This is an optimization exercise on Yosys and OpenROAD, whose aim is small area, a short achievable clock period and few clock cycles per item, not a production implementation.
Where RTL was checked, it was by simulation tests only, not by an equivalence proof against the original.
The series may have gaps, and a smaller design here may also do less where the tests do not look.
The RTL of runs 2 to 6 was laid out without a check of its function.
The flow treats the clock pin as an ideal source, which a real chip does not have.
Power figures rest on the tool's default switching activity, not on a simulated workload.

**design/flow/design.v**
```verilog
module storage(input pclk, input we, input [6:0] addr, input [31:0] wdata,
               input [3:0] strb, output [31:0] rdata);
  reg [31:0] memory [0:127];
  wire [3:0] be = (strb == 4'b0) ? 4'b1111 : strb;
  always @(posedge pclk) begin
    if (we) begin
      if (be[0]) memory[addr][7:0]   <= wdata[7:0];
      if (be[1]) memory[addr][15:8]  <= wdata[15:8];
      if (be[2]) memory[addr][23:16] <= wdata[23:16];
      if (be[3]) memory[addr][31:24] <= wdata[31:24];
    end
  end
  assign rdata = memory[addr];
endmodule
module apb_master(
  input pclk,
  input preset,
  input [31:0]paddr,
  input pwrite,
  input [2:0]pprot,
  input [31:0]pwdata,
  input [3:0]pstrb,
  output reg [31:0]prdata,
  output pslverr,
  output reg penable,
  output reg [3:0]psel,
  output reg pready
);
  wire req = |paddr;
  wire [31:0] rdata;
  storage m1(pclk, preset & req & pwrite, {paddr[31:30], paddr[4:0]}, pwdata, pstrb, rdata);
  assign pslverr = 1'b0;
  always @(*) begin
    pready  = req;
    penable = req;
    psel    = 4'b0001 << paddr[31:30];
    prdata  = rdata;
  end
endmodule
```
**design/flow/run.sh**
```bash
#!/bin/bash
# synth_recipe.tcl (not shown) runs the flow's synth.tcl, then flattens the netlist and writes it again
# the make line also repeats each setting of config.mk as NAME=value (left out here)
make -C /OpenROAD-flow-scripts/flow DESIGN_CONFIG=/design/flow/config.mk WORK_HOME=/design/flow/orfs CLKGATE_MAP_FILE= SYNTH_SCRIPT=/design/flow/synth_recipe.tcl finish
```
**design/flow/config.mk**
```make
export PLATFORM = sky130hd
export DESIGN_NAME = apb_master
export DESIGN_NICKNAME = apb_master
export VERILOG_FILES = /design/flow/design.v
export SDC_FILE = /design/flow/constraint.sdc
export NUM_CORES = 4
export LEC_CHECK = 0
export CAP_MARGIN = 20
export CORE_MARGIN = 2
export CORE_UTILIZATION = 45
export PLACE_DENSITY = 0.6
export SLEW_MARGIN = 20
```
**design/flow/constraint.sdc**
```tcl
create_clock -name core_clock -period 8.0 [get_ports {pclk}]
set_input_delay 1.6000 -clock core_clock [delete_from_list [all_inputs] [get_ports {pclk}]]
set_output_delay 1.6000 -clock core_clock [all_outputs]
set_load 0.01 [all_outputs]
```
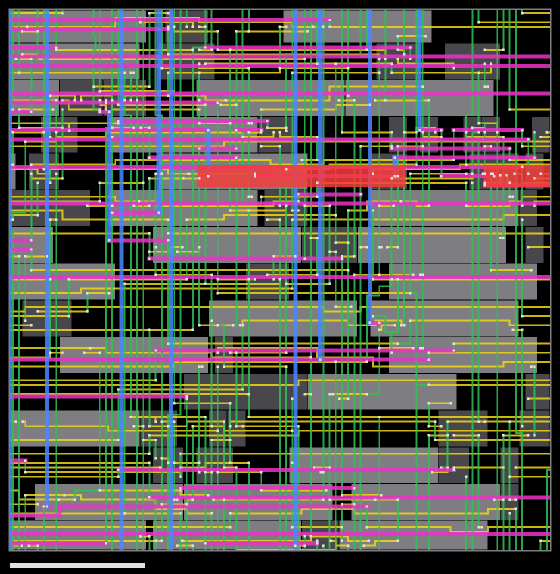
*Layout detail, run 1*
Bar = 10 um. Region (282, 161) to (322, 201) um. Cells in grey, sequential cells in the stronger grey; small squares are vias.
[magenta] M3
[green] M2
[blue] M4
[yellow] M1
[red] M5
cells with their middle in the window: 63
sequential cells in the window: 26
most frequent: edfxtp_1 (26), nor2_1 (8), a22oi_1 (5)
netlist names of flops here include: m1.memory (26)

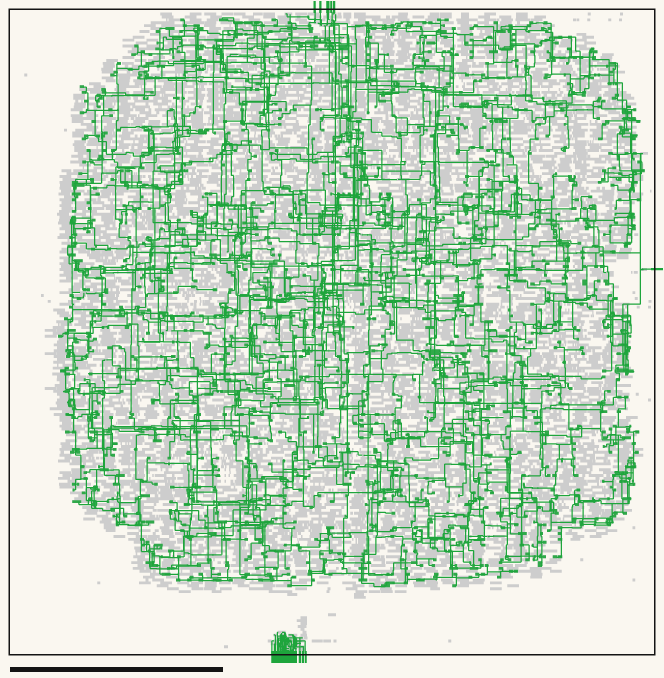
*Port wiring, run 1*
Bar = 200 um.
[green] paddr | bits: 32 | direction: input | edge: 25 bottom, 6 top, 1 right | end cells: 2277 | buffers: 111 | wire: 53.8 mm

==> flow_metrics.env, run 1 <==
export IMPL_status="no timing/DRC/antenna violations"
export IMPL_vias=103000
export IMPL_nets=9912
export IMPL_detail_route_wl_per_cell_um=39.6
export IMPL_busiest_layer="met2"
export IMPL_clock_fmax_ghz=0.131
export IMPL_maxCapViolations=0
export IMPL_switching_share_pct=22.9
export IMPL_grt_util_all_layers_pct=31.9
export IMPL_synth_edf_count=4096
export IMPL_io_buffer_count=108
export IMPL_final_cell_area_um2=183000
export IMPL_synth_simple_gate_area_share_pct=4.43
export IMPL_synth_top_area_share_pct=76.0
export IMPL_tap_cells=4773
export IMPL_drcViolationCount=0
export IMPL_firstDrtPassIters=10
export IMPL_cp_endpoint="prdata[7]"
export IMPL_max_stage_delay_ns=0.73
export IMPL_multiInputGateArea_um2=34900
export IMPL_dp_slack_ns=0.661
export IMPL_dr_wl_met3_um=79900
export IMPL_wl_met2_um=258000
export IMPL_seqPwrFrac_pct=51.3
export IMPL_synth_area_per_cell_um2=16.7
export IMPL_period_minus_slack_ns=7.62
export IMPL_syn_to_final_growth_pct=13.3
export IMPL_syn_area_um2=162000
export IMPL_drv_slew=0
export IMPL_drt_iter0_drc=18100
export IMPL_drive_gt1_share_pct=16.1
export IMPL_timing_final_ws_setup_ns=0.382
export IMPL_p_comb_share_pct=6.7
export IMPL_start_util_pct=45.1
export IMPL_rsz0062_at_grt="no"
export IMPL_largest_reg_flops=4096
export IMPL_fp_coreArea_um2=358000
export IMPL_placed_area_um2=170000
export IMPL_met3_usage_pct=10.1
export IMPL_synthAdderAreaFrac_pct=0
export IMPL_ctsHtreeMaxLevel=5
export IMPL_final_hold_violation_count=0
export IMPL_cts_tree="done"
export IMPL_synth_top_family_by_area="compound AO/OA/AOI/OAI gates"
export IMPL_async_flop_share_pct=0
export IMPL_buf_share_pct=3.03
export IMPL_synth_xor_area_share_pct=0
export IMPL_cp_top_family="buffers and inverters"
export IMPL_synth_area_leaders="edfxtp_1 (76%), a22oi_1 (2.5%), mux2_2 (1.8%)"
export IMPL_ios=113
export IMPL_nNonClkBuffers=545
export IMPL_pg_clk_uw=19400
export IMPL_setup_viol=0
export IMPL_total_leakage_power_uw=0.0572
export IMPL_final_cell_mix="edfxtp_1 (4096), nor2_1 (601), a22oi_1 (540)"
export IMPL_end_kind="primary output"
export IMPL_cts_hold_buf=0
export IMPL_cts_setup_buffers=0
export IMPL_topRoutingLayerUsed="met5"
export IMPL_power_uw=46100
export IMPL_worstHoldEndpoint="m1.memory[23][3]"
export IMPL_gr_total_overflow=0
export IMPL_whs_path_depth=1
export IMPL_switching_power_uw=10500
Testbench counts for the RTL of run 1, summed over its fixed seeds: cycles 12,000, items 12,000.
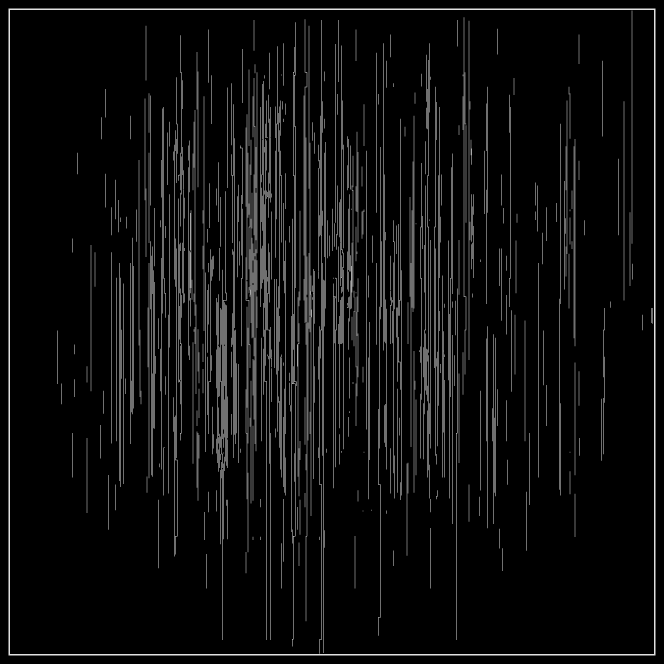
*Met4 routing, run 1*
share of all routed wire: 7.4%
main direction: vertical
nets with wire on the layer: 409
longest straight run: 350 um
wire length on this layer: 44.4 mm

==> inputs of run 2 (changes only) <==
--- a/design/flow/design.v
+++ b/design/flow/design.v
@@ -1,16 +1,24 @@
 module storage(input pclk, input we, input [6:0] addr, input [31:0] wdata,
-               input [3:0] strb, output [31:0] rdata);
+               input [3:0] strb, output reg [31:0] rdata);
   reg [31:0] memory [0:127];
   wire [3:0] be = (strb == 4'b0) ? 4'b1111 : strb;
+  wire [127:0] wl = 128'b1 << addr;
+  integer i;
   always @(posedge pclk) begin
-    if (we) begin
-      if (be[0]) memory[addr][7:0]   <= wdata[7:0];
-      if (be[1]) memory[addr][15:8]  <= wdata[15:8];
-      if (be[2]) memory[addr][23:16] <= wdata[23:16];
-      if (be[3]) memory[addr][31:24] <= wdata[31:24];
+    for (i = 0; i < 128; i = i + 1) begin
+      if (we & wl[i]) begin
+        if (be[0]) memory[i][7:0]   <= wdata[7:0];
+        if (be[1]) memory[i][15:8]  <= wdata[15:8];
+        if (be[2]) memory[i][23:16] <= wdata[23:16];
+        if (be[3]) memory[i][31:24] <= wdata[31:24];
+      end
     end
   end
-  assign rdata = memory[addr];
+  always @(*) begin
+    rdata = 32'b0;
+    for (i = 0; i < 128; i = i + 1)
+      rdata = rdata | (memory[i] & {32{wl[i]}});
+  end
 endmodule
 module apb_master(
   input pclk,
--- a/design/flow/config.mk
+++ b/design/flow/config.mk
@@ -7,6 +7,7 @@
 export LEC_CHECK = 0
 export CAP_MARGIN = 20
 export CORE_MARGIN = 2
-export CORE_UTILIZATION = 45
-export PLACE_DENSITY = 0.6
+export CORE_UTILIZATION = 60
+export PLACE_DENSITY = 0.7
+export SETUP_SLACK_MARGIN = 2.5
 export SLEW_MARGIN = 20
==> run 2 against run 1 <==
Compared with the run above: the run now fails in 5_1_grt; area after synthesis is 5.1% lower; synthesized cell count down 7.7%.
==> flow_metrics.env, run 2 <==
export IMPL_synth_warnings=3
export IMPL_clockRootBuffer="clkbuf_16"
export IMPL_start_util_pct=60.4
export IMPL_use_met2_pct=86.7
export IMPL_cts_sinks=4096
export IMPL_synth_seq_cells=4096
export IMPL_cts_hold_buf=0
export IMPL_gp_congestion=1.27
export IMPL_syn_num_nets=9017
export IMPL_synth_largest_area_cell="edfxtp_1"
export IMPL_met1_usage_pct=78.7
export IMPL_synth_mux_area_share_pct=1.33
export IMPL_cts_inserted_buffers=414
export IMPL_status="aborted with a tool error"
export IMPL_yosys_cell_types_count=89
export IMPL_clock_path_buffers=4
export IMPL_grt_max_degree=118
export IMPL_placed_area_um2=169000
export IMPL_synth_top_family_by_area="compound AO/OA/AOI/OAI gates"
export IMPL_ctsHtreeMaxLevel=5
export IMPL_synthAdderAreaFrac_pct=0
export IMPL_lastStage="5_1_grt"
export IMPL_synth_compound_area_share_pct=11.1
export IMPL_met3_usage_pct=68.3
export IMPL_grt_util_all_layers_pct=77.1
export IMPL_synth_top_area_share_pct=80.2
export IMPL_syn_area_um2=153000
export IMPL_synthCells=8943
export IMPL_error_line="[ERROR GRT-0232] Routing congestion too high. Check the congestion heatmap in the GUI."
export IMPL_synth_area_per_cell_um2=17.2
export IMPL_busiest_layer="met2"
export IMPL_synth_simple_gate_area_share_pct=5.65
export IMPL_async_flop_share_pct=0
export IMPL_synthTopCellsByCount="edfxtp_1 (4096), a22oi_1 (1349), nor2_1 (752), nand2_1 (346), buf_2 (264)"
export IMPL_ys_flop_type="edfxtp_1"
export IMPL_core_rowCount=185
export IMPL_dp_slack_ns=0.128
export IMPL_gr_total_overflow=2
export IMPL_die_h_um=510
export IMPL_synth_area_leaders="edfxtp_1 (80%), a22oi_1 (6.6%), nor2_1 (1.8%)"
export IMPL_hpwl_um=624000
export IMPL_fp_dieW_um=510
export IMPL_yosysMostFrequentCell="edfxtp_1"
export IMPL_cts_setup_buffers=395
export IMPL_ys_seq_area_share_pct=80.2
export IMPL_ios=113
export IMPL_io_buffer_count=108
export IMPL_synth_edf_count=4096
export IMPL_post_place_cells=13200
export IMPL_synth_xor_area_share_pct=0
export IMPL_ctsResizeCount=829
==> inputs of run 3 (changes only) <==
==> design/flow/design.v (replaced) <==
module rd_aoi3(input [31:0] d0, input [31:0] d1, input [31:0] d2,
               input s0, input s1, input s2, output [31:0] y);
  assign y = ~((d0 & {32{s0}}) | (d1 & {32{s1}}) | (d2 & {32{s2}}));
endmodule
module rd_aoi2(input [31:0] d0, input [31:0] d1, input s0, input s1,
               output [31:0] y);
  assign y = ~((d0 & {32{s0}}) | (d1 & {32{s1}}));
endmodule
module rd_nand4(input [31:0] a, input [31:0] b, input [31:0] c, input [31:0] d,
                output [31:0] y);
  assign y = ~(a & b & c & d);
endmodule
module rd_nand3(input [31:0] a, input [31:0] b, input [31:0] c, output [31:0] y);
  assign y = ~(a & b & c);
endmodule
module rd_nor4(input [31:0] a, input [31:0] b, input [31:0] c, input [31:0] d,
               output [31:0] y);
  assign y = ~(a | b | c | d);
endmodule
module rd_nor3(input [31:0] a, input [31:0] b, input [31:0] c, output [31:0] y);
  assign y = ~(a | b | c);
endmodule
module apb_master(
  input pclk,
  input preset,
  input [31:0]paddr,
  input pwrite,
  input [2:0]pprot,
  input [31:0]pwdata,
  input [3:0]pstrb,
  output reg [31:0]prdata,
  output pslverr,
  output reg penable,
  output reg [3:0]psel,
  output reg pready
);
  wire req = |paddr;
  wire [6:0] addr = {paddr[31:30], paddr[4:0]};
  wire [127:0] wl = 128'b1 << addr;
  wire [3:0] be = (pstrb == 4'b0) ? 4'b1111 : pstrb;
  wire [3:0] wen = {4{preset & req & pwrite}} & be;
  reg [31:0] memory [0:127];
  integer i;
  always @(posedge pclk) begin
    for (i = 0; i < 128; i = i + 1) begin
      if (wl[i] & wen[0]) memory[i][7:0]   <= pwdata[7:0];
      if (wl[i] & wen[1]) memory[i][15:8]  <= pwdata[15:8];
      if (wl[i] & wen[2]) memory[i][23:16] <= pwdata[23:16];
      if (wl[i] & wen[3]) memory[i][31:24] <= pwdata[31:24];
    end
  end
  wire [31:0] g [0:42];
  genvar k;
  generate
    for (k = 0; k < 42; k = k + 1) begin : l1
      rd_aoi3 u(memory[3*k], memory[3*k+1], memory[3*k+2],
                wl[3*k], wl[3*k+1], wl[3*k+2], g[k]);
    end
  endgenerate
  rd_aoi2 l1_last(memory[126], memory[127], wl[126], wl[127], g[42]);
  wire [31:0] h [0:10];
  generate
    for (k = 0; k < 10; k = k + 1) begin : l2
      rd_nand4 u(g[4*k], g[4*k+1], g[4*k+2], g[4*k+3], h[k]);
    end
  endgenerate
  rd_nand3 l2_last(g[40], g[41], g[42], h[10]);
  wire [31:0] k0, k1, k2, rdata;
  rd_nor4 l3_0(h[0], h[1], h[2], h[3], k0);
  rd_nor4 l3_1(h[4], h[5], h[6], h[7], k1);
  rd_nor3 l3_2(h[8], h[9], h[10], k2);
  rd_nand3 l4(k0, k1, k2, rdata);
  assign pslverr = 1'b0;
  always @(*) begin
    pready  = req;
    penable = req;
    psel    = 4'b0001 << paddr[31:30];
    prdata  = rdata;
  end
endmodule
--- a/design/flow/config.mk
+++ b/design/flow/config.mk
@@ -7,7 +7,9 @@
 export LEC_CHECK = 0
 export CAP_MARGIN = 20
 export CORE_MARGIN = 2
-export CORE_UTILIZATION = 60
-export PLACE_DENSITY = 0.7
-export SETUP_SLACK_MARGIN = 2.5
+export CORE_UTILIZATION = 45
+export PLACE_DENSITY = 0.6
+export SETUP_SLACK_MARGIN = 2.0
 export SLEW_MARGIN = 20
+export SYNTH_HIERARCHICAL = 1
+export SYNTH_MINIMUM_KEEP_SIZE = 0
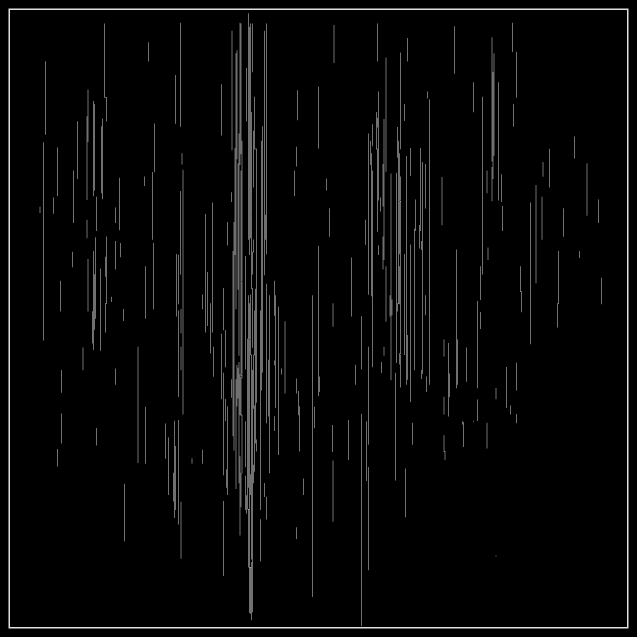
*Met4 routing, run 3*
nets with wire on the layer: 186
wire length on this layer: 19100 um
longest straight run: 283 um
share of all routed wire: 4.5%
final WL: 429000 um
DR vias: 82.3k

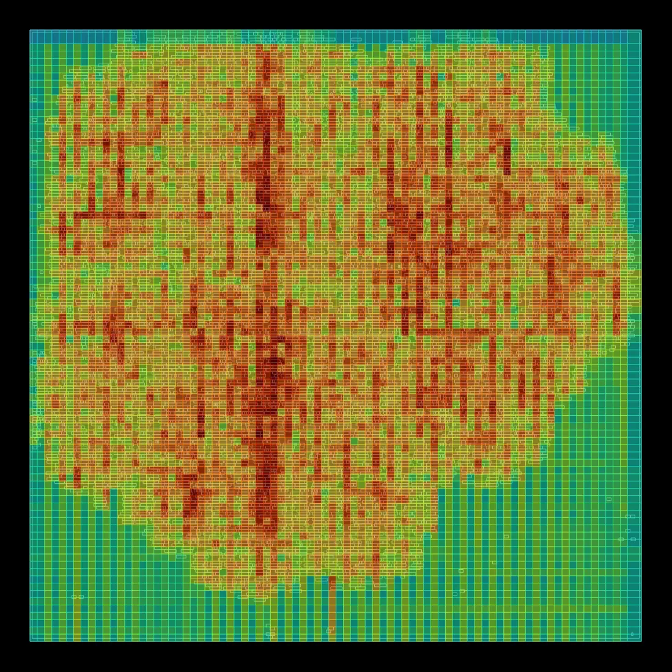
*Track usage over the die, run 3*
grt met3 use: 4.51%
Overall Global Routing Usage: 24.9%
average wire per cell in the routed design: 33.9 um
post-layout util: 52.2%
met2 usage: 39.3%

==> run 3 against run 2 <==
Compared with the run above: now clean on timing, DRC and antenna; synthesized cell count is 19% lower; area after synthesis is 3.1% lower.
==> flow_metrics.env, run 3 <==
export IMPL_clock_path_buffers=4
export IMPL_timing_final_ws_setup_ns=1.47
export IMPL_startpoint="paddr[4]"
export IMPL_p_comb_share_pct=3.4
export IMPL_synthCells=7243
export IMPL_crit_path_cell_trace="buf_8 > nor2b_4 > buf_12 > buf_16 > nand3_4 > clkinvlp_4 > buf_6 > buf_12 > a222oi_1 > nand4_1 > nor4_4 > nand3_4 > buf_6"
export IMPL_async_flop_share_pct=0
export IMPL_multiInputGateArea_um2=22000
export IMPL_setup_viol=0
export IMPL_syn_area_um2=149000
export IMPL_cts_clk_slew_worst_paths_ns=0.06
export IMPL_synth_compound_area_share_pct=9.24
export IMPL_cts_tree="done"
export IMPL_vdd_ir_drop_max_v=0.000195
export IMPL_total_leakage_power_uw=0.0536
export IMPL_nets=8020
export IMPL_cts_hold_buf=0
export IMPL_period_minus_slack_ns=6.53
export IMPL_hp_class="primary input to register"
export IMPL_seqPwrFrac_pct=53.9
export IMPL_fp_coreArea_um2=330000
export IMPL_maxCapViolations=0
export IMPL_firstDrtPassIters=13
export IMPL_synth_top_area_share_pct=82.7
export IMPL_synth_area_leaders="edfxtp_1 (83%), a222oi_1 (9.0%), buf_6 (2.0%)"
export IMPL_max_stage_delay_ns=0.61
export IMPL_synth_largest_area_cell="edfxtp_1"
export IMPL_regArea_um2=123000
export IMPL_pg_clk_uw=18800
export IMPL_dp_slack_ns=-0.291
export IMPL_synth_warnings=9
export IMPL_status="no timing/DRC/antenna violations"
export IMPL_largest_reg_flops=4096
export IMPL_ios=113
export IMPL_worst_pin_slew_ns=1.18
export IMPL_syn_num_nets=7317
export IMPL_busiest_layer="met2"
export IMPL_multi_input_area_share_pct=12.8
export IMPL_synth_xor_area_share_pct=0
export IMPL_final_common_cell="edfxtp_1"
export IMPL_multi_input_gates=2533
export IMPL_worstSetupStartpointType="primary input"
export IMPL_fin_crit_sh_pct=81.7
export IMPL_worstSetupPathType="primary input to primary output"
export IMPL_synth_simple_gate_area_share_pct=4.88
export IMPL_required_ns=6.40
export IMPL_buf_share_pct=4.50
export IMPL_ctsResizeCount=459
export IMPL_worstPathMaxFanout=7
export IMPL_switching_power_uw=9150
export IMPL_ant_nets=0
export IMPL_drcViolationCount=0
export IMPL_nNonClkBuffers=778
export IMPL_n_sequential_cell=4096
export IMPL_cts_sinks=4096
export IMPL_diodes=7
export IMPL_switching_share_pct=20.8
export IMPL_power_top_consumer="sequential cells"
export IMPL_placed_area_um2=154000
export IMPL_fillers=25400
export IMPL_arrival_ns=4.93
export IMPL_cp_depth=13
export IMPL_wirelength_met1_um=161000
export IMPL_powerDensity_nw_per_um2=255
export IMPL_min_from="pwdata[19]"
export IMPL_final_hold_violation_count=0
export IMPL_hpwl_um=273000
export IMPL_dominant_cells="flip-flops and latches"
export IMPL_area_share_clock_buf_inv_pct=7.61
export IMPL_start_util_pct=45.1
export IMPL_synth_top_family_by_area="compound AO/OA/AOI/OAI gates"
export IMPL_ys_flop_type="edfxtp_1"
export IMPL_worstHoldEndpoint="memory[20][19]"
export IMPL_sh_seq_area_pct=71.5
export IMPL_io_buffer_count=108
export IMPL_final_cell_count_no_fill=12700
export IMPL_final_cell_area_um2=172000
export IMPL_intPower_uw=34800
export IMPL_topRoutingLayerUsed="met5"
export IMPL_synthTopCellsByCount="edfxtp_1 (4096), a222oi_1 (1344), nor2_1 (506), nand4_1 (320), buf_6 (270)"
export IMPL_synthAdderAreaFrac_pct=0
export IMPL_gr_total_overflow=0
export IMPL_end_kind="primary output"
export IMPL_clkbuf_count=469
export IMPL_max_flop_register="memory"
export IMPL_synth_edf_count=4096
export IMPL_die_area_um2=335000
export IMPL_core_rowCount=211
export IMPL_rsz0062_at_grt="yes"
export IMPL_power_uw=43900
export IMPL_cp_endpoint="prdata[28]"
export IMPL_die_h_um=579
export IMPL_top_regs="memory: 4096 flops"
export IMPL_cts_inserted_buffers=401
export IMPL_dr_wl_met3_um=48100
export IMPL_relSlewSlack_pct=21.3
export IMPL_cp_top_family="simple AND/OR/NAND/NOR gates"
export IMPL_ctsHtreeMaxLevel=5
export IMPL_fp_dieW_um=579
export IMPL_cts_setup_buffers=187
export IMPL_yosysMostFrequentCell="edfxtp_1"
export IMPL_whs_path_depth=1
export IMPL_grt_pass1_vias=78800
export IMPL_wl_met2_um=200000
export IMPL_vias_per_cell=6.50
export IMPL_holdWs_ns=1.09
export IMPL_post_place_cells=11600
export IMPL_syn_to_final_growth_pct=15.7
export IMPL_clock_fmax_ghz=0.153
export IMPL_yosys_cell_types_count=39
export IMPL_drive_gt1_share_pct=19.8
export IMPL_final_cell_mix="edfxtp_1 (4096), a222oi_1 (1344), buf_4 (517)"
export IMPL_synth_mux_area_share_pct=0
export IMPL_synth_seq_cells=4096
export IMPL_met1_usage_pct=34.5
export IMPL_drv_slew=0
export IMPL_combinationalPower_uw=1500
export IMPL_antenna_found_initial=12
export IMPL_slowest_stage="nor4_4"
export IMPL_totalNegativeSetupSlack_ns=0
export IMPL_synth_area_per_cell_um2=20.5
export IMPL_gp_congestion=0.880
export IMPL_clkPwrFrac_pct=42.7
export IMPL_pg_seq_uw=23600
export IMPL_grt_max_degree=129
export IMPL_path_buf_inv=7
export IMPL_clockRootBuffer="clkbuf_16"
export IMPL_inverters=136
export IMPL_tap_cells=4366
export IMPL_grt_pass1_wl_um=591000
export IMPL_ys_seq_area_share_pct=82.7
export IMPL_drt_iter0_drc=16900
### PDN straps and rails, run 3

Bar = 200 um. Pins as bars on the die edge. Tap cells in grey.
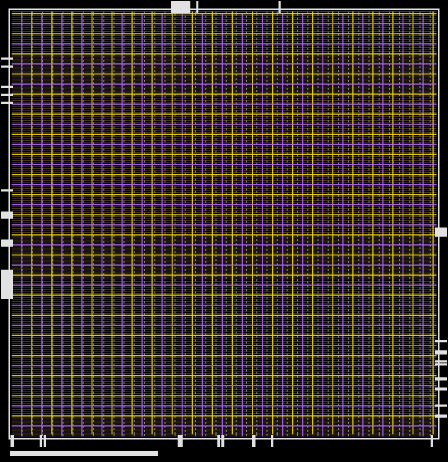

==> inputs of run 4 (changes only) <==
--- a/design/flow/config.mk
+++ b/design/flow/config.mk
@@ -7,8 +7,10 @@
 export LEC_CHECK = 0
 export CAP_MARGIN = 20
 export CORE_MARGIN = 2
-export CORE_UTILIZATION = 45
-export PLACE_DENSITY = 0.6
+export CORE_UTILIZATION = 60
+export CTS_CLUSTER_DIAMETER = 100
+export CTS_CLUSTER_SIZE = 30
+export PLACE_DENSITY = 0.7
 export SETUP_SLACK_MARGIN = 2.0
 export SLEW_MARGIN = 20
 export SYNTH_HIERARCHICAL = 1
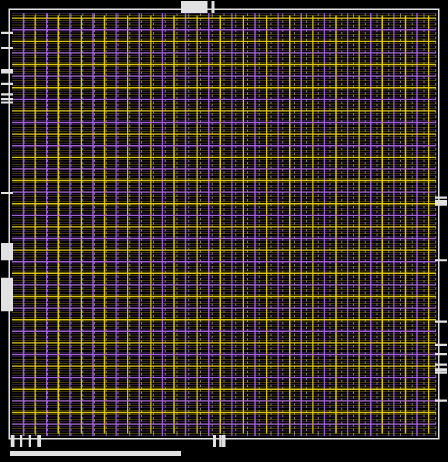
*PDN straps and rails, run 4*
Bar = 200 um. Pins as bars on the die edge. Tap cells in grey.
[yellow] VDD
[purple] VSS
rows: 182
met4 straps: 36
tap cells: 3312
met1 rails: 183
met5 straps: 36
IR drop worst, VDD: 0.000244 V
placeable core area: 246000 um^2
DIE HEIGHT: 502 um
Die X: 502 um

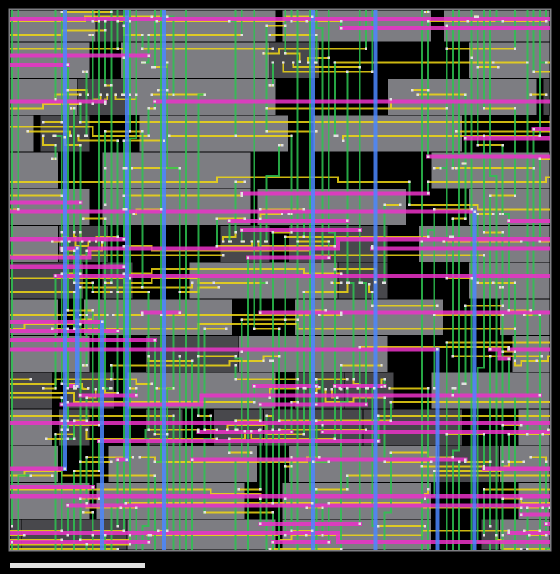
*Layout detail, run 4*
Bar = 10 um. Region (231, 131) to (271, 171) um. Cells in grey, sequential cells in the stronger grey; small squares are vias.
[blue] M4
[green] M2
[magenta] M3
[yellow] M1
most frequent: edfxtp_1 (33), a222oi_1 (10)
cells with their middle in the window: 55
netlist names of flops here include: memory (33)
sequential cells in the window: 33

==> run 4 against run 3 <==
Compared with the run above: global-route usage grew 6.9 points; non-clock buffer count grew 52; via count shrank 0.66%; clock-buffer cell count shrank 309; clock power shrank 48%; power shrank 21%; combinational power shrank 3%; die area shrank 25%; sequential share of layout area grew 4.3 points; cell count shrank 12%.
==> flow_metrics.env, run 4 <==
export IMPL_start_util_pct=60.4
export IMPL_required_ns=6.40
export IMPL_max_flop_register="memory"
export IMPL_detail_route_wl_per_cell_um=36.8
export IMPL_relSlewSlack_pct=25.2
export IMPL_fin_crit_sh_pct=80.4
export IMPL_synth_top_family_by_area="compound AO/OA/AOI/OAI gates"
export IMPL_drive_gt1_share_pct=16.5
export IMPL_max_stage_delay_ns=0.54
export IMPL_nets=7822
export IMPL_buf_share_pct=5.09
export IMPL_worstSetupStartpointType="primary input"
export IMPL_arrival_ns=4.83
export IMPL_switching_power_uw=7160
export IMPL_ys_seq_area_share_pct=82.7
export IMPL_grt_util_all_layers_pct=31.8
export IMPL_synthAdderAreaFrac_pct=0
export IMPL_drv_slew=0
export IMPL_slowest_stage="nand4_1"
export IMPL_wirelength_met1_um=139000
export IMPL_sh_seq_area_pct=75.8
export IMPL_synthCells=7243
export IMPL_clkbuf_count=160
export IMPL_synth_warnings=9
export IMPL_multiInputGateArea_um2=21900
export IMPL_synth_area_leaders="edfxtp_1 (83%), a222oi_1 (9.0%), buf_6 (2.0%)"
export IMPL_ctsResizeCount=527
export IMPL_synth_area_per_cell_um2=20.5
export IMPL_worst_pin_slew_ns=1.12
export IMPL_ant_nets=0
export IMPL_wl_met2_um=192000
export IMPL_met1_usage_pct=44.2
export IMPL_totalNegativeSetupSlack_ns=0
export IMPL_antenna_found_initial=14
export IMPL_path_buf_inv=7
export IMPL_final_common_cell="edfxtp_1"
export IMPL_die_area_um2=252000
export IMPL_top_regs="memory: 4096 flops"
export IMPL_cts_sinks=4096
export IMPL_switching_share_pct=20.5
export IMPL_gp_congestion=0.917
export IMPL_tap_cells=3312
export IMPL_final_cell_count_no_fill=11100
export IMPL_post_place_cells=10600
export IMPL_min_from="pwdata[25]"
export IMPL_fillers=15700
export IMPL_inverters=131
export IMPL_dominant_cells="flip-flops and latches"
export IMPL_final_hold_violation_count=0
export IMPL_cp_endpoint="prdata[7]"
export IMPL_whs_path_depth=1
export IMPL_seqPwrFrac_pct=67.7
export IMPL_holdWs_ns=1.17
export IMPL_combinationalPower_uw=1460
export IMPL_drcViolationCount=0
export IMPL_utilization_pct=66.0
export IMPL_gr_total_overflow=0
export IMPL_syn_area_um2=149000
export IMPL_intPower_uw=27700
export IMPL_dp_slack_ns=-0.0502
export IMPL_cts_tree="done"
export IMPL_synthTopCellsByCount="edfxtp_1 (4096), a222oi_1 (1344), nor2_1 (506), nand4_1 (320), buf_6 (270)"
export IMPL_synth_edf_count=4096
export IMPL_worstSetupPathType="primary input to primary output"
export IMPL_firstDrtPassIters=13
export IMPL_dr_wl_met3_um=56600
export IMPL_synth_compound_area_share_pct=9.24
export IMPL_ios=113
export IMPL_synth_xor_area_share_pct=0
export IMPL_power_uw=34900
export IMPL_busiest_layer="met2"
export IMPL_largest_reg_flops=4096
export IMPL_io_buffer_count=108
export IMPL_vias=81700
export IMPL_synth_seq_cells=4096
export IMPL_powerDensity_nw_per_um2=215
export IMPL_status="no timing/DRC/antenna violations"
export IMPL_met3_usage_pct=6.50
export IMPL_grt_pass1_vias=77200
export IMPL_placed_area_um2=153000
export IMPL_core_rowCount=182
export IMPL_ctsHtreeMaxLevel=4
export IMPL_syn_num_nets=7317
export IMPL_hp_class="primary input to register"
export IMPL_async_flop_share_pct=0
export IMPL_power_top_consumer="sequential cells"
export IMPL_total_leakage_power_uw=0.0496
export IMPL_pg_clk_uw=9800
export IMPL_hpwl_um=261000
export IMPL_synth_largest_area_cell="edfxtp_1"
export IMPL_worstHoldEndpoint="memory[1][25]"
export IMPL_timing_final_ws_setup_ns=1.57
export IMPL_clkPwrFrac_pct=28.1
export IMPL_cp_depth=13
export IMPL_topRoutingLayerUsed="met5"
export IMPL_regArea_um2=123000
export IMPL_pg_seq_uw=23600
export IMPL_synth_top_area_share_pct=82.7
export IMPL_yosysMostFrequentCell="edfxtp_1"
export IMPL_p_comb_share_pct=4.2
export IMPL_cts_hold_buf=0
export IMPL_yosys_cell_types_count=39
export IMPL_diodes=5
export IMPL_synth_mux_area_share_pct=0
export IMPL_rsz0062_at_grt="yes"
export IMPL_clockRootBuffer="clkbuf_16"
export IMPL_synth_simple_gate_area_share_pct=4.88
export IMPL_n_sequential_cell=4096
export IMPL_cts_setup_buffers=206
export IMPL_syn_to_final_growth_pct=9.18
export IMPL_drt_iter0_drc=19800
### Track usage over the die, run 4

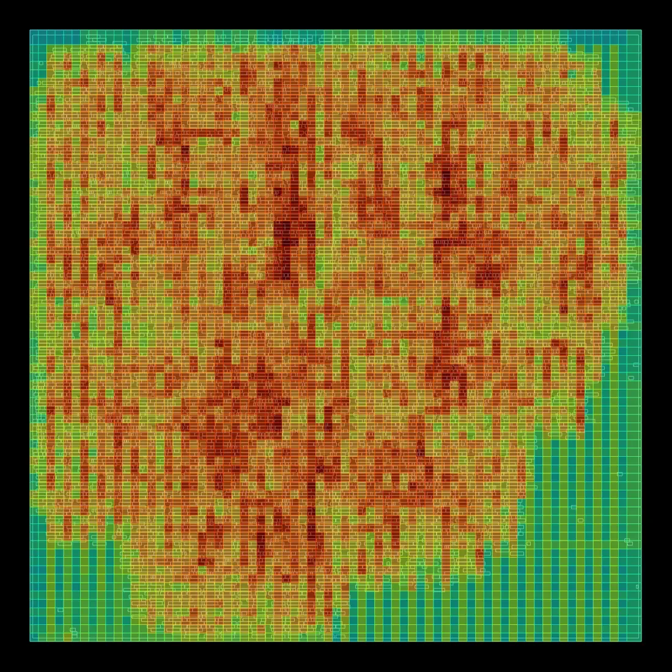

==> inputs of run 5 (changes only) <==
==> design/flow/flow/run.sh (new file) <==
#!/bin/bash
# Layout: the standard flow, with the resizer allowed to change a cell's
# footprint (drive strength) while repairing timing.
set -euo pipefail
bash standard.sh MATCH_CELL_FOOTPRINT=0 finish > standard_flow.log 2>&1
==> design/flow/standard.sh (new file) <==
#!/bin/bash
# synth_recipe.tcl (not shown) runs the flow's synth.tcl, then flattens the netlist and writes it again
# the make line also repeats each setting of config.mk as NAME=value (left out here)
make -C /OpenROAD-flow-scripts/flow DESIGN_CONFIG=/design/flow/config.mk WORK_HOME=/design/flow/orfs CLKGATE_MAP_FILE= SYNTH_SCRIPT=/design/flow/synth_recipe.tcl "${@:-finish}"
--- a/design/flow/config.mk
+++ b/design/flow/config.mk
@@ -7,10 +7,8 @@
 export LEC_CHECK = 0
 export CAP_MARGIN = 20
 export CORE_MARGIN = 2
-export CORE_UTILIZATION = 60
-export CTS_CLUSTER_DIAMETER = 100
-export CTS_CLUSTER_SIZE = 30
-export PLACE_DENSITY = 0.7
+export CORE_UTILIZATION = 45
+export PLACE_DENSITY = 0.6
 export SETUP_SLACK_MARGIN = 2.0
 export SLEW_MARGIN = 20
 export SYNTH_HIERARCHICAL = 1
removed: design/flow/run.sh
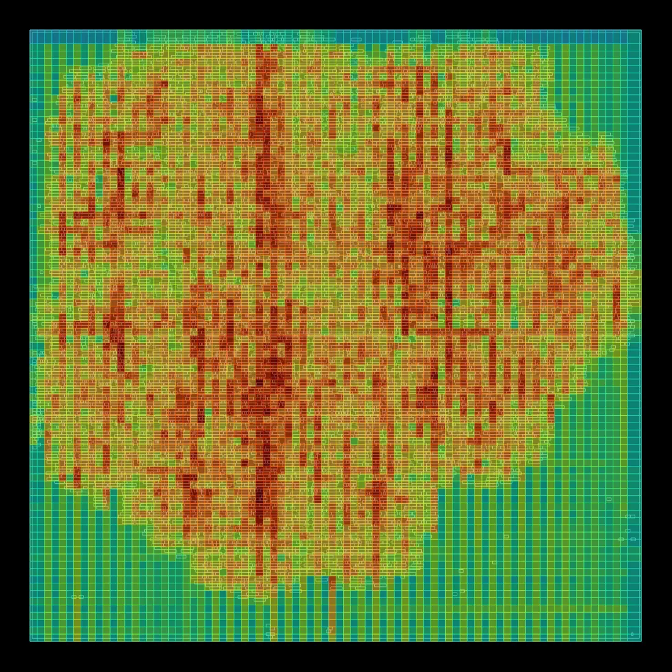
*Track usage over the die, run 5*
GRT met1 Usage: 34.4%
Overall Global Routing Usage: 24.9%
post-layout util: 51.9%
grt met3 use: 4.53%

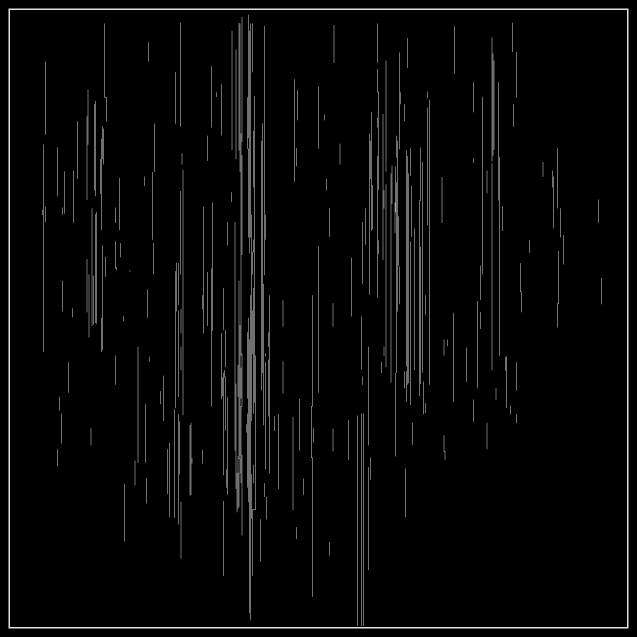
*Met4 routing, run 5*
wire length on this layer: 18900 um
main direction: vertical
share of all routed wire: 4.4%
longest straight run: 305 um
nets with wire on the layer: 176

==> run 5 against run 4 <==
Compared with the run above: synthesized cell count unchanged; hold slack worse by 0.091 ns; final area up 5.4%; clock power up 92%; sequential share of layout area down 3.9 points; core utilization down 14 points; sequential power about the same; area after synthesis unchanged; highest routed layer unchanged.
==> flow_metrics.env, run 5 <==
export IMPL_powerDensity_nw_per_um2=256
export IMPL_max_flop_register="memory"
export IMPL_cts_clk_slew_worst_paths_ns=0.06
export IMPL_worst_pin_slew_ns=1.21
export IMPL_slowest_stage="nor4_4"
export IMPL_synthCells=7243
export IMPL_detail_route_wl_per_cell_um=34.0
export IMPL_synth_xor_area_share_pct=0
export IMPL_fin_crit_sh_pct=82.0
export IMPL_post_place_cells=11600
export IMPL_combinationalPower_uw=1460
export IMPL_final_common_cell="edfxtp_1"
export IMPL_ys_flop_type="edfxtp_1"
export IMPL_synth_seq_cells=4096
export IMPL_timing_final_ws_setup_ns=1.44
export IMPL_relSlewSlack_pct=19.4
export IMPL_min_from="pwdata[19]"
export IMPL_multiInputGateArea_um2=21900
export IMPL_busiest_layer="met2"
export IMPL_multi_input_area_share_pct=12.8
export IMPL_n_sequential_cell=4096
export IMPL_tap_cells=4366
export IMPL_end_kind="primary output"
export IMPL_status="no timing/DRC/antenna violations"
export IMPL_fp_dieW_um=579
export IMPL_cp_depth=15
export IMPL_final_cell_count_no_fill=12600
export IMPL_synth_compound_area_share_pct=9.24
export IMPL_maxCapViolations=0
export IMPL_placed_area_um2=154000
export IMPL_ant_nets=0
export IMPL_synth_area_per_cell_um2=20.5
export IMPL_buf_share_pct=4.07
export IMPL_ios=113
export IMPL_sh_seq_area_pct=71.9
export IMPL_dr_wl_met3_um=48000
export IMPL_dp_slack_ns=-0.291
export IMPL_synth_largest_area_cell="edfxtp_1"
export IMPL_synth_area_leaders="edfxtp_1 (83%), a222oi_1 (9.0%), buf_6 (2.0%)"
export IMPL_synth_top_area_share_pct=82.7
export IMPL_inverters=135
export IMPL_ctsHtreeMaxLevel=5
export IMPL_nNonClkBuffers=715
export IMPL_use_met2_pct=39.3
export IMPL_vdd_ir_drop_max_v=0.000198
export IMPL_grt_pass1_wl_um=591000
export IMPL_dominant_cells="flip-flops and latches"
export IMPL_hpwl_um=273000
export IMPL_crit_path_cell_trace="buf_12 > buf_8 > nor3b_4 > buf_12 > buf_8 > nand3_4 > clkinvlp_4 > buf_4 > buf_6 > clkbuf_16 > a222oi_1 > nand4_1 > nor4_4 > nand3_4 > buf_6"
export IMPL_cp_top_family="simple AND/OR/NAND/NOR gates"
export IMPL_pg_clk_uw=18800
export IMPL_worstPathMaxFanout=6
export IMPL_largest_reg_flops=4096
export IMPL_cts_sinks=4096
export IMPL_final_hold_violation_count=0
export IMPL_grt_pass1_vias=78800
export IMPL_totalWireLength_um=428000
export IMPL_p_comb_share_pct=3.3
export IMPL_wirelength_met1_um=161000
export IMPL_clock_path_buffers=4
export IMPL_intPower_uw=34700
export IMPL_clock_fmax_ghz=0.152
export IMPL_synthTopCellsByCount="edfxtp_1 (4096), a222oi_1 (1344), nor2_1 (506), nand4_1 (320), buf_6 (270)"
export IMPL_regArea_um2=123000
export IMPL_grt_max_degree=129
export IMPL_diodes=8
export IMPL_synth_warnings=9
export IMPL_top_regs="memory: 4096 flops"
export IMPL_yosysMostFrequentCell="edfxtp_1"
export IMPL_async_flop_share_pct=0
export IMPL_clockRootBuffer="clkbuf_16"
export IMPL_rsz0062_at_grt="yes"
export IMPL_cts_tree="done"
export IMPL_topRoutingLayerUsed="met5"
export IMPL_ys_seq_area_share_pct=82.7
export IMPL_switching_share_pct=20.8
export IMPL_die_h_um=579
export IMPL_fillers=25500
export IMPL_synthAdderAreaFrac_pct=0
export IMPL_io_buffer_count=108
export IMPL_wl_met2_um=200000
export IMPL_synth_mux_area_share_pct=0
export IMPL_gp_congestion=0.880
export IMPL_syn_area_um2=149000
export IMPL_die_area_um2=335000
export IMPL_worstSetupStartpointType="primary input"
export IMPL_final_cell_mix="edfxtp_1 (4096), a222oi_1 (1344), nor2_1 (506)"
export IMPL_cts_inserted_buffers=401
export IMPL_syn_to_final_growth_pct=15.1
export IMPL_whs_path_depth=1
export IMPL_vias=82300
export IMPL_seqPwrFrac_pct=53.9
export IMPL_synth_top_family_by_area="compound AO/OA/AOI/OAI gates"
export IMPL_vias_per_cell=6.54
export IMPL_area_share_clock_buf_inv_pct=7.65
export IMPL_power_top_consumer="sequential cells"
export IMPL_cp_endpoint="prdata[26]"
export IMPL_drive_gt1_share_pct=18.9
export IMPL_ctsResizeCount=419
export IMPL_max_stage_delay_ns=0.52
export IMPL_pg_seq_uw=23600
export IMPL_drv_slew=0
export IMPL_worstHoldEndpoint="memory[20][19]"
export IMPL_path_buf_inv=9
export IMPL_yosys_cell_types_count=39
### Port wiring, run 5

Bar = 200 um.
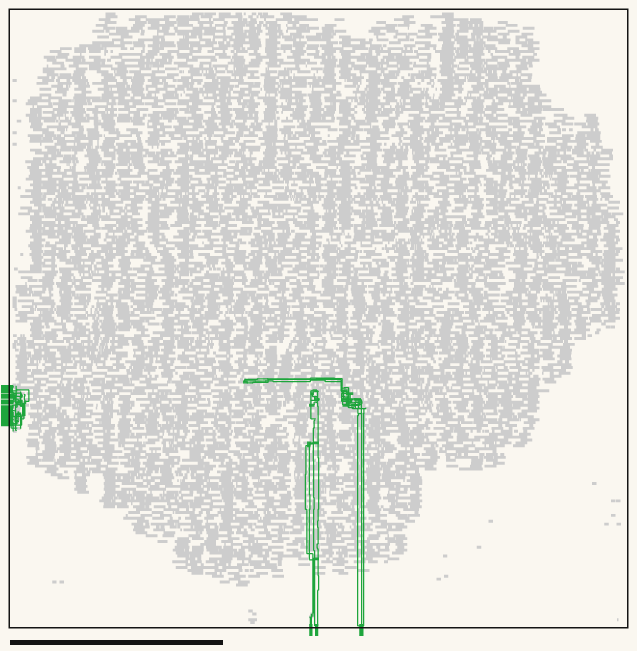

==> inputs of run 6 (changes only) <==
==> design/flow/flow/run.sh (replaced) <==
#!/bin/bash
# Layout: the standard flow, with longer timing repair after CTS
# (flow/post_cts.tcl, sourced at the end of ORFS's CTS step).
set -euo pipefail
here=$(pwd)
bash standard.sh POST_CTS_TCL=$here/flow/post_cts.tcl finish > standard_flow.log 2>&1
==> design/flow/flow/post_cts.tcl (new file) <==
# Extra setup repair after CTS: the standard call stops after a fixed number of
# passes while the in-to-out paths are still improving.
estimate_parasitics -placement
for {set i 0} {$i < 4} {incr i} {
  log_cmd repair_timing -setup -setup_margin 3.0 -repair_tns 100 \
    -max_passes 5000 -verbose
  detailed_placement
  estimate_parasitics -placement
}
check_placement -verbose
report_worst_slack -max
--- a/design/flow/config.mk
+++ b/design/flow/config.mk
@@ -7,8 +7,10 @@
 export LEC_CHECK = 0
 export CAP_MARGIN = 20
 export CORE_MARGIN = 2
-export CORE_UTILIZATION = 45
-export PLACE_DENSITY = 0.6
+export CORE_UTILIZATION = 60
+export CTS_CLUSTER_DIAMETER = 100
+export CTS_CLUSTER_SIZE = 30
+export PLACE_DENSITY = 0.7
 export SETUP_SLACK_MARGIN = 2.0
 export SLEW_MARGIN = 20
 export SYNTH_HIERARCHICAL = 1
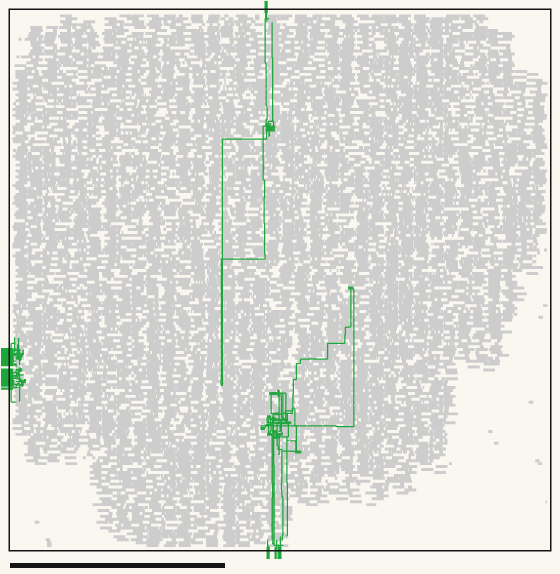
*Port wiring, run 6*
Bar = 200 um.
[green] paddr | bits: 32 | direction: input | edge: 25 left, 5 bottom, 2 top | end cells: 25 | buffers: 47 | wire: 2780 um
PortBufs: 108
I/O pin cnt: 113

==> run 6 against run 5 <==
Compared with the run above: core utilization rose by 14 points; hold slack gained 0.089 ns; first-iteration DRC count is 11% higher; clock-buffer cell count down 309; largest cell class unchanged.
==> flow_metrics.env, run 6 <==
export IMPL_status="no timing/DRC/antenna violations"
export IMPL_die_area_um2=252000
export IMPL_met1_usage_pct=44.4
export IMPL_fp_coreArea_um2=246000
export IMPL_grt_pass1_wl_um=570000
export IMPL_async_flop_share_pct=0
export IMPL_syn_num_nets=7317
export IMPL_combinationalPower_uw=1490
export IMPL_grt_pass1_vias=77800
export IMPL_synth_compound_area_share_pct=9.24
export IMPL_hp_class="primary input to register"
export IMPL_ant_nets=0
export IMPL_wl_met2_um=191000
export IMPL_worstSetupPathType="primary input to primary output"
export IMPL_die_h_um=502
export IMPL_core_rowCount=182
export IMPL_seqPwrFrac_pct=67.6
export IMPL_holdWs_ns=1.17
export IMPL_max_stage_delay_ns=0.74
export IMPL_totalWireLength_um=410000
export IMPL_antenna_found_initial=9
export IMPL_period_minus_slack_ns=6.45
export IMPL_switching_share_pct=20.6
export IMPL_synth_top_family_by_area="compound AO/OA/AOI/OAI gates"
export IMPL_largest_reg_flops=4096
export IMPL_whs_path_depth=1
export IMPL_synth_area_leaders="edfxtp_1 (83%), a222oi_1 (9.0%), buf_6 (2.0%)"
export IMPL_maxCapViolations=0
export IMPL_multiInputGateArea_um2=22000
export IMPL_clock_fmax_ghz=0.155
export IMPL_detail_route_wl_per_cell_um=36.8
export IMPL_end_kind="primary output"
export IMPL_p_comb_share_pct=4.3
export IMPL_relSlewSlack_pct=25.7
export IMPL_worst_pin_slew_ns=1.11
export IMPL_grt_util_all_layers_pct=32.1
export IMPL_use_met2_pct=49.9
export IMPL_max_flop_register="memory"
export IMPL_placed_area_um2=153000
export IMPL_final_cell_area_um2=163000
export IMPL_startpoint="paddr[1]"
export IMPL_cts_clk_slew_worst_paths_ns=0.11
export IMPL_syn_area_um2=149000
export IMPL_gp_congestion=0.917
export IMPL_pg_clk_uw=9810
export IMPL_slowest_stage="nor4_4"
export IMPL_synth_largest_area_cell="edfxtp_1"
export IMPL_worstSetupStartpointType="primary input"
export IMPL_nets=7882
export IMPL_n_sequential_cell=4096
export IMPL_synth_simple_gate_area_share_pct=4.88
export IMPL_dominant_cells="flip-flops and latches"
export IMPL_ys_flop_type="edfxtp_1"
export IMPL_topRoutingLayerUsed="met5"
export IMPL_clkbuf_count=160
export IMPL_diodes=2
export IMPL_fin_crit_sh_pct=80.6
export IMPL_post_place_cells=10600
export IMPL_fillers=15500
export IMPL_vias=82000
export IMPL_synthCells=7243
export IMPL_tap_cells=3312
export IMPL_synth_top_area_share_pct=82.7
export IMPL_worstPathMaxFanout=6
export IMPL_drcViolationCount=0
export IMPL_final_hold_violation_count=0
export IMPL_totalNegativeSetupSlack_ns=0
export IMPL_path_buf_inv=8
export IMPL_final_cell_count_no_fill=11100
export IMPL_dr_wl_met3_um=57300
export IMPL_required_ns=6.40
export IMPL_arrival_ns=4.85
export IMPL_grt_max_degree=129
export IMPL_multi_input_area_share_pct=13.5
export IMPL_powerDensity_nw_per_um2=214
export IMPL_met3_usage_pct=6.69
export IMPL_synthAdderAreaFrac_pct=0
export IMPL_min_from="pwdata[25]"
export IMPL_drive_gt1_share_pct=17.3
export IMPL_drt_iter0_drc=18900
export IMPL_buf_share_pct=5.62
export IMPL_busiest_layer="met2"
export IMPL_synth_edf_count=4096
export IMPL_pg_seq_uw=23600
export IMPL_final_common_cell="edfxtp_1"
export IMPL_power_uw=34900
export IMPL_switching_power_uw=7180
export IMPL_vias_per_cell=7.36
export IMPL_synthTopCellsByCount="edfxtp_1 (4096), a222oi_1 (1344), nor2_1 (506), nand4_1 (320), buf_6 (270)"
export IMPL_total_leakage_power_uw=0.0501
export IMPL_worstHoldEndpoint="memory[9][25]"
export IMPL_cts_tree="done"
export IMPL_cts_sinks=4096
export IMPL_cp_endpoint="prdata[22]"
export IMPL_setup_viol=0
export IMPL_fp_dieW_um=502
export IMPL_hpwl_um=261000
export IMPL_drv_slew=0
export IMPL_area_share_clock_buf_inv_pct=2.62
export IMPL_synth_xor_area_share_pct=0
export IMPL_yosysMostFrequentCell="edfxtp_1"
export IMPL_vdd_ir_drop_max_v=0.000242
export IMPL_syn_to_final_growth_pct=9.83
export IMPL_intPower_uw=27700
export IMPL_start_util_pct=60.4
export IMPL_dp_slack_ns=-0.0502
export IMPL_cp_top_family="simple AND/OR/NAND/NOR gates"
export IMPL_inverters=131
export IMPL_ys_seq_area_share_pct=82.7
export IMPL_sh_seq_area_pct=75.3
export IMPL_gr_total_overflow=0
export IMPL_power_top_consumer="sequential cells"
export IMPL_synth_warnings=9
export IMPL_regArea_um2=123000
export IMPL_top_regs="memory: 4096 flops"
export IMPL_firstDrtPassIters=13
export IMPL_synth_seq_cells=4096
export IMPL_synth_area_per_cell_um2=20.5
export IMPL_clkPwrFrac_pct=28.1
export IMPL_timing_final_ws_setup_ns=1.55
export IMPL_cp_depth=14
export IMPL_nNonClkBuffers=890
export IMPL_multi_input_gates=2534
export IMPL_final_cell_mix="edfxtp_1 (4096), a222oi_1 (1344), buf_4 (547)"
export IMPL_utilization_pct=66.4
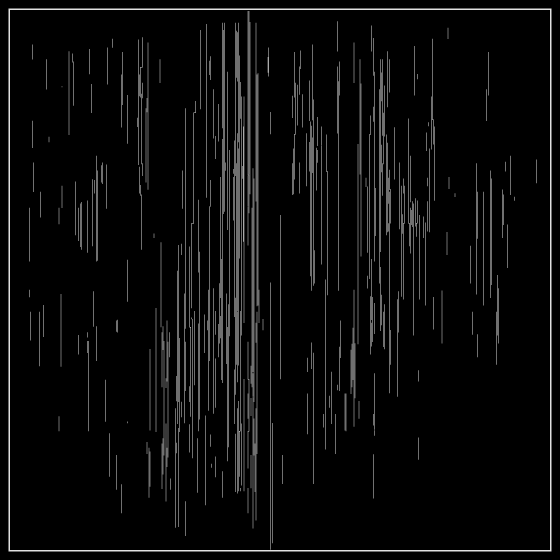
*Met4 routing, run 6*
nets with wire on the layer: 268
main direction: vertical
wire length on this layer: 21.6 mm
share of all routed wire: 5.3%
longest straight run: 248 um

### Track usage over the die, run 6

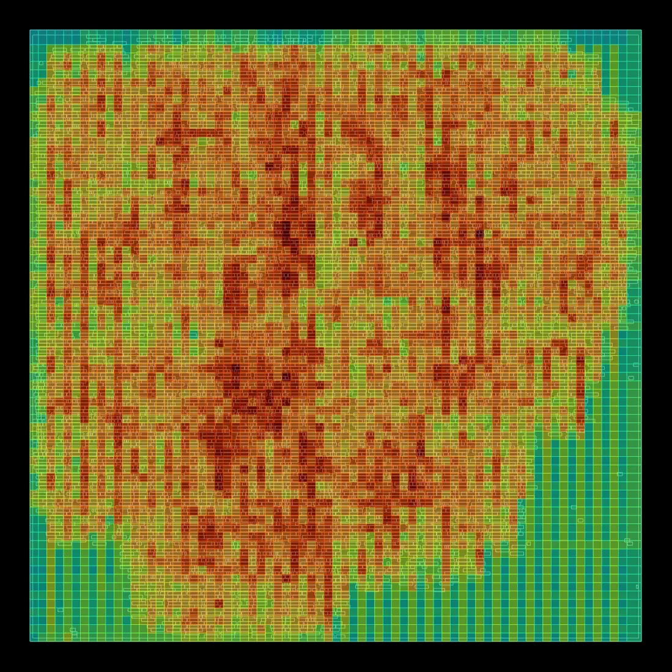

==> run 7: a larger rewrite; changed files in full <==
removed: design/flow/flow/run.sh
removed: design/flow/flow/post_cts.tcl
removed: design/flow/standard.sh
==> design/flow/design.v <==
module rd_aoi2(input [31:0] d0, input [31:0] d1, input s0, input s1, output [31:0] y);
  assign y = ~((d0 & {32{s0}}) | (d1 & {32{s1}}));
endmodule
module rd_nand4(input [31:0] a0, input [31:0] a1, input [31:0] a2, input [31:0] a3, output [31:0] y);
  assign y = ~(a0 & a1 & a2 & a3);
endmodule
module rd_nor4(input [31:0] a0, input [31:0] a1, input [31:0] a2, input [31:0] a3, output [31:0] y);
  assign y = ~(a0 | a1 | a2 | a3);
endmodule
module apb_master(
  input pclk,
  input preset,
  input [31:0]paddr,
  input pwrite,
  input [2:0]pprot,
  input [31:0]pwdata,
  input [3:0]pstrb,
  output reg [31:0]prdata,
  output pslverr,
  output reg penable,
  output reg [3:0]psel,
  output reg pready
);
  wire req = |paddr;
  wire [6:0] addr = {paddr[31:30], paddr[4:0]};
  wire [127:0] wl = 128'b1 << addr;
  wire [3:0] be = (pstrb == 4'b0) ? 4'b1111 : pstrb;
  wire [3:0] wen = {4{preset & req & pwrite}} & be;
  reg [31:0] memory [0:127];
  integer i;
  always @(posedge pclk) begin
    for (i = 0; i < 128; i = i + 1) begin
      if (wl[i] & wen[0]) memory[i][7:0]   <= pwdata[7:0];
      if (wl[i] & wen[1]) memory[i][15:8]  <= pwdata[15:8];
      if (wl[i] & wen[2]) memory[i][23:16] <= pwdata[23:16];
      if (wl[i] & wen[3]) memory[i][31:24] <= pwdata[31:24];
    end
  end
  wire [31:0] t1 [0:63];
  rd_aoi2 l1_0(memory[0], memory[1], wl[0], wl[1], t1[0]);
  rd_aoi2 l1_1(memory[2], memory[3], wl[2], wl[3], t1[1]);
  rd_aoi2 l1_2(memory[4], memory[5], wl[4], wl[5], t1[2]);
  rd_aoi2 l1_3(memory[6], memory[7], wl[6], wl[7], t1[3]);
  rd_aoi2 l1_4(memory[8], memory[9], wl[8], wl[9], t1[4]);
  rd_aoi2 l1_5(memory[10], memory[11], wl[10], wl[11], t1[5]);
  rd_aoi2 l1_6(memory[12], memory[13], wl[12], wl[13], t1[6]);
  rd_aoi2 l1_7(memory[14], memory[15], wl[14], wl[15], t1[7]);
  rd_aoi2 l1_8(memory[16], memory[17], wl[16], wl[17], t1[8]);
  rd_aoi2 l1_9(memory[18], memory[19], wl[18], wl[19], t1[9]);
  rd_aoi2 l1_10(memory[20], memory[21], wl[20], wl[21], t1[10]);
  rd_aoi2 l1_11(memory[22], memory[23], wl[22], wl[23], t1[11]);
  rd_aoi2 l1_12(memory[24], memory[25], wl[24], wl[25], t1[12]);
  rd_aoi2 l1_13(memory[26], memory[27], wl[26], wl[27], t1[13]);
  rd_aoi2 l1_14(memory[28], memory[29], wl[28], wl[29], t1[14]);
  rd_aoi2 l1_15(memory[30], memory[31], wl[30], wl[31], t1[15]);
  rd_aoi2 l1_16(memory[32], memory[33], wl[32], wl[33], t1[16]);
  rd_aoi2 l1_17(memory[34], memory[35], wl[34], wl[35], t1[17]);
  rd_aoi2 l1_18(memory[36], memory[37], wl[36], wl[37], t1[18]);
  rd_aoi2 l1_19(memory[38], memory[39], wl[38], wl[39], t1[19]);
  rd_aoi2 l1_20(memory[40], memory[41], wl[40], wl[41], t1[20]);
  rd_aoi2 l1_21(memory[42], memory[43], wl[42], wl[43], t1[21]);
  rd_aoi2 l1_22(memory[44], memory[45], wl[44], wl[45], t1[22]);
  rd_aoi2 l1_23(memory[46], memory[47], wl[46], wl[47], t1[23]);
  rd_aoi2 l1_24(memory[48], memory[49], wl[48], wl[49], t1[24]);
  rd_aoi2 l1_25(memory[50], memory[51], wl[50], wl[51], t1[25]);
  rd_aoi2 l1_26(memory[52], memory[53], wl[52], wl[53], t1[26]);
  rd_aoi2 l1_27(memory[54], memory[55], wl[54], wl[55], t1[27]);
  rd_aoi2 l1_28(memory[56], memory[57], wl[56], wl[57], t1[28]);
  rd_aoi2 l1_29(memory[58], memory[59], wl[58], wl[59], t1[29]);
  rd_aoi2 l1_30(memory[60], memory[61], wl[60], wl[61], t1[30]);
  rd_aoi2 l1_31(memory[62], memory[63], wl[62], wl[63], t1[31]);
  rd_aoi2 l1_32(memory[64], memory[65], wl[64], wl[65], t1[32]);
  rd_aoi2 l1_33(memory[66], memory[67], wl[66], wl[67], t1[33]);
  rd_aoi2 l1_34(memory[68], memory[69], wl[68], wl[69], t1[34]);
  rd_aoi2 l1_35(memory[70], memory[71], wl[70], wl[71], t1[35]);
  rd_aoi2 l1_36(memory[72], memory[73], wl[72], wl[73], t1[36]);
  rd_aoi2 l1_37(memory[74], memory[75], wl[74], wl[75], t1[37]);
  rd_aoi2 l1_38(memory[76], memory[77], wl[76], wl[77], t1[38]);
  rd_aoi2 l1_39(memory[78], memory[79], wl[78], wl[79], t1[39]);
  rd_aoi2 l1_40(memory[80], memory[81], wl[80], wl[81], t1[40]);
  rd_aoi2 l1_41(memory[82], memory[83], wl[82], wl[83], t1[41]);
  rd_aoi2 l1_42(memory[84], memory[85], wl[84], wl[85], t1[42]);
  rd_aoi2 l1_43(memory[86], memory[87], wl[86], wl[87], t1[43]);
  rd_aoi2 l1_44(memory[88], memory[89], wl[88], wl[89], t1[44]);
  rd_aoi2 l1_45(memory[90], memory[91], wl[90], wl[91], t1[45]);
  rd_aoi2 l1_46(memory[92], memory[93], wl[92], wl[93], t1[46]);
  rd_aoi2 l1_47(memory[94], memory[95], wl[94], wl[95], t1[47]);
  rd_aoi2 l1_48(memory[96], memory[97], wl[96], wl[97], t1[48]);
  rd_aoi2 l1_49(memory[98], memory[99], wl[98], wl[99], t1[49]);
  rd_aoi2 l1_50(memory[100], memory[101], wl[100], wl[101], t1[50]);
  rd_aoi2 l1_51(memory[102], memory[103], wl[102], wl[103], t1[51]);
  rd_aoi2 l1_52(memory[104], memory[105], wl[104], wl[105], t1[52]);
  rd_aoi2 l1_53(memory[106], memory[107], wl[106], wl[107], t1[53]);
  rd_aoi2 l1_54(memory[108], memory[109], wl[108], wl[109], t1[54]);
  rd_aoi2 l1_55(memory[110], memory[111], wl[110], wl[111], t1[55]);
  rd_aoi2 l1_56(memory[112], memory[113], wl[112], wl[113], t1[56]);
  rd_aoi2 l1_57(memory[114], memory[115], wl[114], wl[115], t1[57]);
  rd_aoi2 l1_58(memory[116], memory[117], wl[116], wl[117], t1[58]);
  rd_aoi2 l1_59(memory[118], memory[119], wl[118], wl[119], t1[59]);
  rd_aoi2 l1_60(memory[120], memory[121], wl[120], wl[121], t1[60]);
  rd_aoi2 l1_61(memory[122], memory[123], wl[122], wl[123], t1[61]);
  rd_aoi2 l1_62(memory[124], memory[125], wl[124], wl[125], t1[62]);
  rd_aoi2 l1_63(memory[126], memory[127], wl[126], wl[127], t1[63]);
  wire [31:0] t2 [0:15];
  rd_nand4 l2_0(t1[0], t1[1], t1[2], t1[3], t2[0]);
  rd_nand4 l2_1(t1[4], t1[5], t1[6], t1[7], t2[1]);
  rd_nand4 l2_2(t1[8], t1[9], t1[10], t1[11], t2[2]);
  rd_nand4 l2_3(t1[12], t1[13], t1[14], t1[15], t2[3]);
  rd_nand4 l2_4(t1[16], t1[17], t1[18], t1[19], t2[4]);
  rd_nand4 l2_5(t1[20], t1[21], t1[22], t1[23], t2[5]);
  rd_nand4 l2_6(t1[24], t1[25], t1[26], t1[27], t2[6]);
  rd_nand4 l2_7(t1[28], t1[29], t1[30], t1[31], t2[7]);
  rd_nand4 l2_8(t1[32], t1[33], t1[34], t1[35], t2[8]);
  rd_nand4 l2_9(t1[36], t1[37], t1[38], t1[39], t2[9]);
  rd_nand4 l2_10(t1[40], t1[41], t1[42], t1[43], t2[10]);
  rd_nand4 l2_11(t1[44], t1[45], t1[46], t1[47], t2[11]);
  rd_nand4 l2_12(t1[48], t1[49], t1[50], t1[51], t2[12]);
  rd_nand4 l2_13(t1[52], t1[53], t1[54], t1[55], t2[13]);
  rd_nand4 l2_14(t1[56], t1[57], t1[58], t1[59], t2[14]);
  rd_nand4 l2_15(t1[60], t1[61], t1[62], t1[63], t2[15]);
  wire [31:0] t3 [0:3];
  rd_nor4 l3_0(t2[0], t2[1], t2[2], t2[3], t3[0]);
  rd_nor4 l3_1(t2[4], t2[5], t2[6], t2[7], t3[1]);
  rd_nor4 l3_2(t2[8], t2[9], t2[10], t2[11], t3[2]);
  rd_nor4 l3_3(t2[12], t2[13], t2[14], t2[15], t3[3]);
  wire [31:0] t4 [0:0];
  rd_nand4 l4_0(t3[0], t3[1], t3[2], t3[3], t4[0]);
  wire [31:0] rdata = t4[0];
  assign pslverr = 1'b0;
  always @(*) begin
    pready  = req;
    penable = req;
    psel    = 4'b0001 << paddr[31:30];
    prdata  = rdata;
  end
endmodule
==> design/flow/run.sh <==
#!/bin/bash
# synth_recipe.tcl (not shown) runs the flow's synth.tcl, then flattens the netlist and writes it again
# the make line also repeats each setting of config.mk as NAME=value (left out here)
make -C /OpenROAD-flow-scripts/flow DESIGN_CONFIG=/design/flow/config.mk WORK_HOME=/design/flow/orfs CLKGATE_MAP_FILE= SYNTH_SCRIPT=/design/flow/synth_recipe.tcl finish
==> design/flow/config.mk <==
export PLATFORM = sky130hd
export DESIGN_NAME = apb_master
export DESIGN_NICKNAME = apb_master
export VERILOG_FILES = /design/flow/design.v
export SDC_FILE = /design/flow/constraint.sdc
export NUM_CORES = 4
export LEC_CHECK = 0
export CAP_MARGIN = 20
export CORE_MARGIN = 2
export CORE_UTILIZATION = 70
export CTS_CLUSTER_DIAMETER = 100
export CTS_CLUSTER_SIZE = 25
export PLACE_DENSITY = 0.8
export SETUP_SLACK_MARGIN = 2.0
export SLEW_MARGIN = 20
export SYNTH_HIERARCHICAL = 1
export SYNTH_MINIMUM_KEEP_SIZE = 0
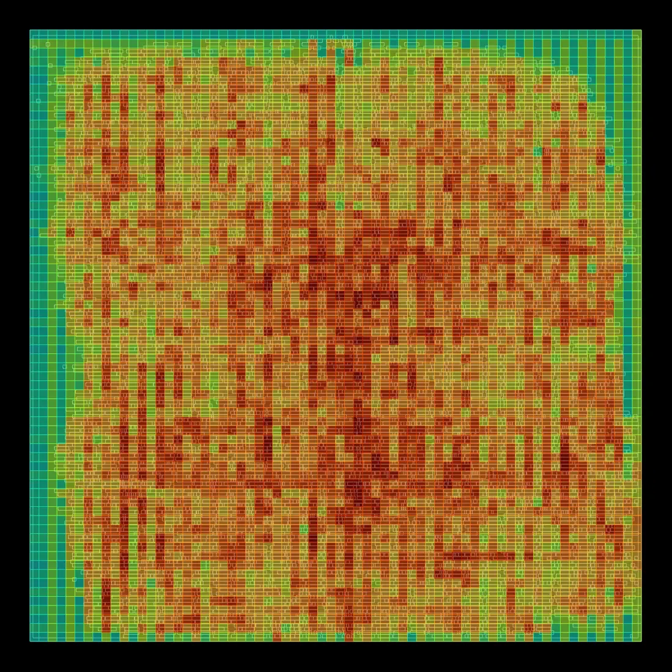
*Track usage over the die, run 7*
met2 usage: 53.8%
average wire per cell in the routed design: 33.6 um
GRT met1 Usage: 46.1%
Overall Global Routing Usage: 33.8%

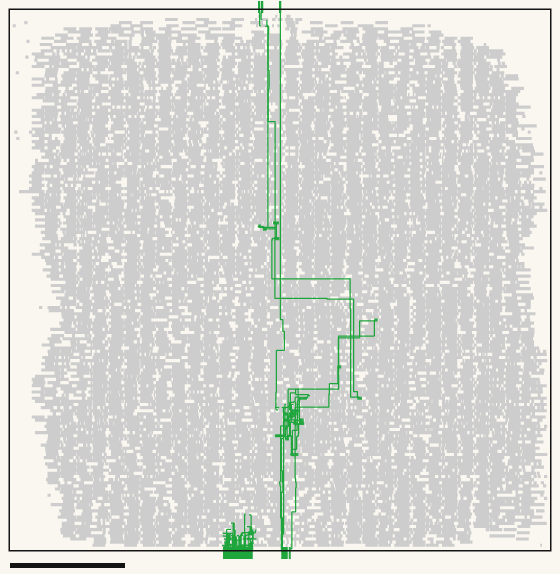
*Port wiring, run 7*
Bar = 100 um.
[green] paddr | bits: 32 | direction: input | edge: 29 bottom, 3 top | end cells: 26 | buffers: 38 | wire: 3030 um

==> run 7 against run 6 <==
Compared with the run above: first-iteration DRC count fell by 40%; sequential power about the same; global-route usage is 1.8 points higher; hold slack worse by 0.052 ns; largest cell class unchanged; largest power group unchanged.
==> flow_metrics.env, run 7 <==
export IMPL_max_stage_delay_ns=0.80
export IMPL_syn_to_final_growth_pct=7.94
export IMPL_synth_largest_area_cell="edfxtp_1"
export IMPL_final_common_cell="edfxtp_1"
export IMPL_synth_mux_area_share_pct=0
export IMPL_totalNegativeSetupSlack_ns=0
export IMPL_final_cell_mix="edfxtp_1 (4096), a22oi_1 (1941), nand4_1 (544)"
export IMPL_whs_path_depth=1
export IMPL_ctsHtreeMaxLevel=4
export IMPL_synth_simple_gate_area_share_pct=5.81
export IMPL_crit_path_cell_trace="buf_4 > nor2b_4 > buf_8 > buf_4 > nand3_1 > inv_1 > a22oi_1 > nand4_1 > nor4_4 > nand4_1 > buf_2"
export IMPL_hp_class="primary input to register"
export IMPL_total_leakage_power_uw=0.0491
export IMPL_synthCells=8107
export IMPL_synthTopCellsByCount="edfxtp_1 (4096), a22oi_1 (2048), nand4_1 (544), nor2_1 (506), buf_2 (251)"
export IMPL_clockRootBuffer="clkbuf_16"
export IMPL_cp_depth=11
export IMPL_final_hold_violation_count=0
export IMPL_intPower_uw=28100
export IMPL_powerDensity_nw_per_um2=215
export IMPL_drv_slew=0
export IMPL_clock_path_buffers=3
export IMPL_synthAdderAreaFrac_pct=0
export IMPL_synth_top_area_share_pct=81.2
export IMPL_cts_setup_buffers=141
export IMPL_clkbuf_count=187
export IMPL_buf_share_pct=3.63
export IMPL_path_buf_inv=5
export IMPL_synth_top_family_by_area="compound AO/OA/AOI/OAI gates"
export IMPL_drcViolationCount=0
export IMPL_cp_top_family="simple AND/OR/NAND/NOR gates"
export IMPL_inverters=135
export IMPL_cts_tree="done"
export IMPL_slowest_stage="nor4_4"
export IMPL_cts_clk_slew_worst_paths_ns=0.09
export IMPL_fp_dieW_um=469
export IMPL_multi_input_area_share_pct=15.6
export IMPL_holdWs_ns=1.12
export IMPL_startpoint="paddr[3]"
export IMPL_die_area_um2=220000
export IMPL_post_place_cells=10900
export IMPL_synth_area_leaders="edfxtp_1 (81%), a22oi_1 (10%), nand4_1 (2.2%)"
export IMPL_grt_pass1_wl_um=541000
export IMPL_firstDrtPassIters=6
export IMPL_utilization_pct=76.2
export IMPL_seqPwrFrac_pct=67.2
export IMPL_synth_edf_count=4096
export IMPL_dr_wl_met3_um=49800
export IMPL_fp_coreArea_um2=215000
export IMPL_worst_pin_slew_ns=1.10
export IMPL_worstSetupPathType="primary input to primary output"
export IMPL_regArea_um2=123000
export IMPL_fin_crit_sh_pct=79.8
export IMPL_syn_num_nets=8181
export IMPL_async_flop_share_pct=0
export IMPL_wl_met2_um=182000
export IMPL_dominant_cells="flip-flops and latches"
export IMPL_antenna_found_initial=20
export IMPL_topRoutingLayerUsed="met5"
export IMPL_tap_cells=2838
export IMPL_start_util_pct=70.6
export IMPL_synth_compound_area_share_pct=10.2
export IMPL_power_top_consumer="sequential cells"
export IMPL_drive_gt1_share_pct=14.4
export IMPL_sh_seq_area_pct=75.2
export IMPL_multi_input_gates=3399
export IMPL_status="no timing/DRC/antenna violations"
export IMPL_maxCapViolations=0
export IMPL_multiInputGateArea_um2=25600
export IMPL_dp_slack_ns=0.225
export IMPL_syn_area_um2=152000
export IMPL_yosys_cell_types_count=37
export IMPL_totalWireLength_um=380000
export IMPL_gp_congestion=0.898
export IMPL_fillers=10900
export IMPL_wirelength_met1_um=129000
export IMPL_placed_area_um2=155000
export IMPL_switching_power_uw=7030
export IMPL_combinationalPower_uw=1260
export IMPL_largest_reg_flops=4096
export IMPL_ys_flop_type="edfxtp_1"
export IMPL_gr_total_overflow=0
export IMPL_clock_fmax_ghz=0.157
export IMPL_hpwl_um=255000
export IMPL_max_flop_register="memory"
export IMPL_met3_usage_pct=7.45
export IMPL_vias=83200
export IMPL_final_cell_area_um2=164000
export IMPL_ctsResizeCount=403
export IMPL_vias_per_cell=7.34
export IMPL_synth_area_per_cell_um2=18.7
export IMPL_cp_endpoint="prdata[17]"
export IMPL_required_ns=6.40
export IMPL_pg_seq_uw=23600
export IMPL_timing_final_ws_setup_ns=1.62
export IMPL_ys_seq_area_share_pct=81.2
export IMPL_nets=8536
export IMPL_worstSetupStartpointType="primary input"
export IMPL_grt_pass1_vias=79400
export IMPL_yosysMostFrequentCell="edfxtp_1"
export IMPL_end_kind="primary output"
export IMPL_synth_warnings=9
export IMPL_arrival_ns=4.78
export IMPL_synth_seq_cells=4096
export IMPL_rsz0062_at_grt="yes"
export IMPL_setup_viol=0
export IMPL_die_h_um=469
export IMPL_cts_inserted_buffers=181
export IMPL_n_sequential_cell=4096
export IMPL_ios=113
export IMPL_period_minus_slack_ns=6.38
export IMPL_worstPathMaxFanout=8
export IMPL_final_cell_count_no_fill=11300
export IMPL_switching_share_pct=20.0
export IMPL_cts_hold_buf=0
export IMPL_min_from="pwdata[19]"
export IMPL_grt_max_degree=101
export IMPL_ant_nets=0
export IMPL_nNonClkBuffers=649
export IMPL_busiest_layer="met2"
export IMPL_core_rowCount=170
export IMPL_cts_sinks=4096
export IMPL_clkPwrFrac_pct=29.2
export IMPL_vdd_ir_drop_max_v=0.000278
export IMPL_top_regs="memory: 4096 flops"
export IMPL_drt_iter0_drc=11400
export IMPL_worstHoldEndpoint="memory[28][19]"
export IMPL_pg_clk_uw=10300
export IMPL_p_comb_share_pct=3.6
export IMPL_synth_xor_area_share_pct=0
export IMPL_diodes=14
export IMPL_relSlewSlack_pct=26.8
export IMPL_io_buffer_count=108
export IMPL_power_uw=35100
export IMPL_area_share_clock_buf_inv_pct=2.95
Testbench counts for the RTL of run 7, summed over its fixed seeds: cycles 12,000, items 12,000.
### Met4 routing, run 7

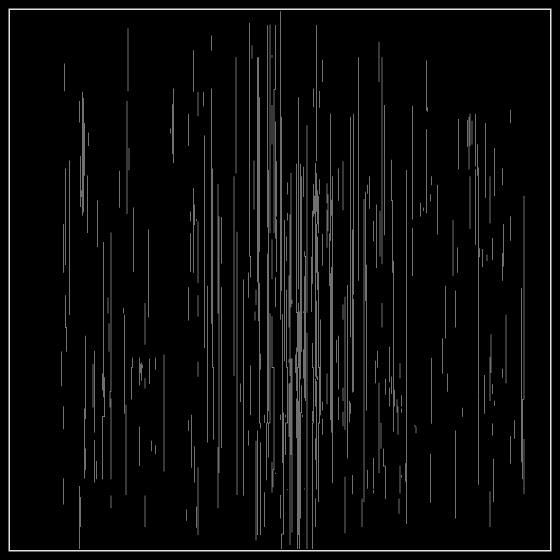

==> inputs of run 8 (changes only) <==
--- a/design/flow/design.v
+++ b/design/flow/design.v
@@ -1,11 +1,14 @@
 module rd_aoi2(input [31:0] d0, input [31:0] d1, input s0, input s1, output [31:0] y);
   assign y = ~((d0 & {32{s0}}) | (d1 & {32{s1}}));
+endmodule
+module rd_nand2(input [31:0] a0, input [31:0] a1, output [31:0] y);
+  assign y = ~(a0 & a1);
 endmodule
 module rd_nand4(input [31:0] a0, input [31:0] a1, input [31:0] a2, input [31:0] a3, output [31:0] y);
   assign y = ~(a0 & a1 & a2 & a3);
 endmodule
-module rd_nor4(input [31:0] a0, input [31:0] a1, input [31:0] a2, input [31:0] a3, output [31:0] y);
-  assign y = ~(a0 | a1 | a2 | a3);
+module rd_nor2(input [31:0] a0, input [31:0] a1, output [31:0] y);
+  assign y = ~(a0 | a1);
 endmodule
 module apb_master(
   input pclk,
@@ -118,14 +121,26 @@
   rd_nand4 l2_13(t1[52], t1[53], t1[54], t1[55], t2[13]);
   rd_nand4 l2_14(t1[56], t1[57], t1[58], t1[59], t2[14]);
   rd_nand4 l2_15(t1[60], t1[61], t1[62], t1[63], t2[15]);
-  wire [31:0] t3 [0:3];
-  rd_nor4 l3_0(t2[0], t2[1], t2[2], t2[3], t3[0]);
-  rd_nor4 l3_1(t2[4], t2[5], t2[6], t2[7], t3[1]);
-  rd_nor4 l3_2(t2[8], t2[9], t2[10], t2[11], t3[2]);
-  rd_nor4 l3_3(t2[12], t2[13], t2[14], t2[15], t3[3]);
-  wire [31:0] t4 [0:0];
-  rd_nand4 l4_0(t3[0], t3[1], t3[2], t3[3], t4[0]);
-  wire [31:0] rdata = t4[0];
+  wire [31:0] t3 [0:7];
+  rd_nor2 l3_0(t2[0], t2[1], t3[0]);
+  rd_nor2 l3_1(t2[2], t2[3], t3[1]);
+  rd_nor2 l3_2(t2[4], t2[5], t3[2]);
+  rd_nor2 l3_3(t2[6], t2[7], t3[3]);
+  rd_nor2 l3_4(t2[8], t2[9], t3[4]);
+  rd_nor2 l3_5(t2[10], t2[11], t3[5]);
+  rd_nor2 l3_6(t2[12], t2[13], t3[6]);
+  rd_nor2 l3_7(t2[14], t2[15], t3[7]);
+  wire [31:0] t4 [0:3];
+  rd_nand2 l4_0(t3[0], t3[1], t4[0]);
+  rd_nand2 l4_1(t3[2], t3[3], t4[1]);
+  rd_nand2 l4_2(t3[4], t3[5], t4[2]);
+  rd_nand2 l4_3(t3[6], t3[7], t4[3]);
+  wire [31:0] t5 [0:1];
+  rd_nor2 l5_0(t4[0], t4[1], t5[0]);
+  rd_nor2 l5_1(t4[2], t4[3], t5[1]);
+  wire [31:0] t6 [0:0];
+  rd_nand2 l6_0(t5[0], t5[1], t6[0]);
+  wire [31:0] rdata = t6[0];
   assign pslverr = 1'b0;
   always @(*) begin
     pready  = req;
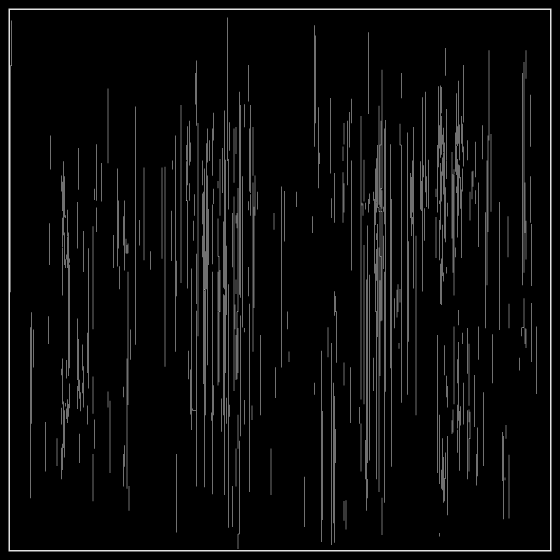
*Met4 routing, run 8*
share of all routed wire: 5.8%
nets with wire on the layer: 310
wire length on this layer: 22.1 mm
longest straight run: 246 um
main direction: vertical

==> run 8 against run 7 <==
Compared with the run above: still clean; routed wire length is essentially flat; via count increased by 2.4%; non-clock buffer count rose by 58; critical endpoint is now prdata[25]; highest routed layer is now met4.
==> flow_metrics.env, run 8 <==
export IMPL_status="no timing/DRC/antenna violations"
export IMPL_multiInputGateArea_um2=26500
export IMPL_path_buf_inv=7
export IMPL_synth_area_per_cell_um2=18.0
export IMPL_clockRootBuffer="clkbuf_16"
export IMPL_yosys_cell_types_count=37
export IMPL_cp_endpoint="prdata[25]"
export IMPL_worst_pin_slew_ns=1.11
export IMPL_fin_crit_sh_pct=77.2
export IMPL_synth_simple_gate_area_share_pct=5.81
export IMPL_power_top_consumer="sequential cells"
export IMPL_min_from="pwdata[28]"
export IMPL_ant_nets=0
export IMPL_ios=113
export IMPL_ys_flop_type="edfxtp_1"
export IMPL_met1_usage_pct=46.1
export IMPL_combinationalPower_uw=1350
export IMPL_diodes=5
export IMPL_synthAdderAreaFrac_pct=0
export IMPL_drv_slew=0
export IMPL_nNonClkBuffers=707
export IMPL_final_cell_area_um2=165000
export IMPL_synth_warnings=9
export IMPL_grt_pass1_wl_um=541000
export IMPL_dp_slack_ns=0.377
export IMPL_end_kind="primary output"
export IMPL_switching_power_uw=7050
export IMPL_synthTopCellsByCount="edfxtp_1 (4096), a22oi_1 (2048), nor2_1 (826), nand4_1 (512), buf_2 (251)"
export IMPL_power_uw=35200
export IMPL_topRoutingLayerUsed="met4"
export IMPL_worstSetupStartpointType="primary input"
export IMPL_grt_util_all_layers_pct=33.8
export IMPL_grt_pass1_vias=81600
export IMPL_placed_area_um2=156000
export IMPL_buf_share_pct=4.13
export IMPL_synth_mux_area_share_pct=0
export IMPL_clock_path_buffers=3
export IMPL_inverters=135
export IMPL_wirelength_met1_um=127000
export IMPL_worstHoldEndpoint="memory[83][28]"
export IMPL_use_met2_pct=54.5
export IMPL_holdWs_ns=1.25
export IMPL_max_stage_delay_ns=0.32
export IMPL_required_ns=6.40
export IMPL_total_leakage_power_uw=0.0502
export IMPL_hpwl_um=248000
export IMPL_syn_area_um2=152000
export IMPL_grt_max_degree=108
export IMPL_ctsResizeCount=649
export IMPL_dominant_cells="flip-flops and latches"
export IMPL_rsz0062_at_grt="yes"
export IMPL_synth_xor_area_share_pct=0
export IMPL_p_comb_share_pct=3.8
export IMPL_firstDrtPassIters=8
export IMPL_cp_top_family="buffers and inverters"
export IMPL_io_buffer_count=108
export IMPL_die_area_um2=220000
export IMPL_fp_coreArea_um2=215000
export IMPL_totalNegativeSetupSlack_ns=0
export IMPL_cts_setup_buffers=171
export IMPL_vias=85200
export IMPL_post_place_cells=11300
export IMPL_synth_edf_count=4096
export IMPL_sh_seq_area_pct=74.4
export IMPL_n_sequential_cell=4096
export IMPL_switching_share_pct=20.0
export IMPL_gr_total_overflow=0
export IMPL_detail_route_wl_per_cell_um=32.5
export IMPL_top_regs="memory: 4096 flops"
export IMPL_start_util_pct=70.6
export IMPL_utilization_pct=77.0
export IMPL_cts_tree="done"
export IMPL_async_flop_share_pct=0
export IMPL_cp_depth=15
export IMPL_cts_sinks=4096
export IMPL_ys_seq_area_share_pct=81.2
export IMPL_drive_gt1_share_pct=16.0
export IMPL_max_flop_register="memory"
export IMPL_period_minus_slack_ns=6.18
export IMPL_dr_wl_met3_um=48600
export IMPL_cts_clk_slew_worst_paths_ns=0.09
export IMPL_clkPwrFrac_pct=29.1
export IMPL_drcViolationCount=0
export IMPL_clock_fmax_ghz=0.162
export IMPL_synth_area_leaders="edfxtp_1 (81%), a22oi_1 (10%), nand4_1 (2.1%)"
export IMPL_drt_iter0_drc=13700
export IMPL_synthCells=8427
export IMPL_startpoint="paddr[2]"
export IMPL_cts_inserted_buffers=181
export IMPL_syn_to_final_growth_pct=9.14
export IMPL_gp_congestion=0.946
export IMPL_ctsHtreeMaxLevel=4
export IMPL_seqPwrFrac_pct=67.1
export IMPL_crit_path_cell_trace="clkdlybuf4s15_2 > buf_6 > nor3b_4 > buf_12 > buf_4 > nand3_4 > clkinvlp_4 > buf_4 > a22oi_1 > nand4_1 > nor2_2 > nand2_4 > nor2_4 > nand2_2 > dlygate4sd2_1"
export IMPL_hp_class="primary input to register"
export IMPL_timing_final_ws_setup_ns=1.82
export IMPL_synth_largest_area_cell="edfxtp_1"
export IMPL_fillers=10800
export IMPL_syn_num_nets=8501
export IMPL_core_rowCount=170
export IMPL_worstPathMaxFanout=7
export IMPL_final_hold_violation_count=0
export IMPL_synth_compound_area_share_pct=10.2
export IMPL_nets=8912
export IMPL_pg_clk_uw=10200
export IMPL_final_cell_mix="edfxtp_1 (4096), a22oi_1 (1966), nor2_1 (614)"
export IMPL_setup_viol=0
export IMPL_cts_hold_buf=0
export IMPL_antenna_found_initial=5
export IMPL_fp_dieW_um=469
export IMPL_final_common_cell="edfxtp_1"
export IMPL_wl_met2_um=182000
export IMPL_tap_cells=2838
export IMPL_intPower_uw=28100
export IMPL_multi_input_area_share_pct=16.0
export IMPL_area_share_clock_buf_inv_pct=2.93
export IMPL_totalWireLength_um=380000
export IMPL_synth_top_area_share_pct=81.2
export IMPL_maxCapViolations=0
export IMPL_yosysMostFrequentCell="edfxtp_1"
export IMPL_synth_seq_cells=4096
export IMPL_busiest_layer="met2"
export IMPL_regArea_um2=123000
export IMPL_multi_input_gates=3717
export IMPL_clkbuf_count=188
export IMPL_vias_per_cell=7.28
export IMPL_die_h_um=469
export IMPL_synth_top_family_by_area="compound AO/OA/AOI/OAI gates"
export IMPL_pg_seq_uw=23600
export IMPL_met3_usage_pct=5.93
export IMPL_worstSetupPathType="primary input to primary output"
export IMPL_final_cell_count_no_fill=11700
export IMPL_powerDensity_nw_per_um2=213
export IMPL_arrival_ns=4.58
export IMPL_largest_reg_flops=4096
export IMPL_relSlewSlack_pct=25.9
export IMPL_whs_path_depth=1
Testbench counts for the RTL of run 8, summed over its fixed seeds: cycles 12,000, items 12,000.
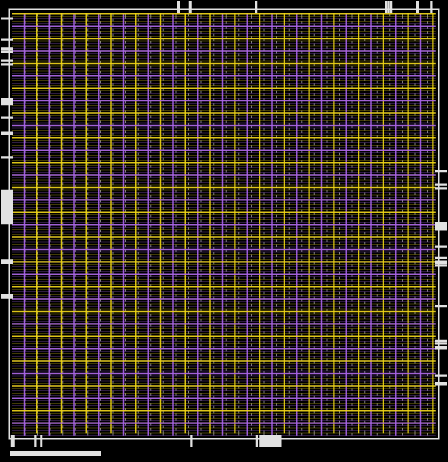
*PDN straps and rails, run 8*
Bar = 100 um. Pins as bars on the die edge. Tap cells in grey.
[purple] VSS
[yellow] VDD
rows: 170
tap cells: 2838
met1 rails: 171

### Track usage over the die, run 8

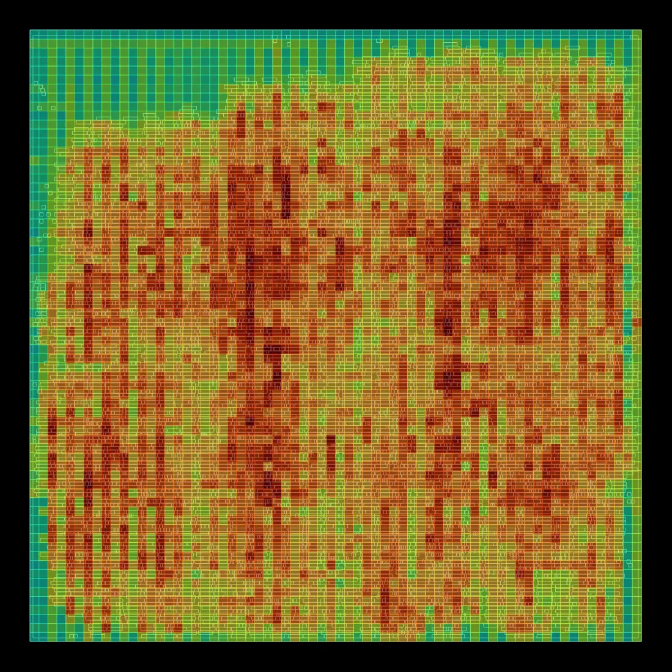

==> inputs of run 9 (changes only) <==
==> design/flow/flow/run.sh (new file) <==
#!/bin/bash
# Layout: the standard flow. Synthesis runs unchanged; the later steps
# buffer the ports with plain buffers (which the resizer can size) and keep
# the resizer off the low-power clock inverters and delay cells
# (flow/dont_use.txt: the platform's own list plus those).
set -euo pipefail
bash standard.sh synth > synth.log 2>&1
du="$(cat flow/dont_use.txt)"
bash standard.sh "BUFFER_PORTS_ARGS=-buffer_cell sky130_fd_sc_hd__buf_4" \
  "DONT_USE_CELLS=$du" finish > layout.log 2>&1
==> design/flow/flow/dont_use.txt (new file) <==
sky130_fd_sc_hd__probe_p_8 sky130_fd_sc_hd__probec_p_8 sky130_fd_sc_hd__lpflow_bleeder_1 sky130_fd_sc_hd__lpflow_clkbufkapwr_1 sky130_fd_sc_hd__lpflow_clkbufkapwr_16 sky130_fd_sc_hd__lpflow_clkbufkapwr_2 sky130_fd_sc_hd__lpflow_clkbufkapwr_4 sky130_fd_sc_hd__lpflow_clkbufkapwr_8 sky130_fd_sc_hd__lpflow_clkinvkapwr_1 sky130_fd_sc_hd__lpflow_clkinvkapwr_16 sky130_fd_sc_hd__lpflow_clkinvkapwr_2 sky130_fd_sc_hd__lpflow_clkinvkapwr_4 sky130_fd_sc_hd__lpflow_clkinvkapwr_8 sky130_fd_sc_hd__lpflow_decapkapwr_12 sky130_fd_sc_hd__lpflow_decapkapwr_3 sky130_fd_sc_hd__lpflow_decapkapwr_4 sky130_fd_sc_hd__lpflow_decapkapwr_6 sky130_fd_sc_hd__lpflow_decapkapwr_8 sky130_fd_sc_hd__lpflow_inputiso0n_1 sky130_fd_sc_hd__lpflow_inputiso0p_1 sky130_fd_sc_hd__lpflow_inputiso1n_1 sky130_fd_sc_hd__lpflow_inputiso1p_1 sky130_fd_sc_hd__lpflow_inputisolatch_1 sky130_fd_sc_hd__lpflow_isobufsrc_1 sky130_fd_sc_hd__lpflow_isobufsrc_16 sky130_fd_sc_hd__lpflow_isobufsrc_2 sky130_fd_sc_hd__lpflow_isobufsrc_4 sky130_fd_sc_hd__lpflow_isobufsrc_8 sky130_fd_sc_hd__lpflow_isobufsrckapwr_16 sky130_fd_sc_hd__lpflow_lsbuf_lh_hl_isowell_tap_1 sky130_fd_sc_hd__lpflow_lsbuf_lh_hl_isowell_tap_2 sky130_fd_sc_hd__lpflow_lsbuf_lh_hl_isowell_tap_4 sky130_fd_sc_hd__lpflow_lsbuf_lh_isowell_4 sky130_fd_sc_hd__lpflow_lsbuf_lh_isowell_tap_1 sky130_fd_sc_hd__lpflow_lsbuf_lh_isowell_tap_2 sky130_fd_sc_hd__lpflow_lsbuf_lh_isowell_tap_4 sky130_fd_sc_hd__fill_1 sky130_fd_sc_hd__fill_2 sky130_fd_sc_hd__fill_4 sky130_fd_sc_hd__fill_8  sky130_fd_sc_hd__clkdlybuf4s15_1 sky130_fd_sc_hd__clkdlybuf4s15_2 sky130_fd_sc_hd__clkdlybuf4s18_1 sky130_fd_sc_hd__clkdlybuf4s18_2 sky130_fd_sc_hd__clkdlybuf4s25_1 sky130_fd_sc_hd__clkdlybuf4s25_2 sky130_fd_sc_hd__clkdlybuf4s50_1 sky130_fd_sc_hd__clkdlybuf4s50_2 sky130_fd_sc_hd__clkinvlp_2 sky130_fd_sc_hd__clkinvlp_4 sky130_fd_sc_hd__dlygate4sd1_1 sky130_fd_sc_hd__dlygate4sd2_1 sky130_fd_sc_hd__dlygate4sd3_1 sky130_fd_sc_hd__dlymetal6s2s_1 sky130_fd_sc_hd__dlymetal6s4s_1 sky130_fd_sc_hd__dlymetal6s6s_1 
==> design/flow/standard.sh (new file) <==
#!/bin/bash
# synth_recipe.tcl (not shown) runs the flow's synth.tcl, then flattens the netlist and writes it again
# the make line also repeats each setting of config.mk as NAME=value (left out here)
make -C /OpenROAD-flow-scripts/flow DESIGN_CONFIG=/design/flow/config.mk WORK_HOME=/design/flow/orfs CLKGATE_MAP_FILE= SYNTH_SCRIPT=/design/flow/synth_recipe.tcl "${@:-finish}"
removed: design/flow/run.sh
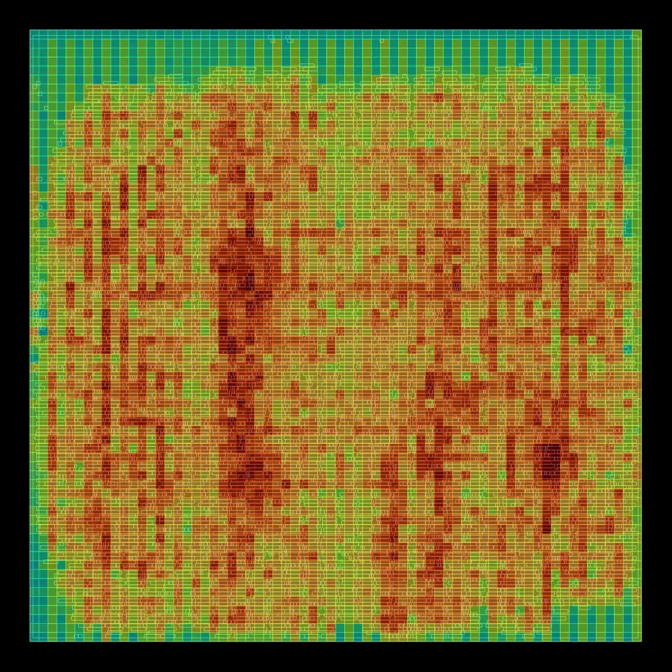
*Track usage over the die, run 9*
met2 usage: 51.3%
GRT met1 Usage: 44.7%
Overall Global Routing Usage: 32.2%
grt met3 use: 5.71%
post-layout util: 74.6%

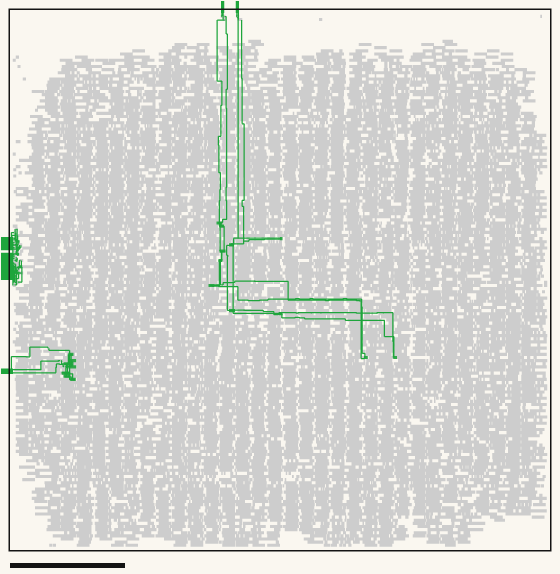
*Port wiring, run 9*
Bar = 100 um.
[green] paddr | bits: 32 | direction: input | edge: 28 left, 4 top | end cells: 26 | buffers: 32 | wire: 2590 um

==> run 9 against run 8 <==
Compared with the run above: hold slack better by 0.018 ns; final area decreased by 3.1%; first-iteration DRC count is 11% lower; core utilization decreased by 2.4 points; power shrank 0.54%; sequential share of layout area up 2.4 points; via count decreased by 3.5%; critical path depth is 1 lower; worst setup slack gained 0.074 ns; largest power group unchanged; maximum frequency grew 1.2%; clock power about the same.
==> flow_metrics.env, run 9 <==
export IMPL_p_comb_share_pct=3.4
export IMPL_nNonClkBuffers=473
export IMPL_core_rowCount=170
export IMPL_ys_seq_area_share_pct=81.2
export IMPL_start_util_pct=70.6
export IMPL_worstSetupStartpointType="primary input"
export IMPL_die_area_um2=220000
export IMPL_top_regs="memory: 4096 flops"
export IMPL_synth_top_area_share_pct=81.2
export IMPL_synthTopCellsByCount="edfxtp_1 (4096), a22oi_1 (2048), nor2_1 (826), nand4_1 (512), buf_2 (251)"
export IMPL_cts_sinks=4096
export IMPL_relSlewSlack_pct=20.2
export IMPL_placed_area_um2=154000
export IMPL_clock_fmax_ghz=0.164
export IMPL_inverters=130
export IMPL_gp_congestion=0.938
export IMPL_timing_final_ws_setup_ns=1.90
export IMPL_synth_area_per_cell_um2=18.0
export IMPL_regArea_um2=123000
export IMPL_fillers=11700
export IMPL_synth_top_family_by_area="compound AO/OA/AOI/OAI gates"
export IMPL_drv_slew=0
export IMPL_buf_share_pct=2.02
export IMPL_wl_met2_um=172000
export IMPL_synthCells=8427
export IMPL_cts_setup_buffers=57
export IMPL_final_cell_count_no_fill=11500
export IMPL_holdWs_ns=1.27
export IMPL_final_hold_violation_count=0
export IMPL_multi_input_gates=3719
export IMPL_clkPwrFrac_pct=29.1
export IMPL_max_stage_delay_ns=0.34
export IMPL_hp_class="primary input to register"
export IMPL_io_buffer_count=108
export IMPL_cts_tree="done"
export IMPL_detail_route_wl_per_cell_um=31.2
export IMPL_worst_pin_slew_ns=1.20
export IMPL_drt_iter0_drc=12100
export IMPL_sh_seq_area_pct=76.7
export IMPL_synth_seq_cells=4096
export IMPL_worstSetupPathType="primary input to primary output"
export IMPL_clockRootBuffer="clkbuf_16"
export IMPL_post_place_cells=11200
export IMPL_gr_total_overflow=0
export IMPL_final_common_cell="edfxtp_1"
export IMPL_syn_num_nets=8501
export IMPL_period_minus_slack_ns=6.10
export IMPL_maxCapViolations=0
export IMPL_antenna_found_initial=4
export IMPL_yosysMostFrequentCell="edfxtp_1"
export IMPL_vias_per_cell=7.17
export IMPL_area_share_clock_buf_inv_pct=3.01
export IMPL_status="no timing/DRC/antenna violations"
export IMPL_cp_endpoint="prdata[3]"
export IMPL_switching_share_pct=19.7
export IMPL_multiInputGateArea_um2=25000
export IMPL_totalWireLength_um=358000
export IMPL_ios=113
export IMPL_pg_clk_uw=10200
export IMPL_hpwl_um=241000
export IMPL_wirelength_met1_um=125000
export IMPL_yosys_cell_types_count=37
export IMPL_totalNegativeSetupSlack_ns=0
export IMPL_min_from="pwdata[0]"
export IMPL_cts_clk_slew_worst_paths_ns=0.09
export IMPL_ctsResizeCount=355
export IMPL_pg_seq_uw=23600
export IMPL_synthAdderAreaFrac_pct=0
export IMPL_final_cell_mix="edfxtp_1 (4096), a22oi_1 (2044), nor2_1 (727)"
export IMPL_end_kind="primary output"
export IMPL_synth_edf_count=4096
export IMPL_synth_largest_area_cell="edfxtp_1"
export IMPL_worstHoldEndpoint="memory[2][0]"
export IMPL_vias=82200
export IMPL_die_h_um=469
export IMPL_topRoutingLayerUsed="met5"
export IMPL_diodes=7
export IMPL_grt_max_degree=100
export IMPL_total_leakage_power_uw=0.0482
export IMPL_synth_compound_area_share_pct=10.2
export IMPL_clock_path_buffers=3
export IMPL_required_ns=6.40
export IMPL_cts_hold_buf=0
export IMPL_synth_warnings=9
export IMPL_power_uw=35000
export IMPL_dr_wl_met3_um=43200
export IMPL_fp_dieW_um=469
export IMPL_dominant_cells="flip-flops and latches"
export IMPL_cp_depth=14
export IMPL_cts_inserted_buffers=181
export IMPL_seqPwrFrac_pct=67.4
export IMPL_setup_viol=0
export IMPL_combinationalPower_uw=1210
export IMPL_intPower_uw=28100
export IMPL_dp_slack_ns=0.896
export IMPL_worstPathMaxFanout=24
export IMPL_clkbuf_count=191
export IMPL_powerDensity_nw_per_um2=218
export IMPL_rsz0062_at_grt="yes"
export IMPL_synth_simple_gate_area_share_pct=5.81
export IMPL_grt_pass1_vias=79100
export IMPL_fin_crit_sh_pct=76.3
export IMPL_slowest_stage="nor2_1"
export IMPL_synth_area_leaders="edfxtp_1 (81%), a22oi_1 (10%), nand4_1 (2.1%)"
export IMPL_syn_to_final_growth_pct=5.76
export IMPL_busiest_layer="met2"
export IMPL_startpoint="paddr[30]"
export IMPL_async_flop_share_pct=0
### Layout detail, run 9

Bar = 10 um. Region (215, 121) to (255, 161) um. Cells in grey, sequential cells in the stronger grey; small squares are vias.
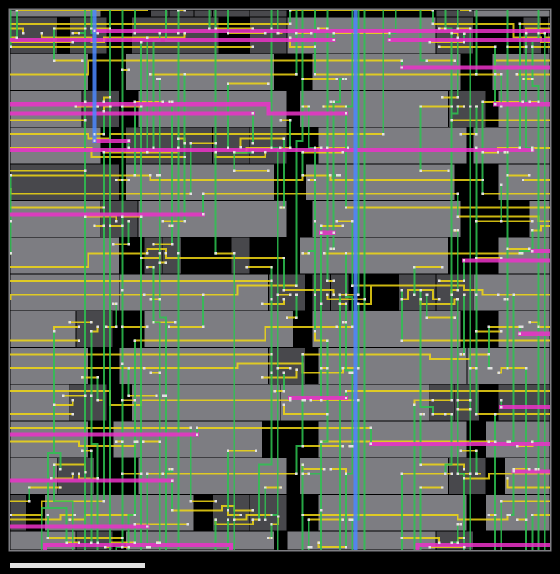

==> inputs of run 10 (changes only) <==
==> design/flow/flow/run.sh (replaced) <==
#!/bin/bash
# Layout: the standard flow. Synthesis runs unchanged; the later steps
# buffer the ports with plain buffers (which the resizer can size), keep the
# resizer off the low-power clock inverters and delay cells
# (flow/dont_use.txt: the platform's own list plus those), and weight the
# timing-critical nets more in global placement.
set -euo pipefail
bash standard.sh synth > synth.log 2>&1
du="$(cat flow/dont_use.txt)"
bash standard.sh "BUFFER_PORTS_ARGS=-buffer_cell sky130_fd_sc_hd__buf_4" \
  "DONT_USE_CELLS=$du" \
  "GLOBAL_PLACEMENT_ARGS=-timing_driven_net_weight_max 5 -timing_driven_nets_percentage 30" \
  finish > layout.log 2>&1
--- a/design/flow/config.mk
+++ b/design/flow/config.mk
@@ -9,7 +9,7 @@
 export CORE_MARGIN = 2
 export CORE_UTILIZATION = 70
 export CTS_CLUSTER_DIAMETER = 100
-export CTS_CLUSTER_SIZE = 25
+export CTS_CLUSTER_SIZE = 30
 export PLACE_DENSITY = 0.8
 export SETUP_SLACK_MARGIN = 2.0
 export SLEW_MARGIN = 20
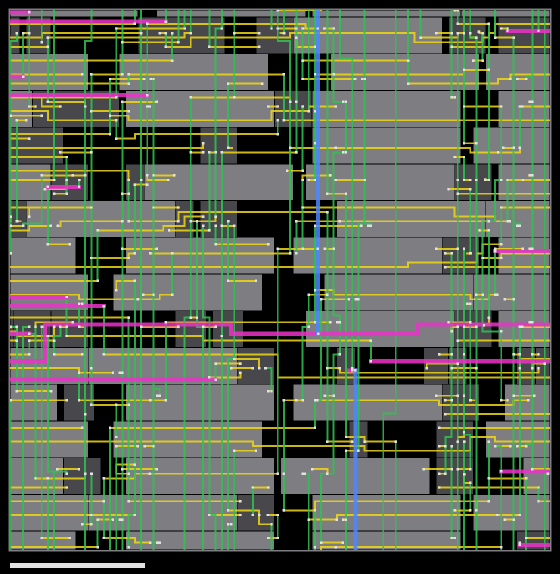
*Layout detail, run 10*
Bar = 10 um. Region (215, 121) to (255, 161) um. Cells in grey, sequential cells in the stronger grey; small squares are vias.
[green] M2
[yellow] M1
[blue] M4
[magenta] M3
cells with their middle in the window: 65
netlist names of flops here include: memory (33)
most frequent: edfxtp_1 (33), a22oi_1 (17), nor2_1 (7)
sequential cells in the window: 33

==> run 10 against run 9 <==
Compared with the run above: still clean; clock-buffer cell count fell by 32; hold slack got worse by 0.055 ns; die area did not move; flip-flop and latch count unchanged; critical path depth is the same; final area shrank 0.51%; via count is 0.18% lower; critical endpoint is now prdata[28]; largest cell class unchanged; largest power group unchanged.
==> flow_metrics.env, run 10 <==
export IMPL_worstSetupStartpointType="primary input"
export IMPL_synth_top_family_by_area="compound AO/OA/AOI/OAI gates"
export IMPL_syn_num_nets=8501
export IMPL_met1_usage_pct=45.0
export IMPL_timing_final_ws_setup_ns=1.86
export IMPL_sh_seq_area_pct=77.1
export IMPL_ys_flop_type="edfxtp_1"
export IMPL_totalNegativeSetupSlack_ns=0
export IMPL_fp_coreArea_um2=215000
export IMPL_nets=8641
export IMPL_firstDrtPassIters=6
export IMPL_ys_seq_area_share_pct=81.2
export IMPL_cp_depth=14
export IMPL_cp_top_family="simple AND/OR/NAND/NOR gates"
export IMPL_async_flop_share_pct=0
export IMPL_multiInputGateArea_um2=25100
export IMPL_wirelength_met1_um=125000
export IMPL_worstPathMaxFanout=32
export IMPL_dominant_cells="flip-flops and latches"
export IMPL_clockRootBuffer="clkbuf_16"
export IMPL_power_top_consumer="sequential cells"
export IMPL_drive_gt1_share_pct=10.9
export IMPL_hp_class="primary input to register"
export IMPL_multi_input_area_share_pct=15.7
export IMPL_switching_share_pct=19.8
export IMPL_synth_top_area_share_pct=81.2
export IMPL_ctsHtreeMaxLevel=4
export IMPL_yosysMostFrequentCell="edfxtp_1"
export IMPL_drv_slew=0
export IMPL_cts_tree="done"
export IMPL_vdd_ir_drop_max_v=0.000263
export IMPL_clock_path_buffers=3
export IMPL_powerDensity_nw_per_um2=214
export IMPL_final_cell_area_um2=159000
export IMPL_regArea_um2=123000
export IMPL_start_util_pct=70.6
export IMPL_top_regs="memory: 4096 flops"
export IMPL_core_rowCount=170
export IMPL_seqPwrFrac_pct=69.0
export IMPL_status="no timing/DRC/antenna violations"
export IMPL_antenna_found_initial=10
export IMPL_cts_sinks=4096
export IMPL_tap_cells=2838
export IMPL_synth_area_per_cell_um2=18.0
export IMPL_worst_pin_slew_ns=1.16
export IMPL_cts_clk_slew_worst_paths_ns=0.11
export IMPL_intPower_uw=27400
export IMPL_met3_usage_pct=6.11
export IMPL_final_cell_mix="edfxtp_1 (4096), a22oi_1 (2041), nor2_1 (716)"
export IMPL_grt_pass1_wl_um=516000
export IMPL_dr_wl_met3_um=44700
export IMPL_final_hold_violation_count=0
export IMPL_cts_inserted_buffers=154
export IMPL_largest_reg_flops=4096
export IMPL_synth_xor_area_share_pct=0
export IMPL_synth_edf_count=4096
export IMPL_yosys_cell_types_count=37
export IMPL_inverters=130
export IMPL_vias=82000
export IMPL_holdWs_ns=1.22
export IMPL_n_sequential_cell=4096
export IMPL_grt_pass1_vias=78200
export IMPL_nNonClkBuffers=466
export IMPL_die_area_um2=220000
export IMPL_hpwl_um=239000
export IMPL_vias_per_cell=7.18
export IMPL_final_common_cell="edfxtp_1"
export IMPL_worstHoldEndpoint="memory[5][1]"
export IMPL_ctsResizeCount=336
export IMPL_cts_hold_buf=0
export IMPL_whs_path_depth=1
export IMPL_combinationalPower_uw=1220
export IMPL_worstSetupPathType="primary input to primary output"
export IMPL_max_flop_register="memory"
export IMPL_arrival_ns=4.54
export IMPL_drcViolationCount=0
export IMPL_maxCapViolations=0
export IMPL_cp_endpoint="prdata[28]"
export IMPL_multi_input_gates=3719
export IMPL_synth_seq_cells=4096
export IMPL_use_met2_pct=51.1
export IMPL_placed_area_um2=154000
export IMPL_p_comb_share_pct=3.6
export IMPL_rsz0062_at_grt="yes"
export IMPL_max_stage_delay_ns=0.31
export IMPL_grt_max_degree=105
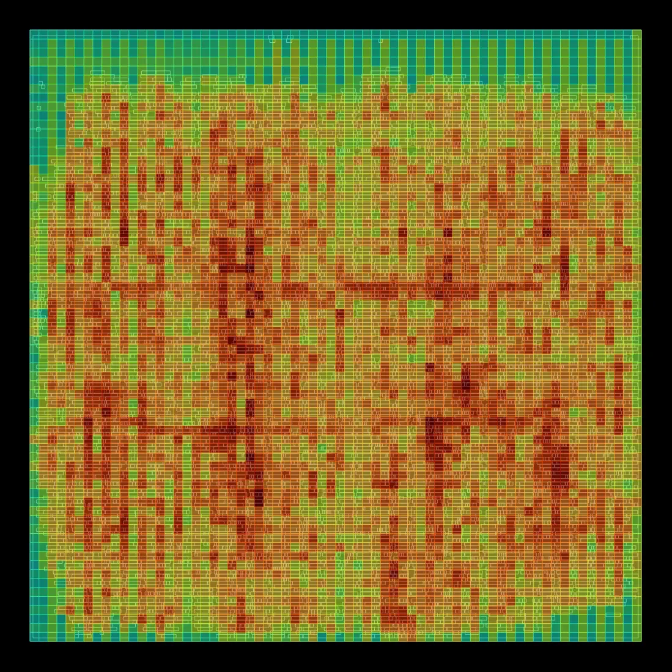
*Track usage over the die, run 10*
Overall Global Routing Usage: 32.1%
average wire per cell in the routed design: 31.3 um

### Met4 routing, run 10

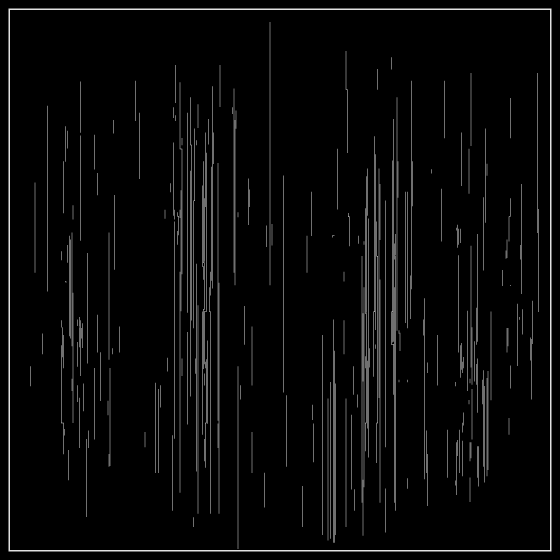

==> inputs of run 11 (changes only) <==
==> design/flow/design.v (replaced) <==
module rd_aoi2(input [31:0] d0, input [31:0] d1, input s0, input s1, output [31:0] y);
  assign y = ~((d0 & {32{s0}}) | (d1 & {32{s1}}));
endmodule
module rd_aoi3(input [31:0] d0, input [31:0] d1, input [31:0] d2, input s0, input s1, input s2, output [31:0] y);
  assign y = ~((d0 & {32{s0}}) | (d1 & {32{s1}}) | (d2 & {32{s2}}));
endmodule
module rd_inv(input [31:0] a, output [31:0] y);
  assign y = ~a;
endmodule
module rd_nand2(input [31:0] a0, input [31:0] a1, output [31:0] y);
  assign y = ~(a0 & a1);
endmodule
module rd_nand3(input [31:0] a0, input [31:0] a1, input [31:0] a2, output [31:0] y);
  assign y = ~(a0 & a1 & a2);
endmodule
module rd_nand4(input [31:0] a0, input [31:0] a1, input [31:0] a2, input [31:0] a3, output [31:0] y);
  assign y = ~(a0 & a1 & a2 & a3);
endmodule
module rd_nor2(input [31:0] a0, input [31:0] a1, output [31:0] y);
  assign y = ~(a0 | a1);
endmodule
module apb_master(
  input pclk,
  input preset,
  input [31:0]paddr,
  input pwrite,
  input [2:0]pprot,
  input [31:0]pwdata,
  input [3:0]pstrb,
  output reg [31:0]prdata,
  output pslverr,
  output reg penable,
  output reg [3:0]psel,
  output reg pready
);
  wire req = |paddr;
  wire [6:0] addr = {paddr[31:30], paddr[4:0]};
  wire [127:0] wl = 128'b1 << addr;
  wire [3:0] be = (pstrb == 4'b0) ? 4'b1111 : pstrb;
  wire [3:0] wen = {4{preset & req & pwrite}} & be;
  reg [31:0] memory [0:127];
  integer i;
  always @(posedge pclk) begin
    for (i = 0; i < 128; i = i + 1) begin
      if (wl[i] & wen[0]) memory[i][7:0]   <= pwdata[7:0];
      if (wl[i] & wen[1]) memory[i][15:8]  <= pwdata[15:8];
      if (wl[i] & wen[2]) memory[i][23:16] <= pwdata[23:16];
      if (wl[i] & wen[3]) memory[i][31:24] <= pwdata[31:24];
    end
  end
  wire [31:0] t1 [0:42];
  rd_aoi3 l1_0(memory[0], memory[1], memory[2], wl[0], wl[1], wl[2], t1[0]);
  rd_aoi3 l1_1(memory[3], memory[4], memory[5], wl[3], wl[4], wl[5], t1[1]);
  rd_aoi3 l1_2(memory[6], memory[7], memory[8], wl[6], wl[7], wl[8], t1[2]);
  rd_aoi3 l1_3(memory[9], memory[10], memory[11], wl[9], wl[10], wl[11], t1[3]);
  rd_aoi3 l1_4(memory[12], memory[13], memory[14], wl[12], wl[13], wl[14], t1[4]);
  rd_aoi3 l1_5(memory[15], memory[16], memory[17], wl[15], wl[16], wl[17], t1[5]);
  rd_aoi3 l1_6(memory[18], memory[19], memory[20], wl[18], wl[19], wl[20], t1[6]);
  rd_aoi3 l1_7(memory[21], memory[22], memory[23], wl[21], wl[22], wl[23], t1[7]);
  rd_aoi3 l1_8(memory[24], memory[25], memory[26], wl[24], wl[25], wl[26], t1[8]);
  rd_aoi3 l1_9(memory[27], memory[28], memory[29], wl[27], wl[28], wl[29], t1[9]);
  rd_aoi3 l1_10(memory[30], memory[31], memory[32], wl[30], wl[31], wl[32], t1[10]);
  rd_aoi3 l1_11(memory[33], memory[34], memory[35], wl[33], wl[34], wl[35], t1[11]);
  rd_aoi3 l1_12(memory[36], memory[37], memory[38], wl[36], wl[37], wl[38], t1[12]);
  rd_aoi3 l1_13(memory[39], memory[40], memory[41], wl[39], wl[40], wl[41], t1[13]);
  rd_aoi3 l1_14(memory[42], memory[43], memory[44], wl[42], wl[43], wl[44], t1[14]);
  rd_aoi3 l1_15(memory[45], memory[46], memory[47], wl[45], wl[46], wl[47], t1[15]);
  rd_aoi3 l1_16(memory[48], memory[49], memory[50], wl[48], wl[49], wl[50], t1[16]);
  rd_aoi3 l1_17(memory[51], memory[52], memory[53], wl[51], wl[52], wl[53], t1[17]);
  rd_aoi3 l1_18(memory[54], memory[55], memory[56], wl[54], wl[55], wl[56], t1[18]);
  rd_aoi3 l1_19(memory[57], memory[58], memory[59], wl[57], wl[58], wl[59], t1[19]);
  rd_aoi3 l1_20(memory[60], memory[61], memory[62], wl[60], wl[61], wl[62], t1[20]);
  rd_aoi3 l1_21(memory[63], memory[64], memory[65], wl[63], wl[64], wl[65], t1[21]);
  rd_aoi3 l1_22(memory[66], memory[67], memory[68], wl[66], wl[67], wl[68], t1[22]);
  rd_aoi3 l1_23(memory[69], memory[70], memory[71], wl[69], wl[70], wl[71], t1[23]);
  rd_aoi3 l1_24(memory[72], memory[73], memory[74], wl[72], wl[73], wl[74], t1[24]);
  rd_aoi3 l1_25(memory[75], memory[76], memory[77], wl[75], wl[76], wl[77], t1[25]);
  rd_aoi3 l1_26(memory[78], memory[79], memory[80], wl[78], wl[79], wl[80], t1[26]);
  rd_aoi3 l1_27(memory[81], memory[82], memory[83], wl[81], wl[82], wl[83], t1[27]);
  rd_aoi3 l1_28(memory[84], memory[85], memory[86], wl[84], wl[85], wl[86], t1[28]);
  rd_aoi3 l1_29(memory[87], memory[88], memory[89], wl[87], wl[88], wl[89], t1[29]);
  rd_aoi3 l1_30(memory[90], memory[91], memory[92], wl[90], wl[91], wl[92], t1[30]);
  rd_aoi3 l1_31(memory[93], memory[94], memory[95], wl[93], wl[94], wl[95], t1[31]);
  rd_aoi3 l1_32(memory[96], memory[97], memory[98], wl[96], wl[97], wl[98], t1[32]);
  rd_aoi3 l1_33(memory[99], memory[100], memory[101], wl[99], wl[100], wl[101], t1[33]);
  rd_aoi3 l1_34(memory[102], memory[103], memory[104], wl[102], wl[103], wl[104], t1[34]);
  rd_aoi3 l1_35(memory[105], memory[106], memory[107], wl[105], wl[106], wl[107], t1[35]);
  rd_aoi3 l1_36(memory[108], memory[109], memory[110], wl[108], wl[109], wl[110], t1[36]);
  rd_aoi3 l1_37(memory[111], memory[112], memory[113], wl[111], wl[112], wl[113], t1[37]);
  rd_aoi3 l1_38(memory[114], memory[115], memory[116], wl[114], wl[115], wl[116], t1[38]);
  rd_aoi3 l1_39(memory[117], memory[118], memory[119], wl[117], wl[118], wl[119], t1[39]);
  rd_aoi3 l1_40(memory[120], memory[121], memory[122], wl[120], wl[121], wl[122], t1[40]);
  rd_aoi3 l1_41(memory[123], memory[124], memory[125], wl[123], wl[124], wl[125], t1[41]);
  rd_aoi2 l1_42(memory[126], memory[127], wl[126], wl[127], t1[42]);
  wire [31:0] t2 [0:10];
  rd_nand4 l2_0(t1[0], t1[1], t1[2], t1[3], t2[0]);
  rd_nand4 l2_1(t1[4], t1[5], t1[6], t1[7], t2[1]);
  rd_nand4 l2_2(t1[8], t1[9], t1[10], t1[11], t2[2]);
  rd_nand4 l2_3(t1[12], t1[13], t1[14], t1[15], t2[3]);
  rd_nand4 l2_4(t1[16], t1[17], t1[18], t1[19], t2[4]);
  rd_nand4 l2_5(t1[20], t1[21], t1[22], t1[23], t2[5]);
  rd_nand4 l2_6(t1[24], t1[25], t1[26], t1[27], t2[6]);
  rd_nand4 l2_7(t1[28], t1[29], t1[30], t1[31], t2[7]);
  rd_nand4 l2_8(t1[32], t1[33], t1[34], t1[35], t2[8]);
  rd_nand4 l2_9(t1[36], t1[37], t1[38], t1[39], t2[9]);
  rd_nand3 l2_10(t1[40], t1[41], t1[42], t2[10]);
  wire [31:0] t3 [0:5];
  rd_nor2 l3_0(t2[0], t2[1], t3[0]);
  rd_nor2 l3_1(t2[2], t2[3], t3[1]);
  rd_nor2 l3_2(t2[4], t2[5], t3[2]);
  rd_nor2 l3_3(t2[6], t2[7], t3[3]);
  rd_nor2 l3_4(t2[8], t2[9], t3[4]);
  rd_inv l3_5(t2[10], t3[5]);
  wire [31:0] t4 [0:2];
  rd_nand2 l4_0(t3[0], t3[1], t4[0]);
  rd_nand2 l4_1(t3[2], t3[3], t4[1]);
  rd_nand2 l4_2(t3[4], t3[5], t4[2]);
  wire [31:0] t5 [0:1];
  rd_nor2 l5_0(t4[0], t4[1], t5[0]);
  rd_inv l5_1(t4[2], t5[1]);
  wire [31:0] t6 [0:0];
  rd_nand2 l6_0(t5[0], t5[1], t6[0]);
  wire [31:0] rdata = t6[0];
  assign pslverr = 1'b0;
  always @(*) begin
    pready  = req;
    penable = req;
    psel    = 4'b0001 << paddr[31:30];
    prdata  = rdata;
  end
endmodule
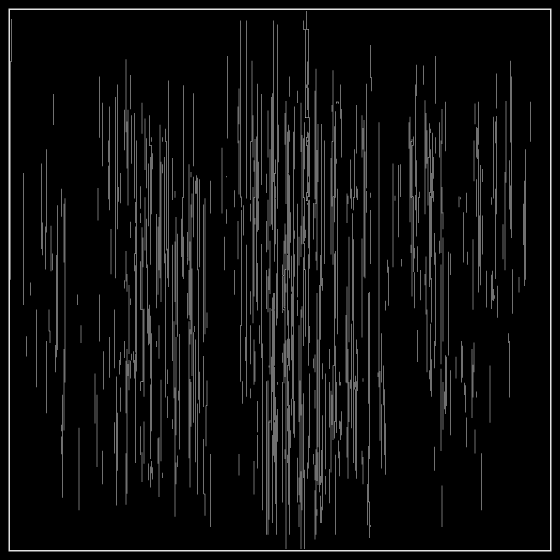
*Met4 routing, run 11*
nets with wire on the layer: 436
main direction: vertical
share of all routed wire: 7.1%
final WL: 403000 um
DR vias: 83.8k

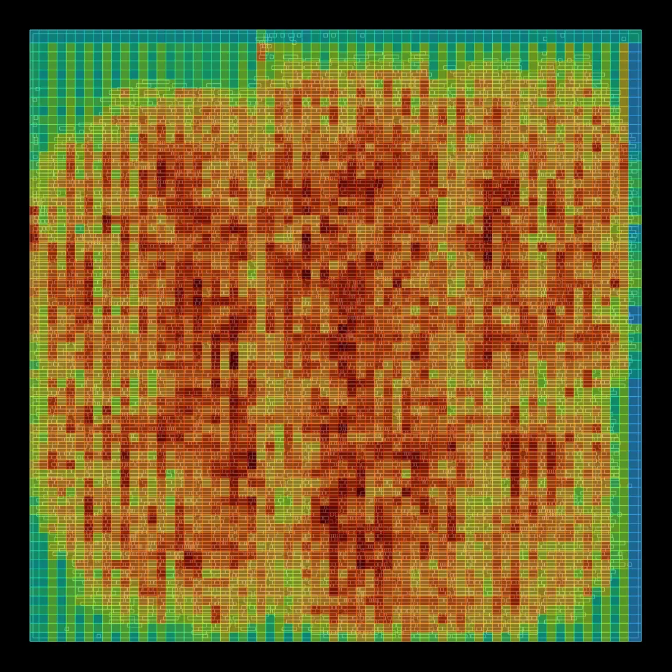
*Track usage over the die, run 11*
Overall Global Routing Usage: 36.7%
average wire per cell in the routed design: 38.2 um
post-layout util: 74.7%
met2 usage: 56.0%

==> run 11 against run 10 <==
Compared with the run above: largest power group unchanged; still clean; sequential power barely moved; critical endpoint is now prdata[8]; synthesized cell count fell by 11%; cell count fell by 7.7%; die area fell by 1.8%; flip-flop and latch count did not move; first-iteration DRC count rose by 68%.
==> flow_metrics.env, run 11 <==
export IMPL_seqPwrFrac_pct=68.3
export IMPL_rsz0062_at_grt="yes"
export IMPL_antenna_found_initial=13
export IMPL_min_from="pwdata[7]"
export IMPL_arrival_ns=4.78
export IMPL_buf_share_pct=2.53
export IMPL_cp_endpoint="prdata[8]"
export IMPL_intPower_uw=27500
export IMPL_gr_total_overflow=0
export IMPL_worstSetupPathType="primary input to primary output"
export IMPL_synth_edf_count=4096
export IMPL_synth_seq_cells=4096
export IMPL_multiInputGateArea_um2=22500
export IMPL_drcViolationCount=0
export IMPL_largest_reg_flops=4096
export IMPL_maxCapViolations=0
export IMPL_die_area_um2=216000
export IMPL_die_h_um=465
export IMPL_sh_seq_area_pct=77.8
export IMPL_hpwl_um=251000
export IMPL_powerDensity_nw_per_um2=219
export IMPL_synth_mux_area_share_pct=0
export IMPL_switching_power_uw=7030
export IMPL_final_cell_count_no_fill=10500
export IMPL_slowest_stage="a222oi_1"
export IMPL_switching_share_pct=20.3
export IMPL_synth_largest_area_cell="edfxtp_1"
export IMPL_area_share_clock_buf_inv_pct=2.61
export IMPL_cts_hold_buf=0
export IMPL_synth_xor_area_share_pct=0
export IMPL_fin_crit_sh_pct=79.7
export IMPL_power_uw=34600
export IMPL_final_cell_mix="edfxtp_1 (4096), a222oi_1 (1344), nor2_1 (577)"
export IMPL_synth_compound_area_share_pct=9.23
export IMPL_core_rowCount=169
export IMPL_holdWs_ns=1.18
export IMPL_synth_top_area_share_pct=82.6
export IMPL_worst_pin_slew_ns=1.22
export IMPL_grt_max_degree=117
export IMPL_worstSetupStartpointType="primary input"
export IMPL_status="no timing/DRC/antenna violations"
export IMPL_path_buf_inv=5
export IMPL_yosysMostFrequentCell="edfxtp_1"
export IMPL_clock_fmax_ghz=0.157
export IMPL_nets=7771
export IMPL_met1_usage_pct=49.1
export IMPL_ctsHtreeMaxLevel=4
export IMPL_drt_iter0_drc=20900
export IMPL_post_place_cells=10300
export IMPL_ys_seq_area_share_pct=82.6
export IMPL_synth_top_family_by_area="compound AO/OA/AOI/OAI gates"
export IMPL_nNonClkBuffers=521
export IMPL_drive_gt1_share_pct=13.6
export IMPL_final_cell_area_um2=158000
export IMPL_yosys_cell_types_count=38
export IMPL_max_stage_delay_ns=0.57
export IMPL_ios=113
export IMPL_cts_inserted_buffers=154
export IMPL_start_util_pct=70.3
export IMPL_inverters=195
export IMPL_top_regs="memory: 4096 flops"
export IMPL_max_flop_register="memory"
export IMPL_worstPathMaxFanout=15
export IMPL_worstHoldEndpoint="memory[80][7]"
export IMPL_n_sequential_cell=4096
Testbench counts for the RTL of run 11, summed over its fixed seeds: cycles 12,000, items 12,000.

==> gallery <==
PDN straps and rails.
shot_01.png
Bar = 100 um. Pins as bars on the die edge. Tap cells in grey.
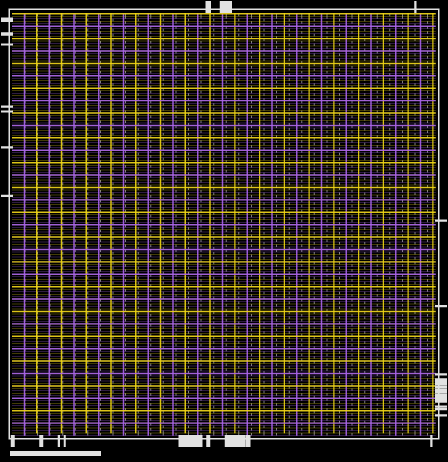
shot_02.png
Bar = 200 um. Pins as bars on the die edge. Tap cells in grey.
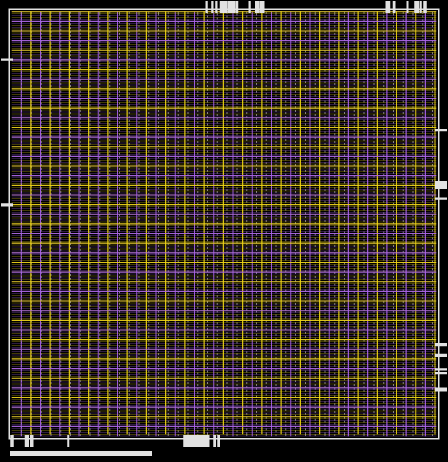
shot_03.png
Bar = 100 um. Pins as bars on the die edge. Tap cells in grey.
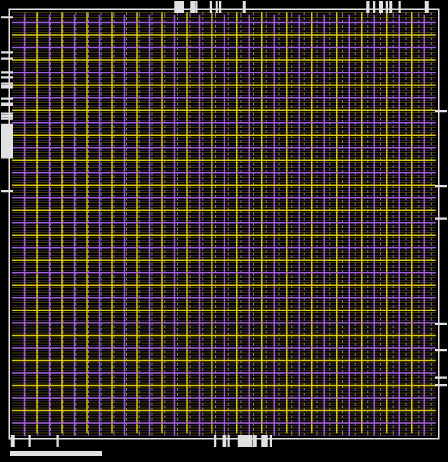
Run 11 is shot_03.png.
Run 1 is shot_02.png.
Run 7 is shot_01.png.

Key to shot_02.png:
[purple] VSS
[yellow] VDD
signal pins: 113
met1 rails: 221


==> notes/layouts.md <==
Pictures saved along the way, in no particular order.

Port wiring.
panel A
Bar = 200 um.
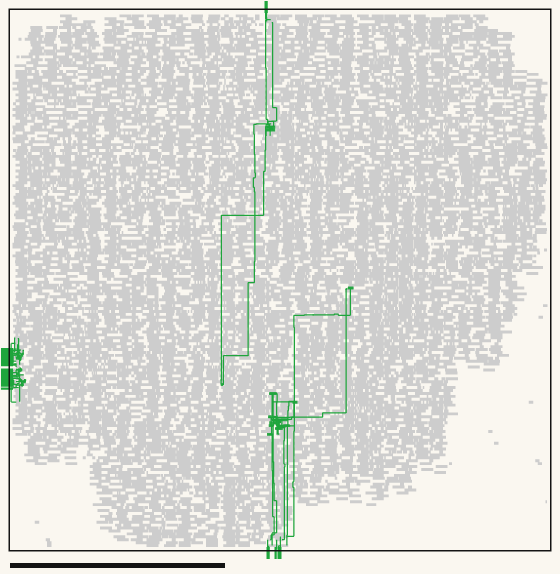
panel B
Bar = 200 um.
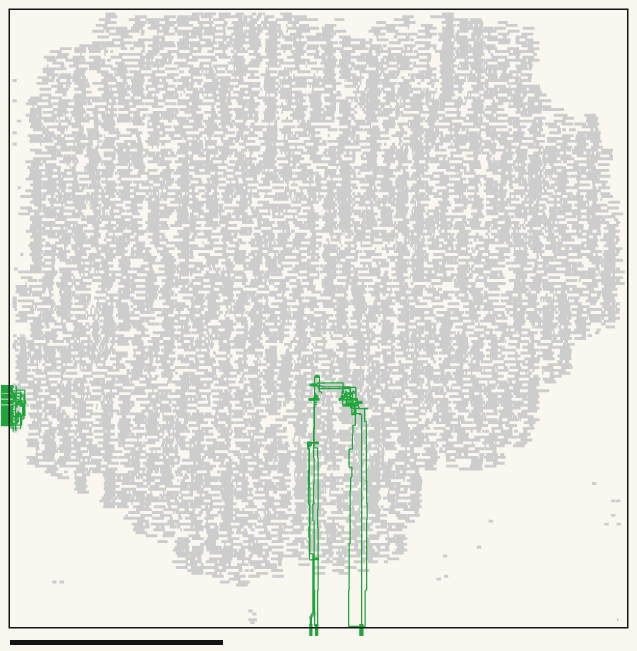
panel C
Bar = 100 um.
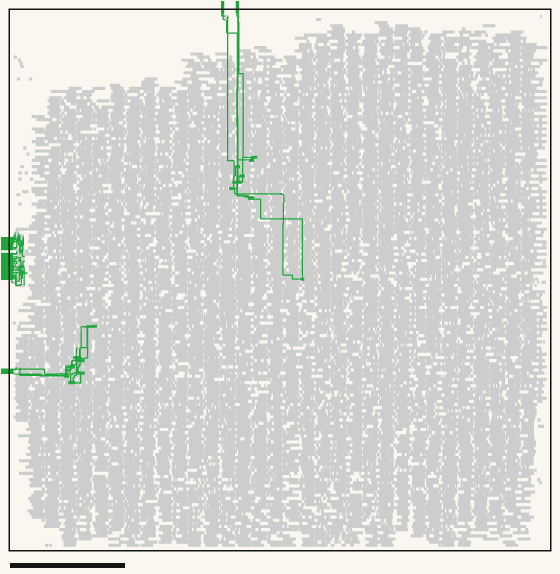
panel D
Bar = 100 um.
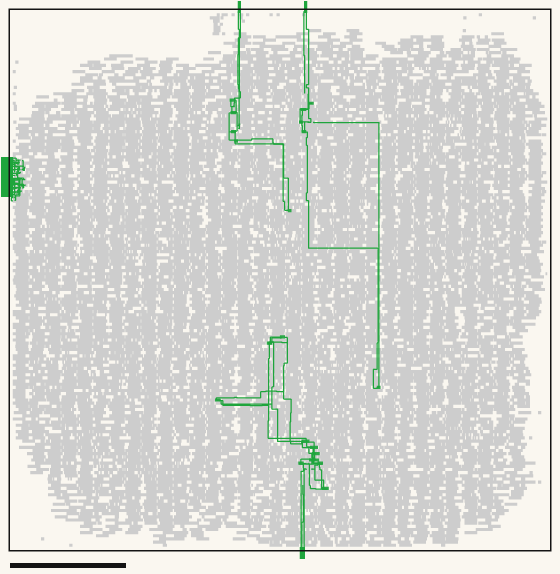
Panel A comes from run 4.
Panel D comes from run 11.
Panel B comes from run 3.
Panel C comes from run 8.
Of these, largest die: panel B

[re-timing with driven ports]
Ports are ideal in the flow. The routed layouts listed here were re-timed in OpenROAD. Step 1: set_driving_cell puts a clkbuf_16 on pclk and a buf_2 on each other input, an assumption about the parent block. Step 2, shift: input delay + t, output delay - t, t = (earliest + latest rising clock arrival at the registers) / 2. This alone moves slack from input paths to output paths. Slacks: ideal ports / drivers / drivers and shift; pairs: ideal ports / drivers.
| run | shift t [ns] | setup WS [ns] | worst hold slack (ns) | worst data-port slew with drivers (ns) |
|---|---|---|---|---|
| run 1 | 1.112 | 0.382 / 0.329 / 0.329 | 1.030 / 0.935 / 2.047 | 0.61 |
| run 3 | 1.055 | 1.468 / 1.264 / 1.264 | 1.090 / 1.007 / 2.062 | 0.29 |
| run 4 | 0.966 | 1.572 / 1.513 / 1.513 | 1.172 / 1.120 / 2.086 | 0.12 |
| run 5 | 1.060 | 1.440 / 1.275 / 1.275 | 1.081 / 0.997 / 2.057 | 0.21 |
| run 6 | 0.972 | 1.550 / 1.493 / 1.493 | 1.170 / 1.112 / 2.084 | 0.12 |
| run 7 | 0.997 | 1.619 / 1.391 / 1.391 | 1.119 / 1.043 / 2.041 | 0.33 |
| run 8 | 0.964 | 1.821 / 1.800 / 1.800 | 1.255 / 1.199 / 2.163 | 0.17 |
| run 9 | 0.956 | 1.896 / 1.842 / 1.842 | 1.272 / 1.220 / 2.176 | 0.10 |
| run 10 | 0.948 | 1.862 / 1.814 / 1.814 | 1.217 / 1.177 / 2.125 | 0.10 |
| run 11 | 0.976 | 1.620 / 1.540 / 1.540 | 1.184 / 1.140 / 2.116 | 0.14 |
After both steps setup and hold are still met in every run listed. The setup slack of run 7, which loses most, moves by -0.228 ns with the drivers and by -0.228 ns with both steps.
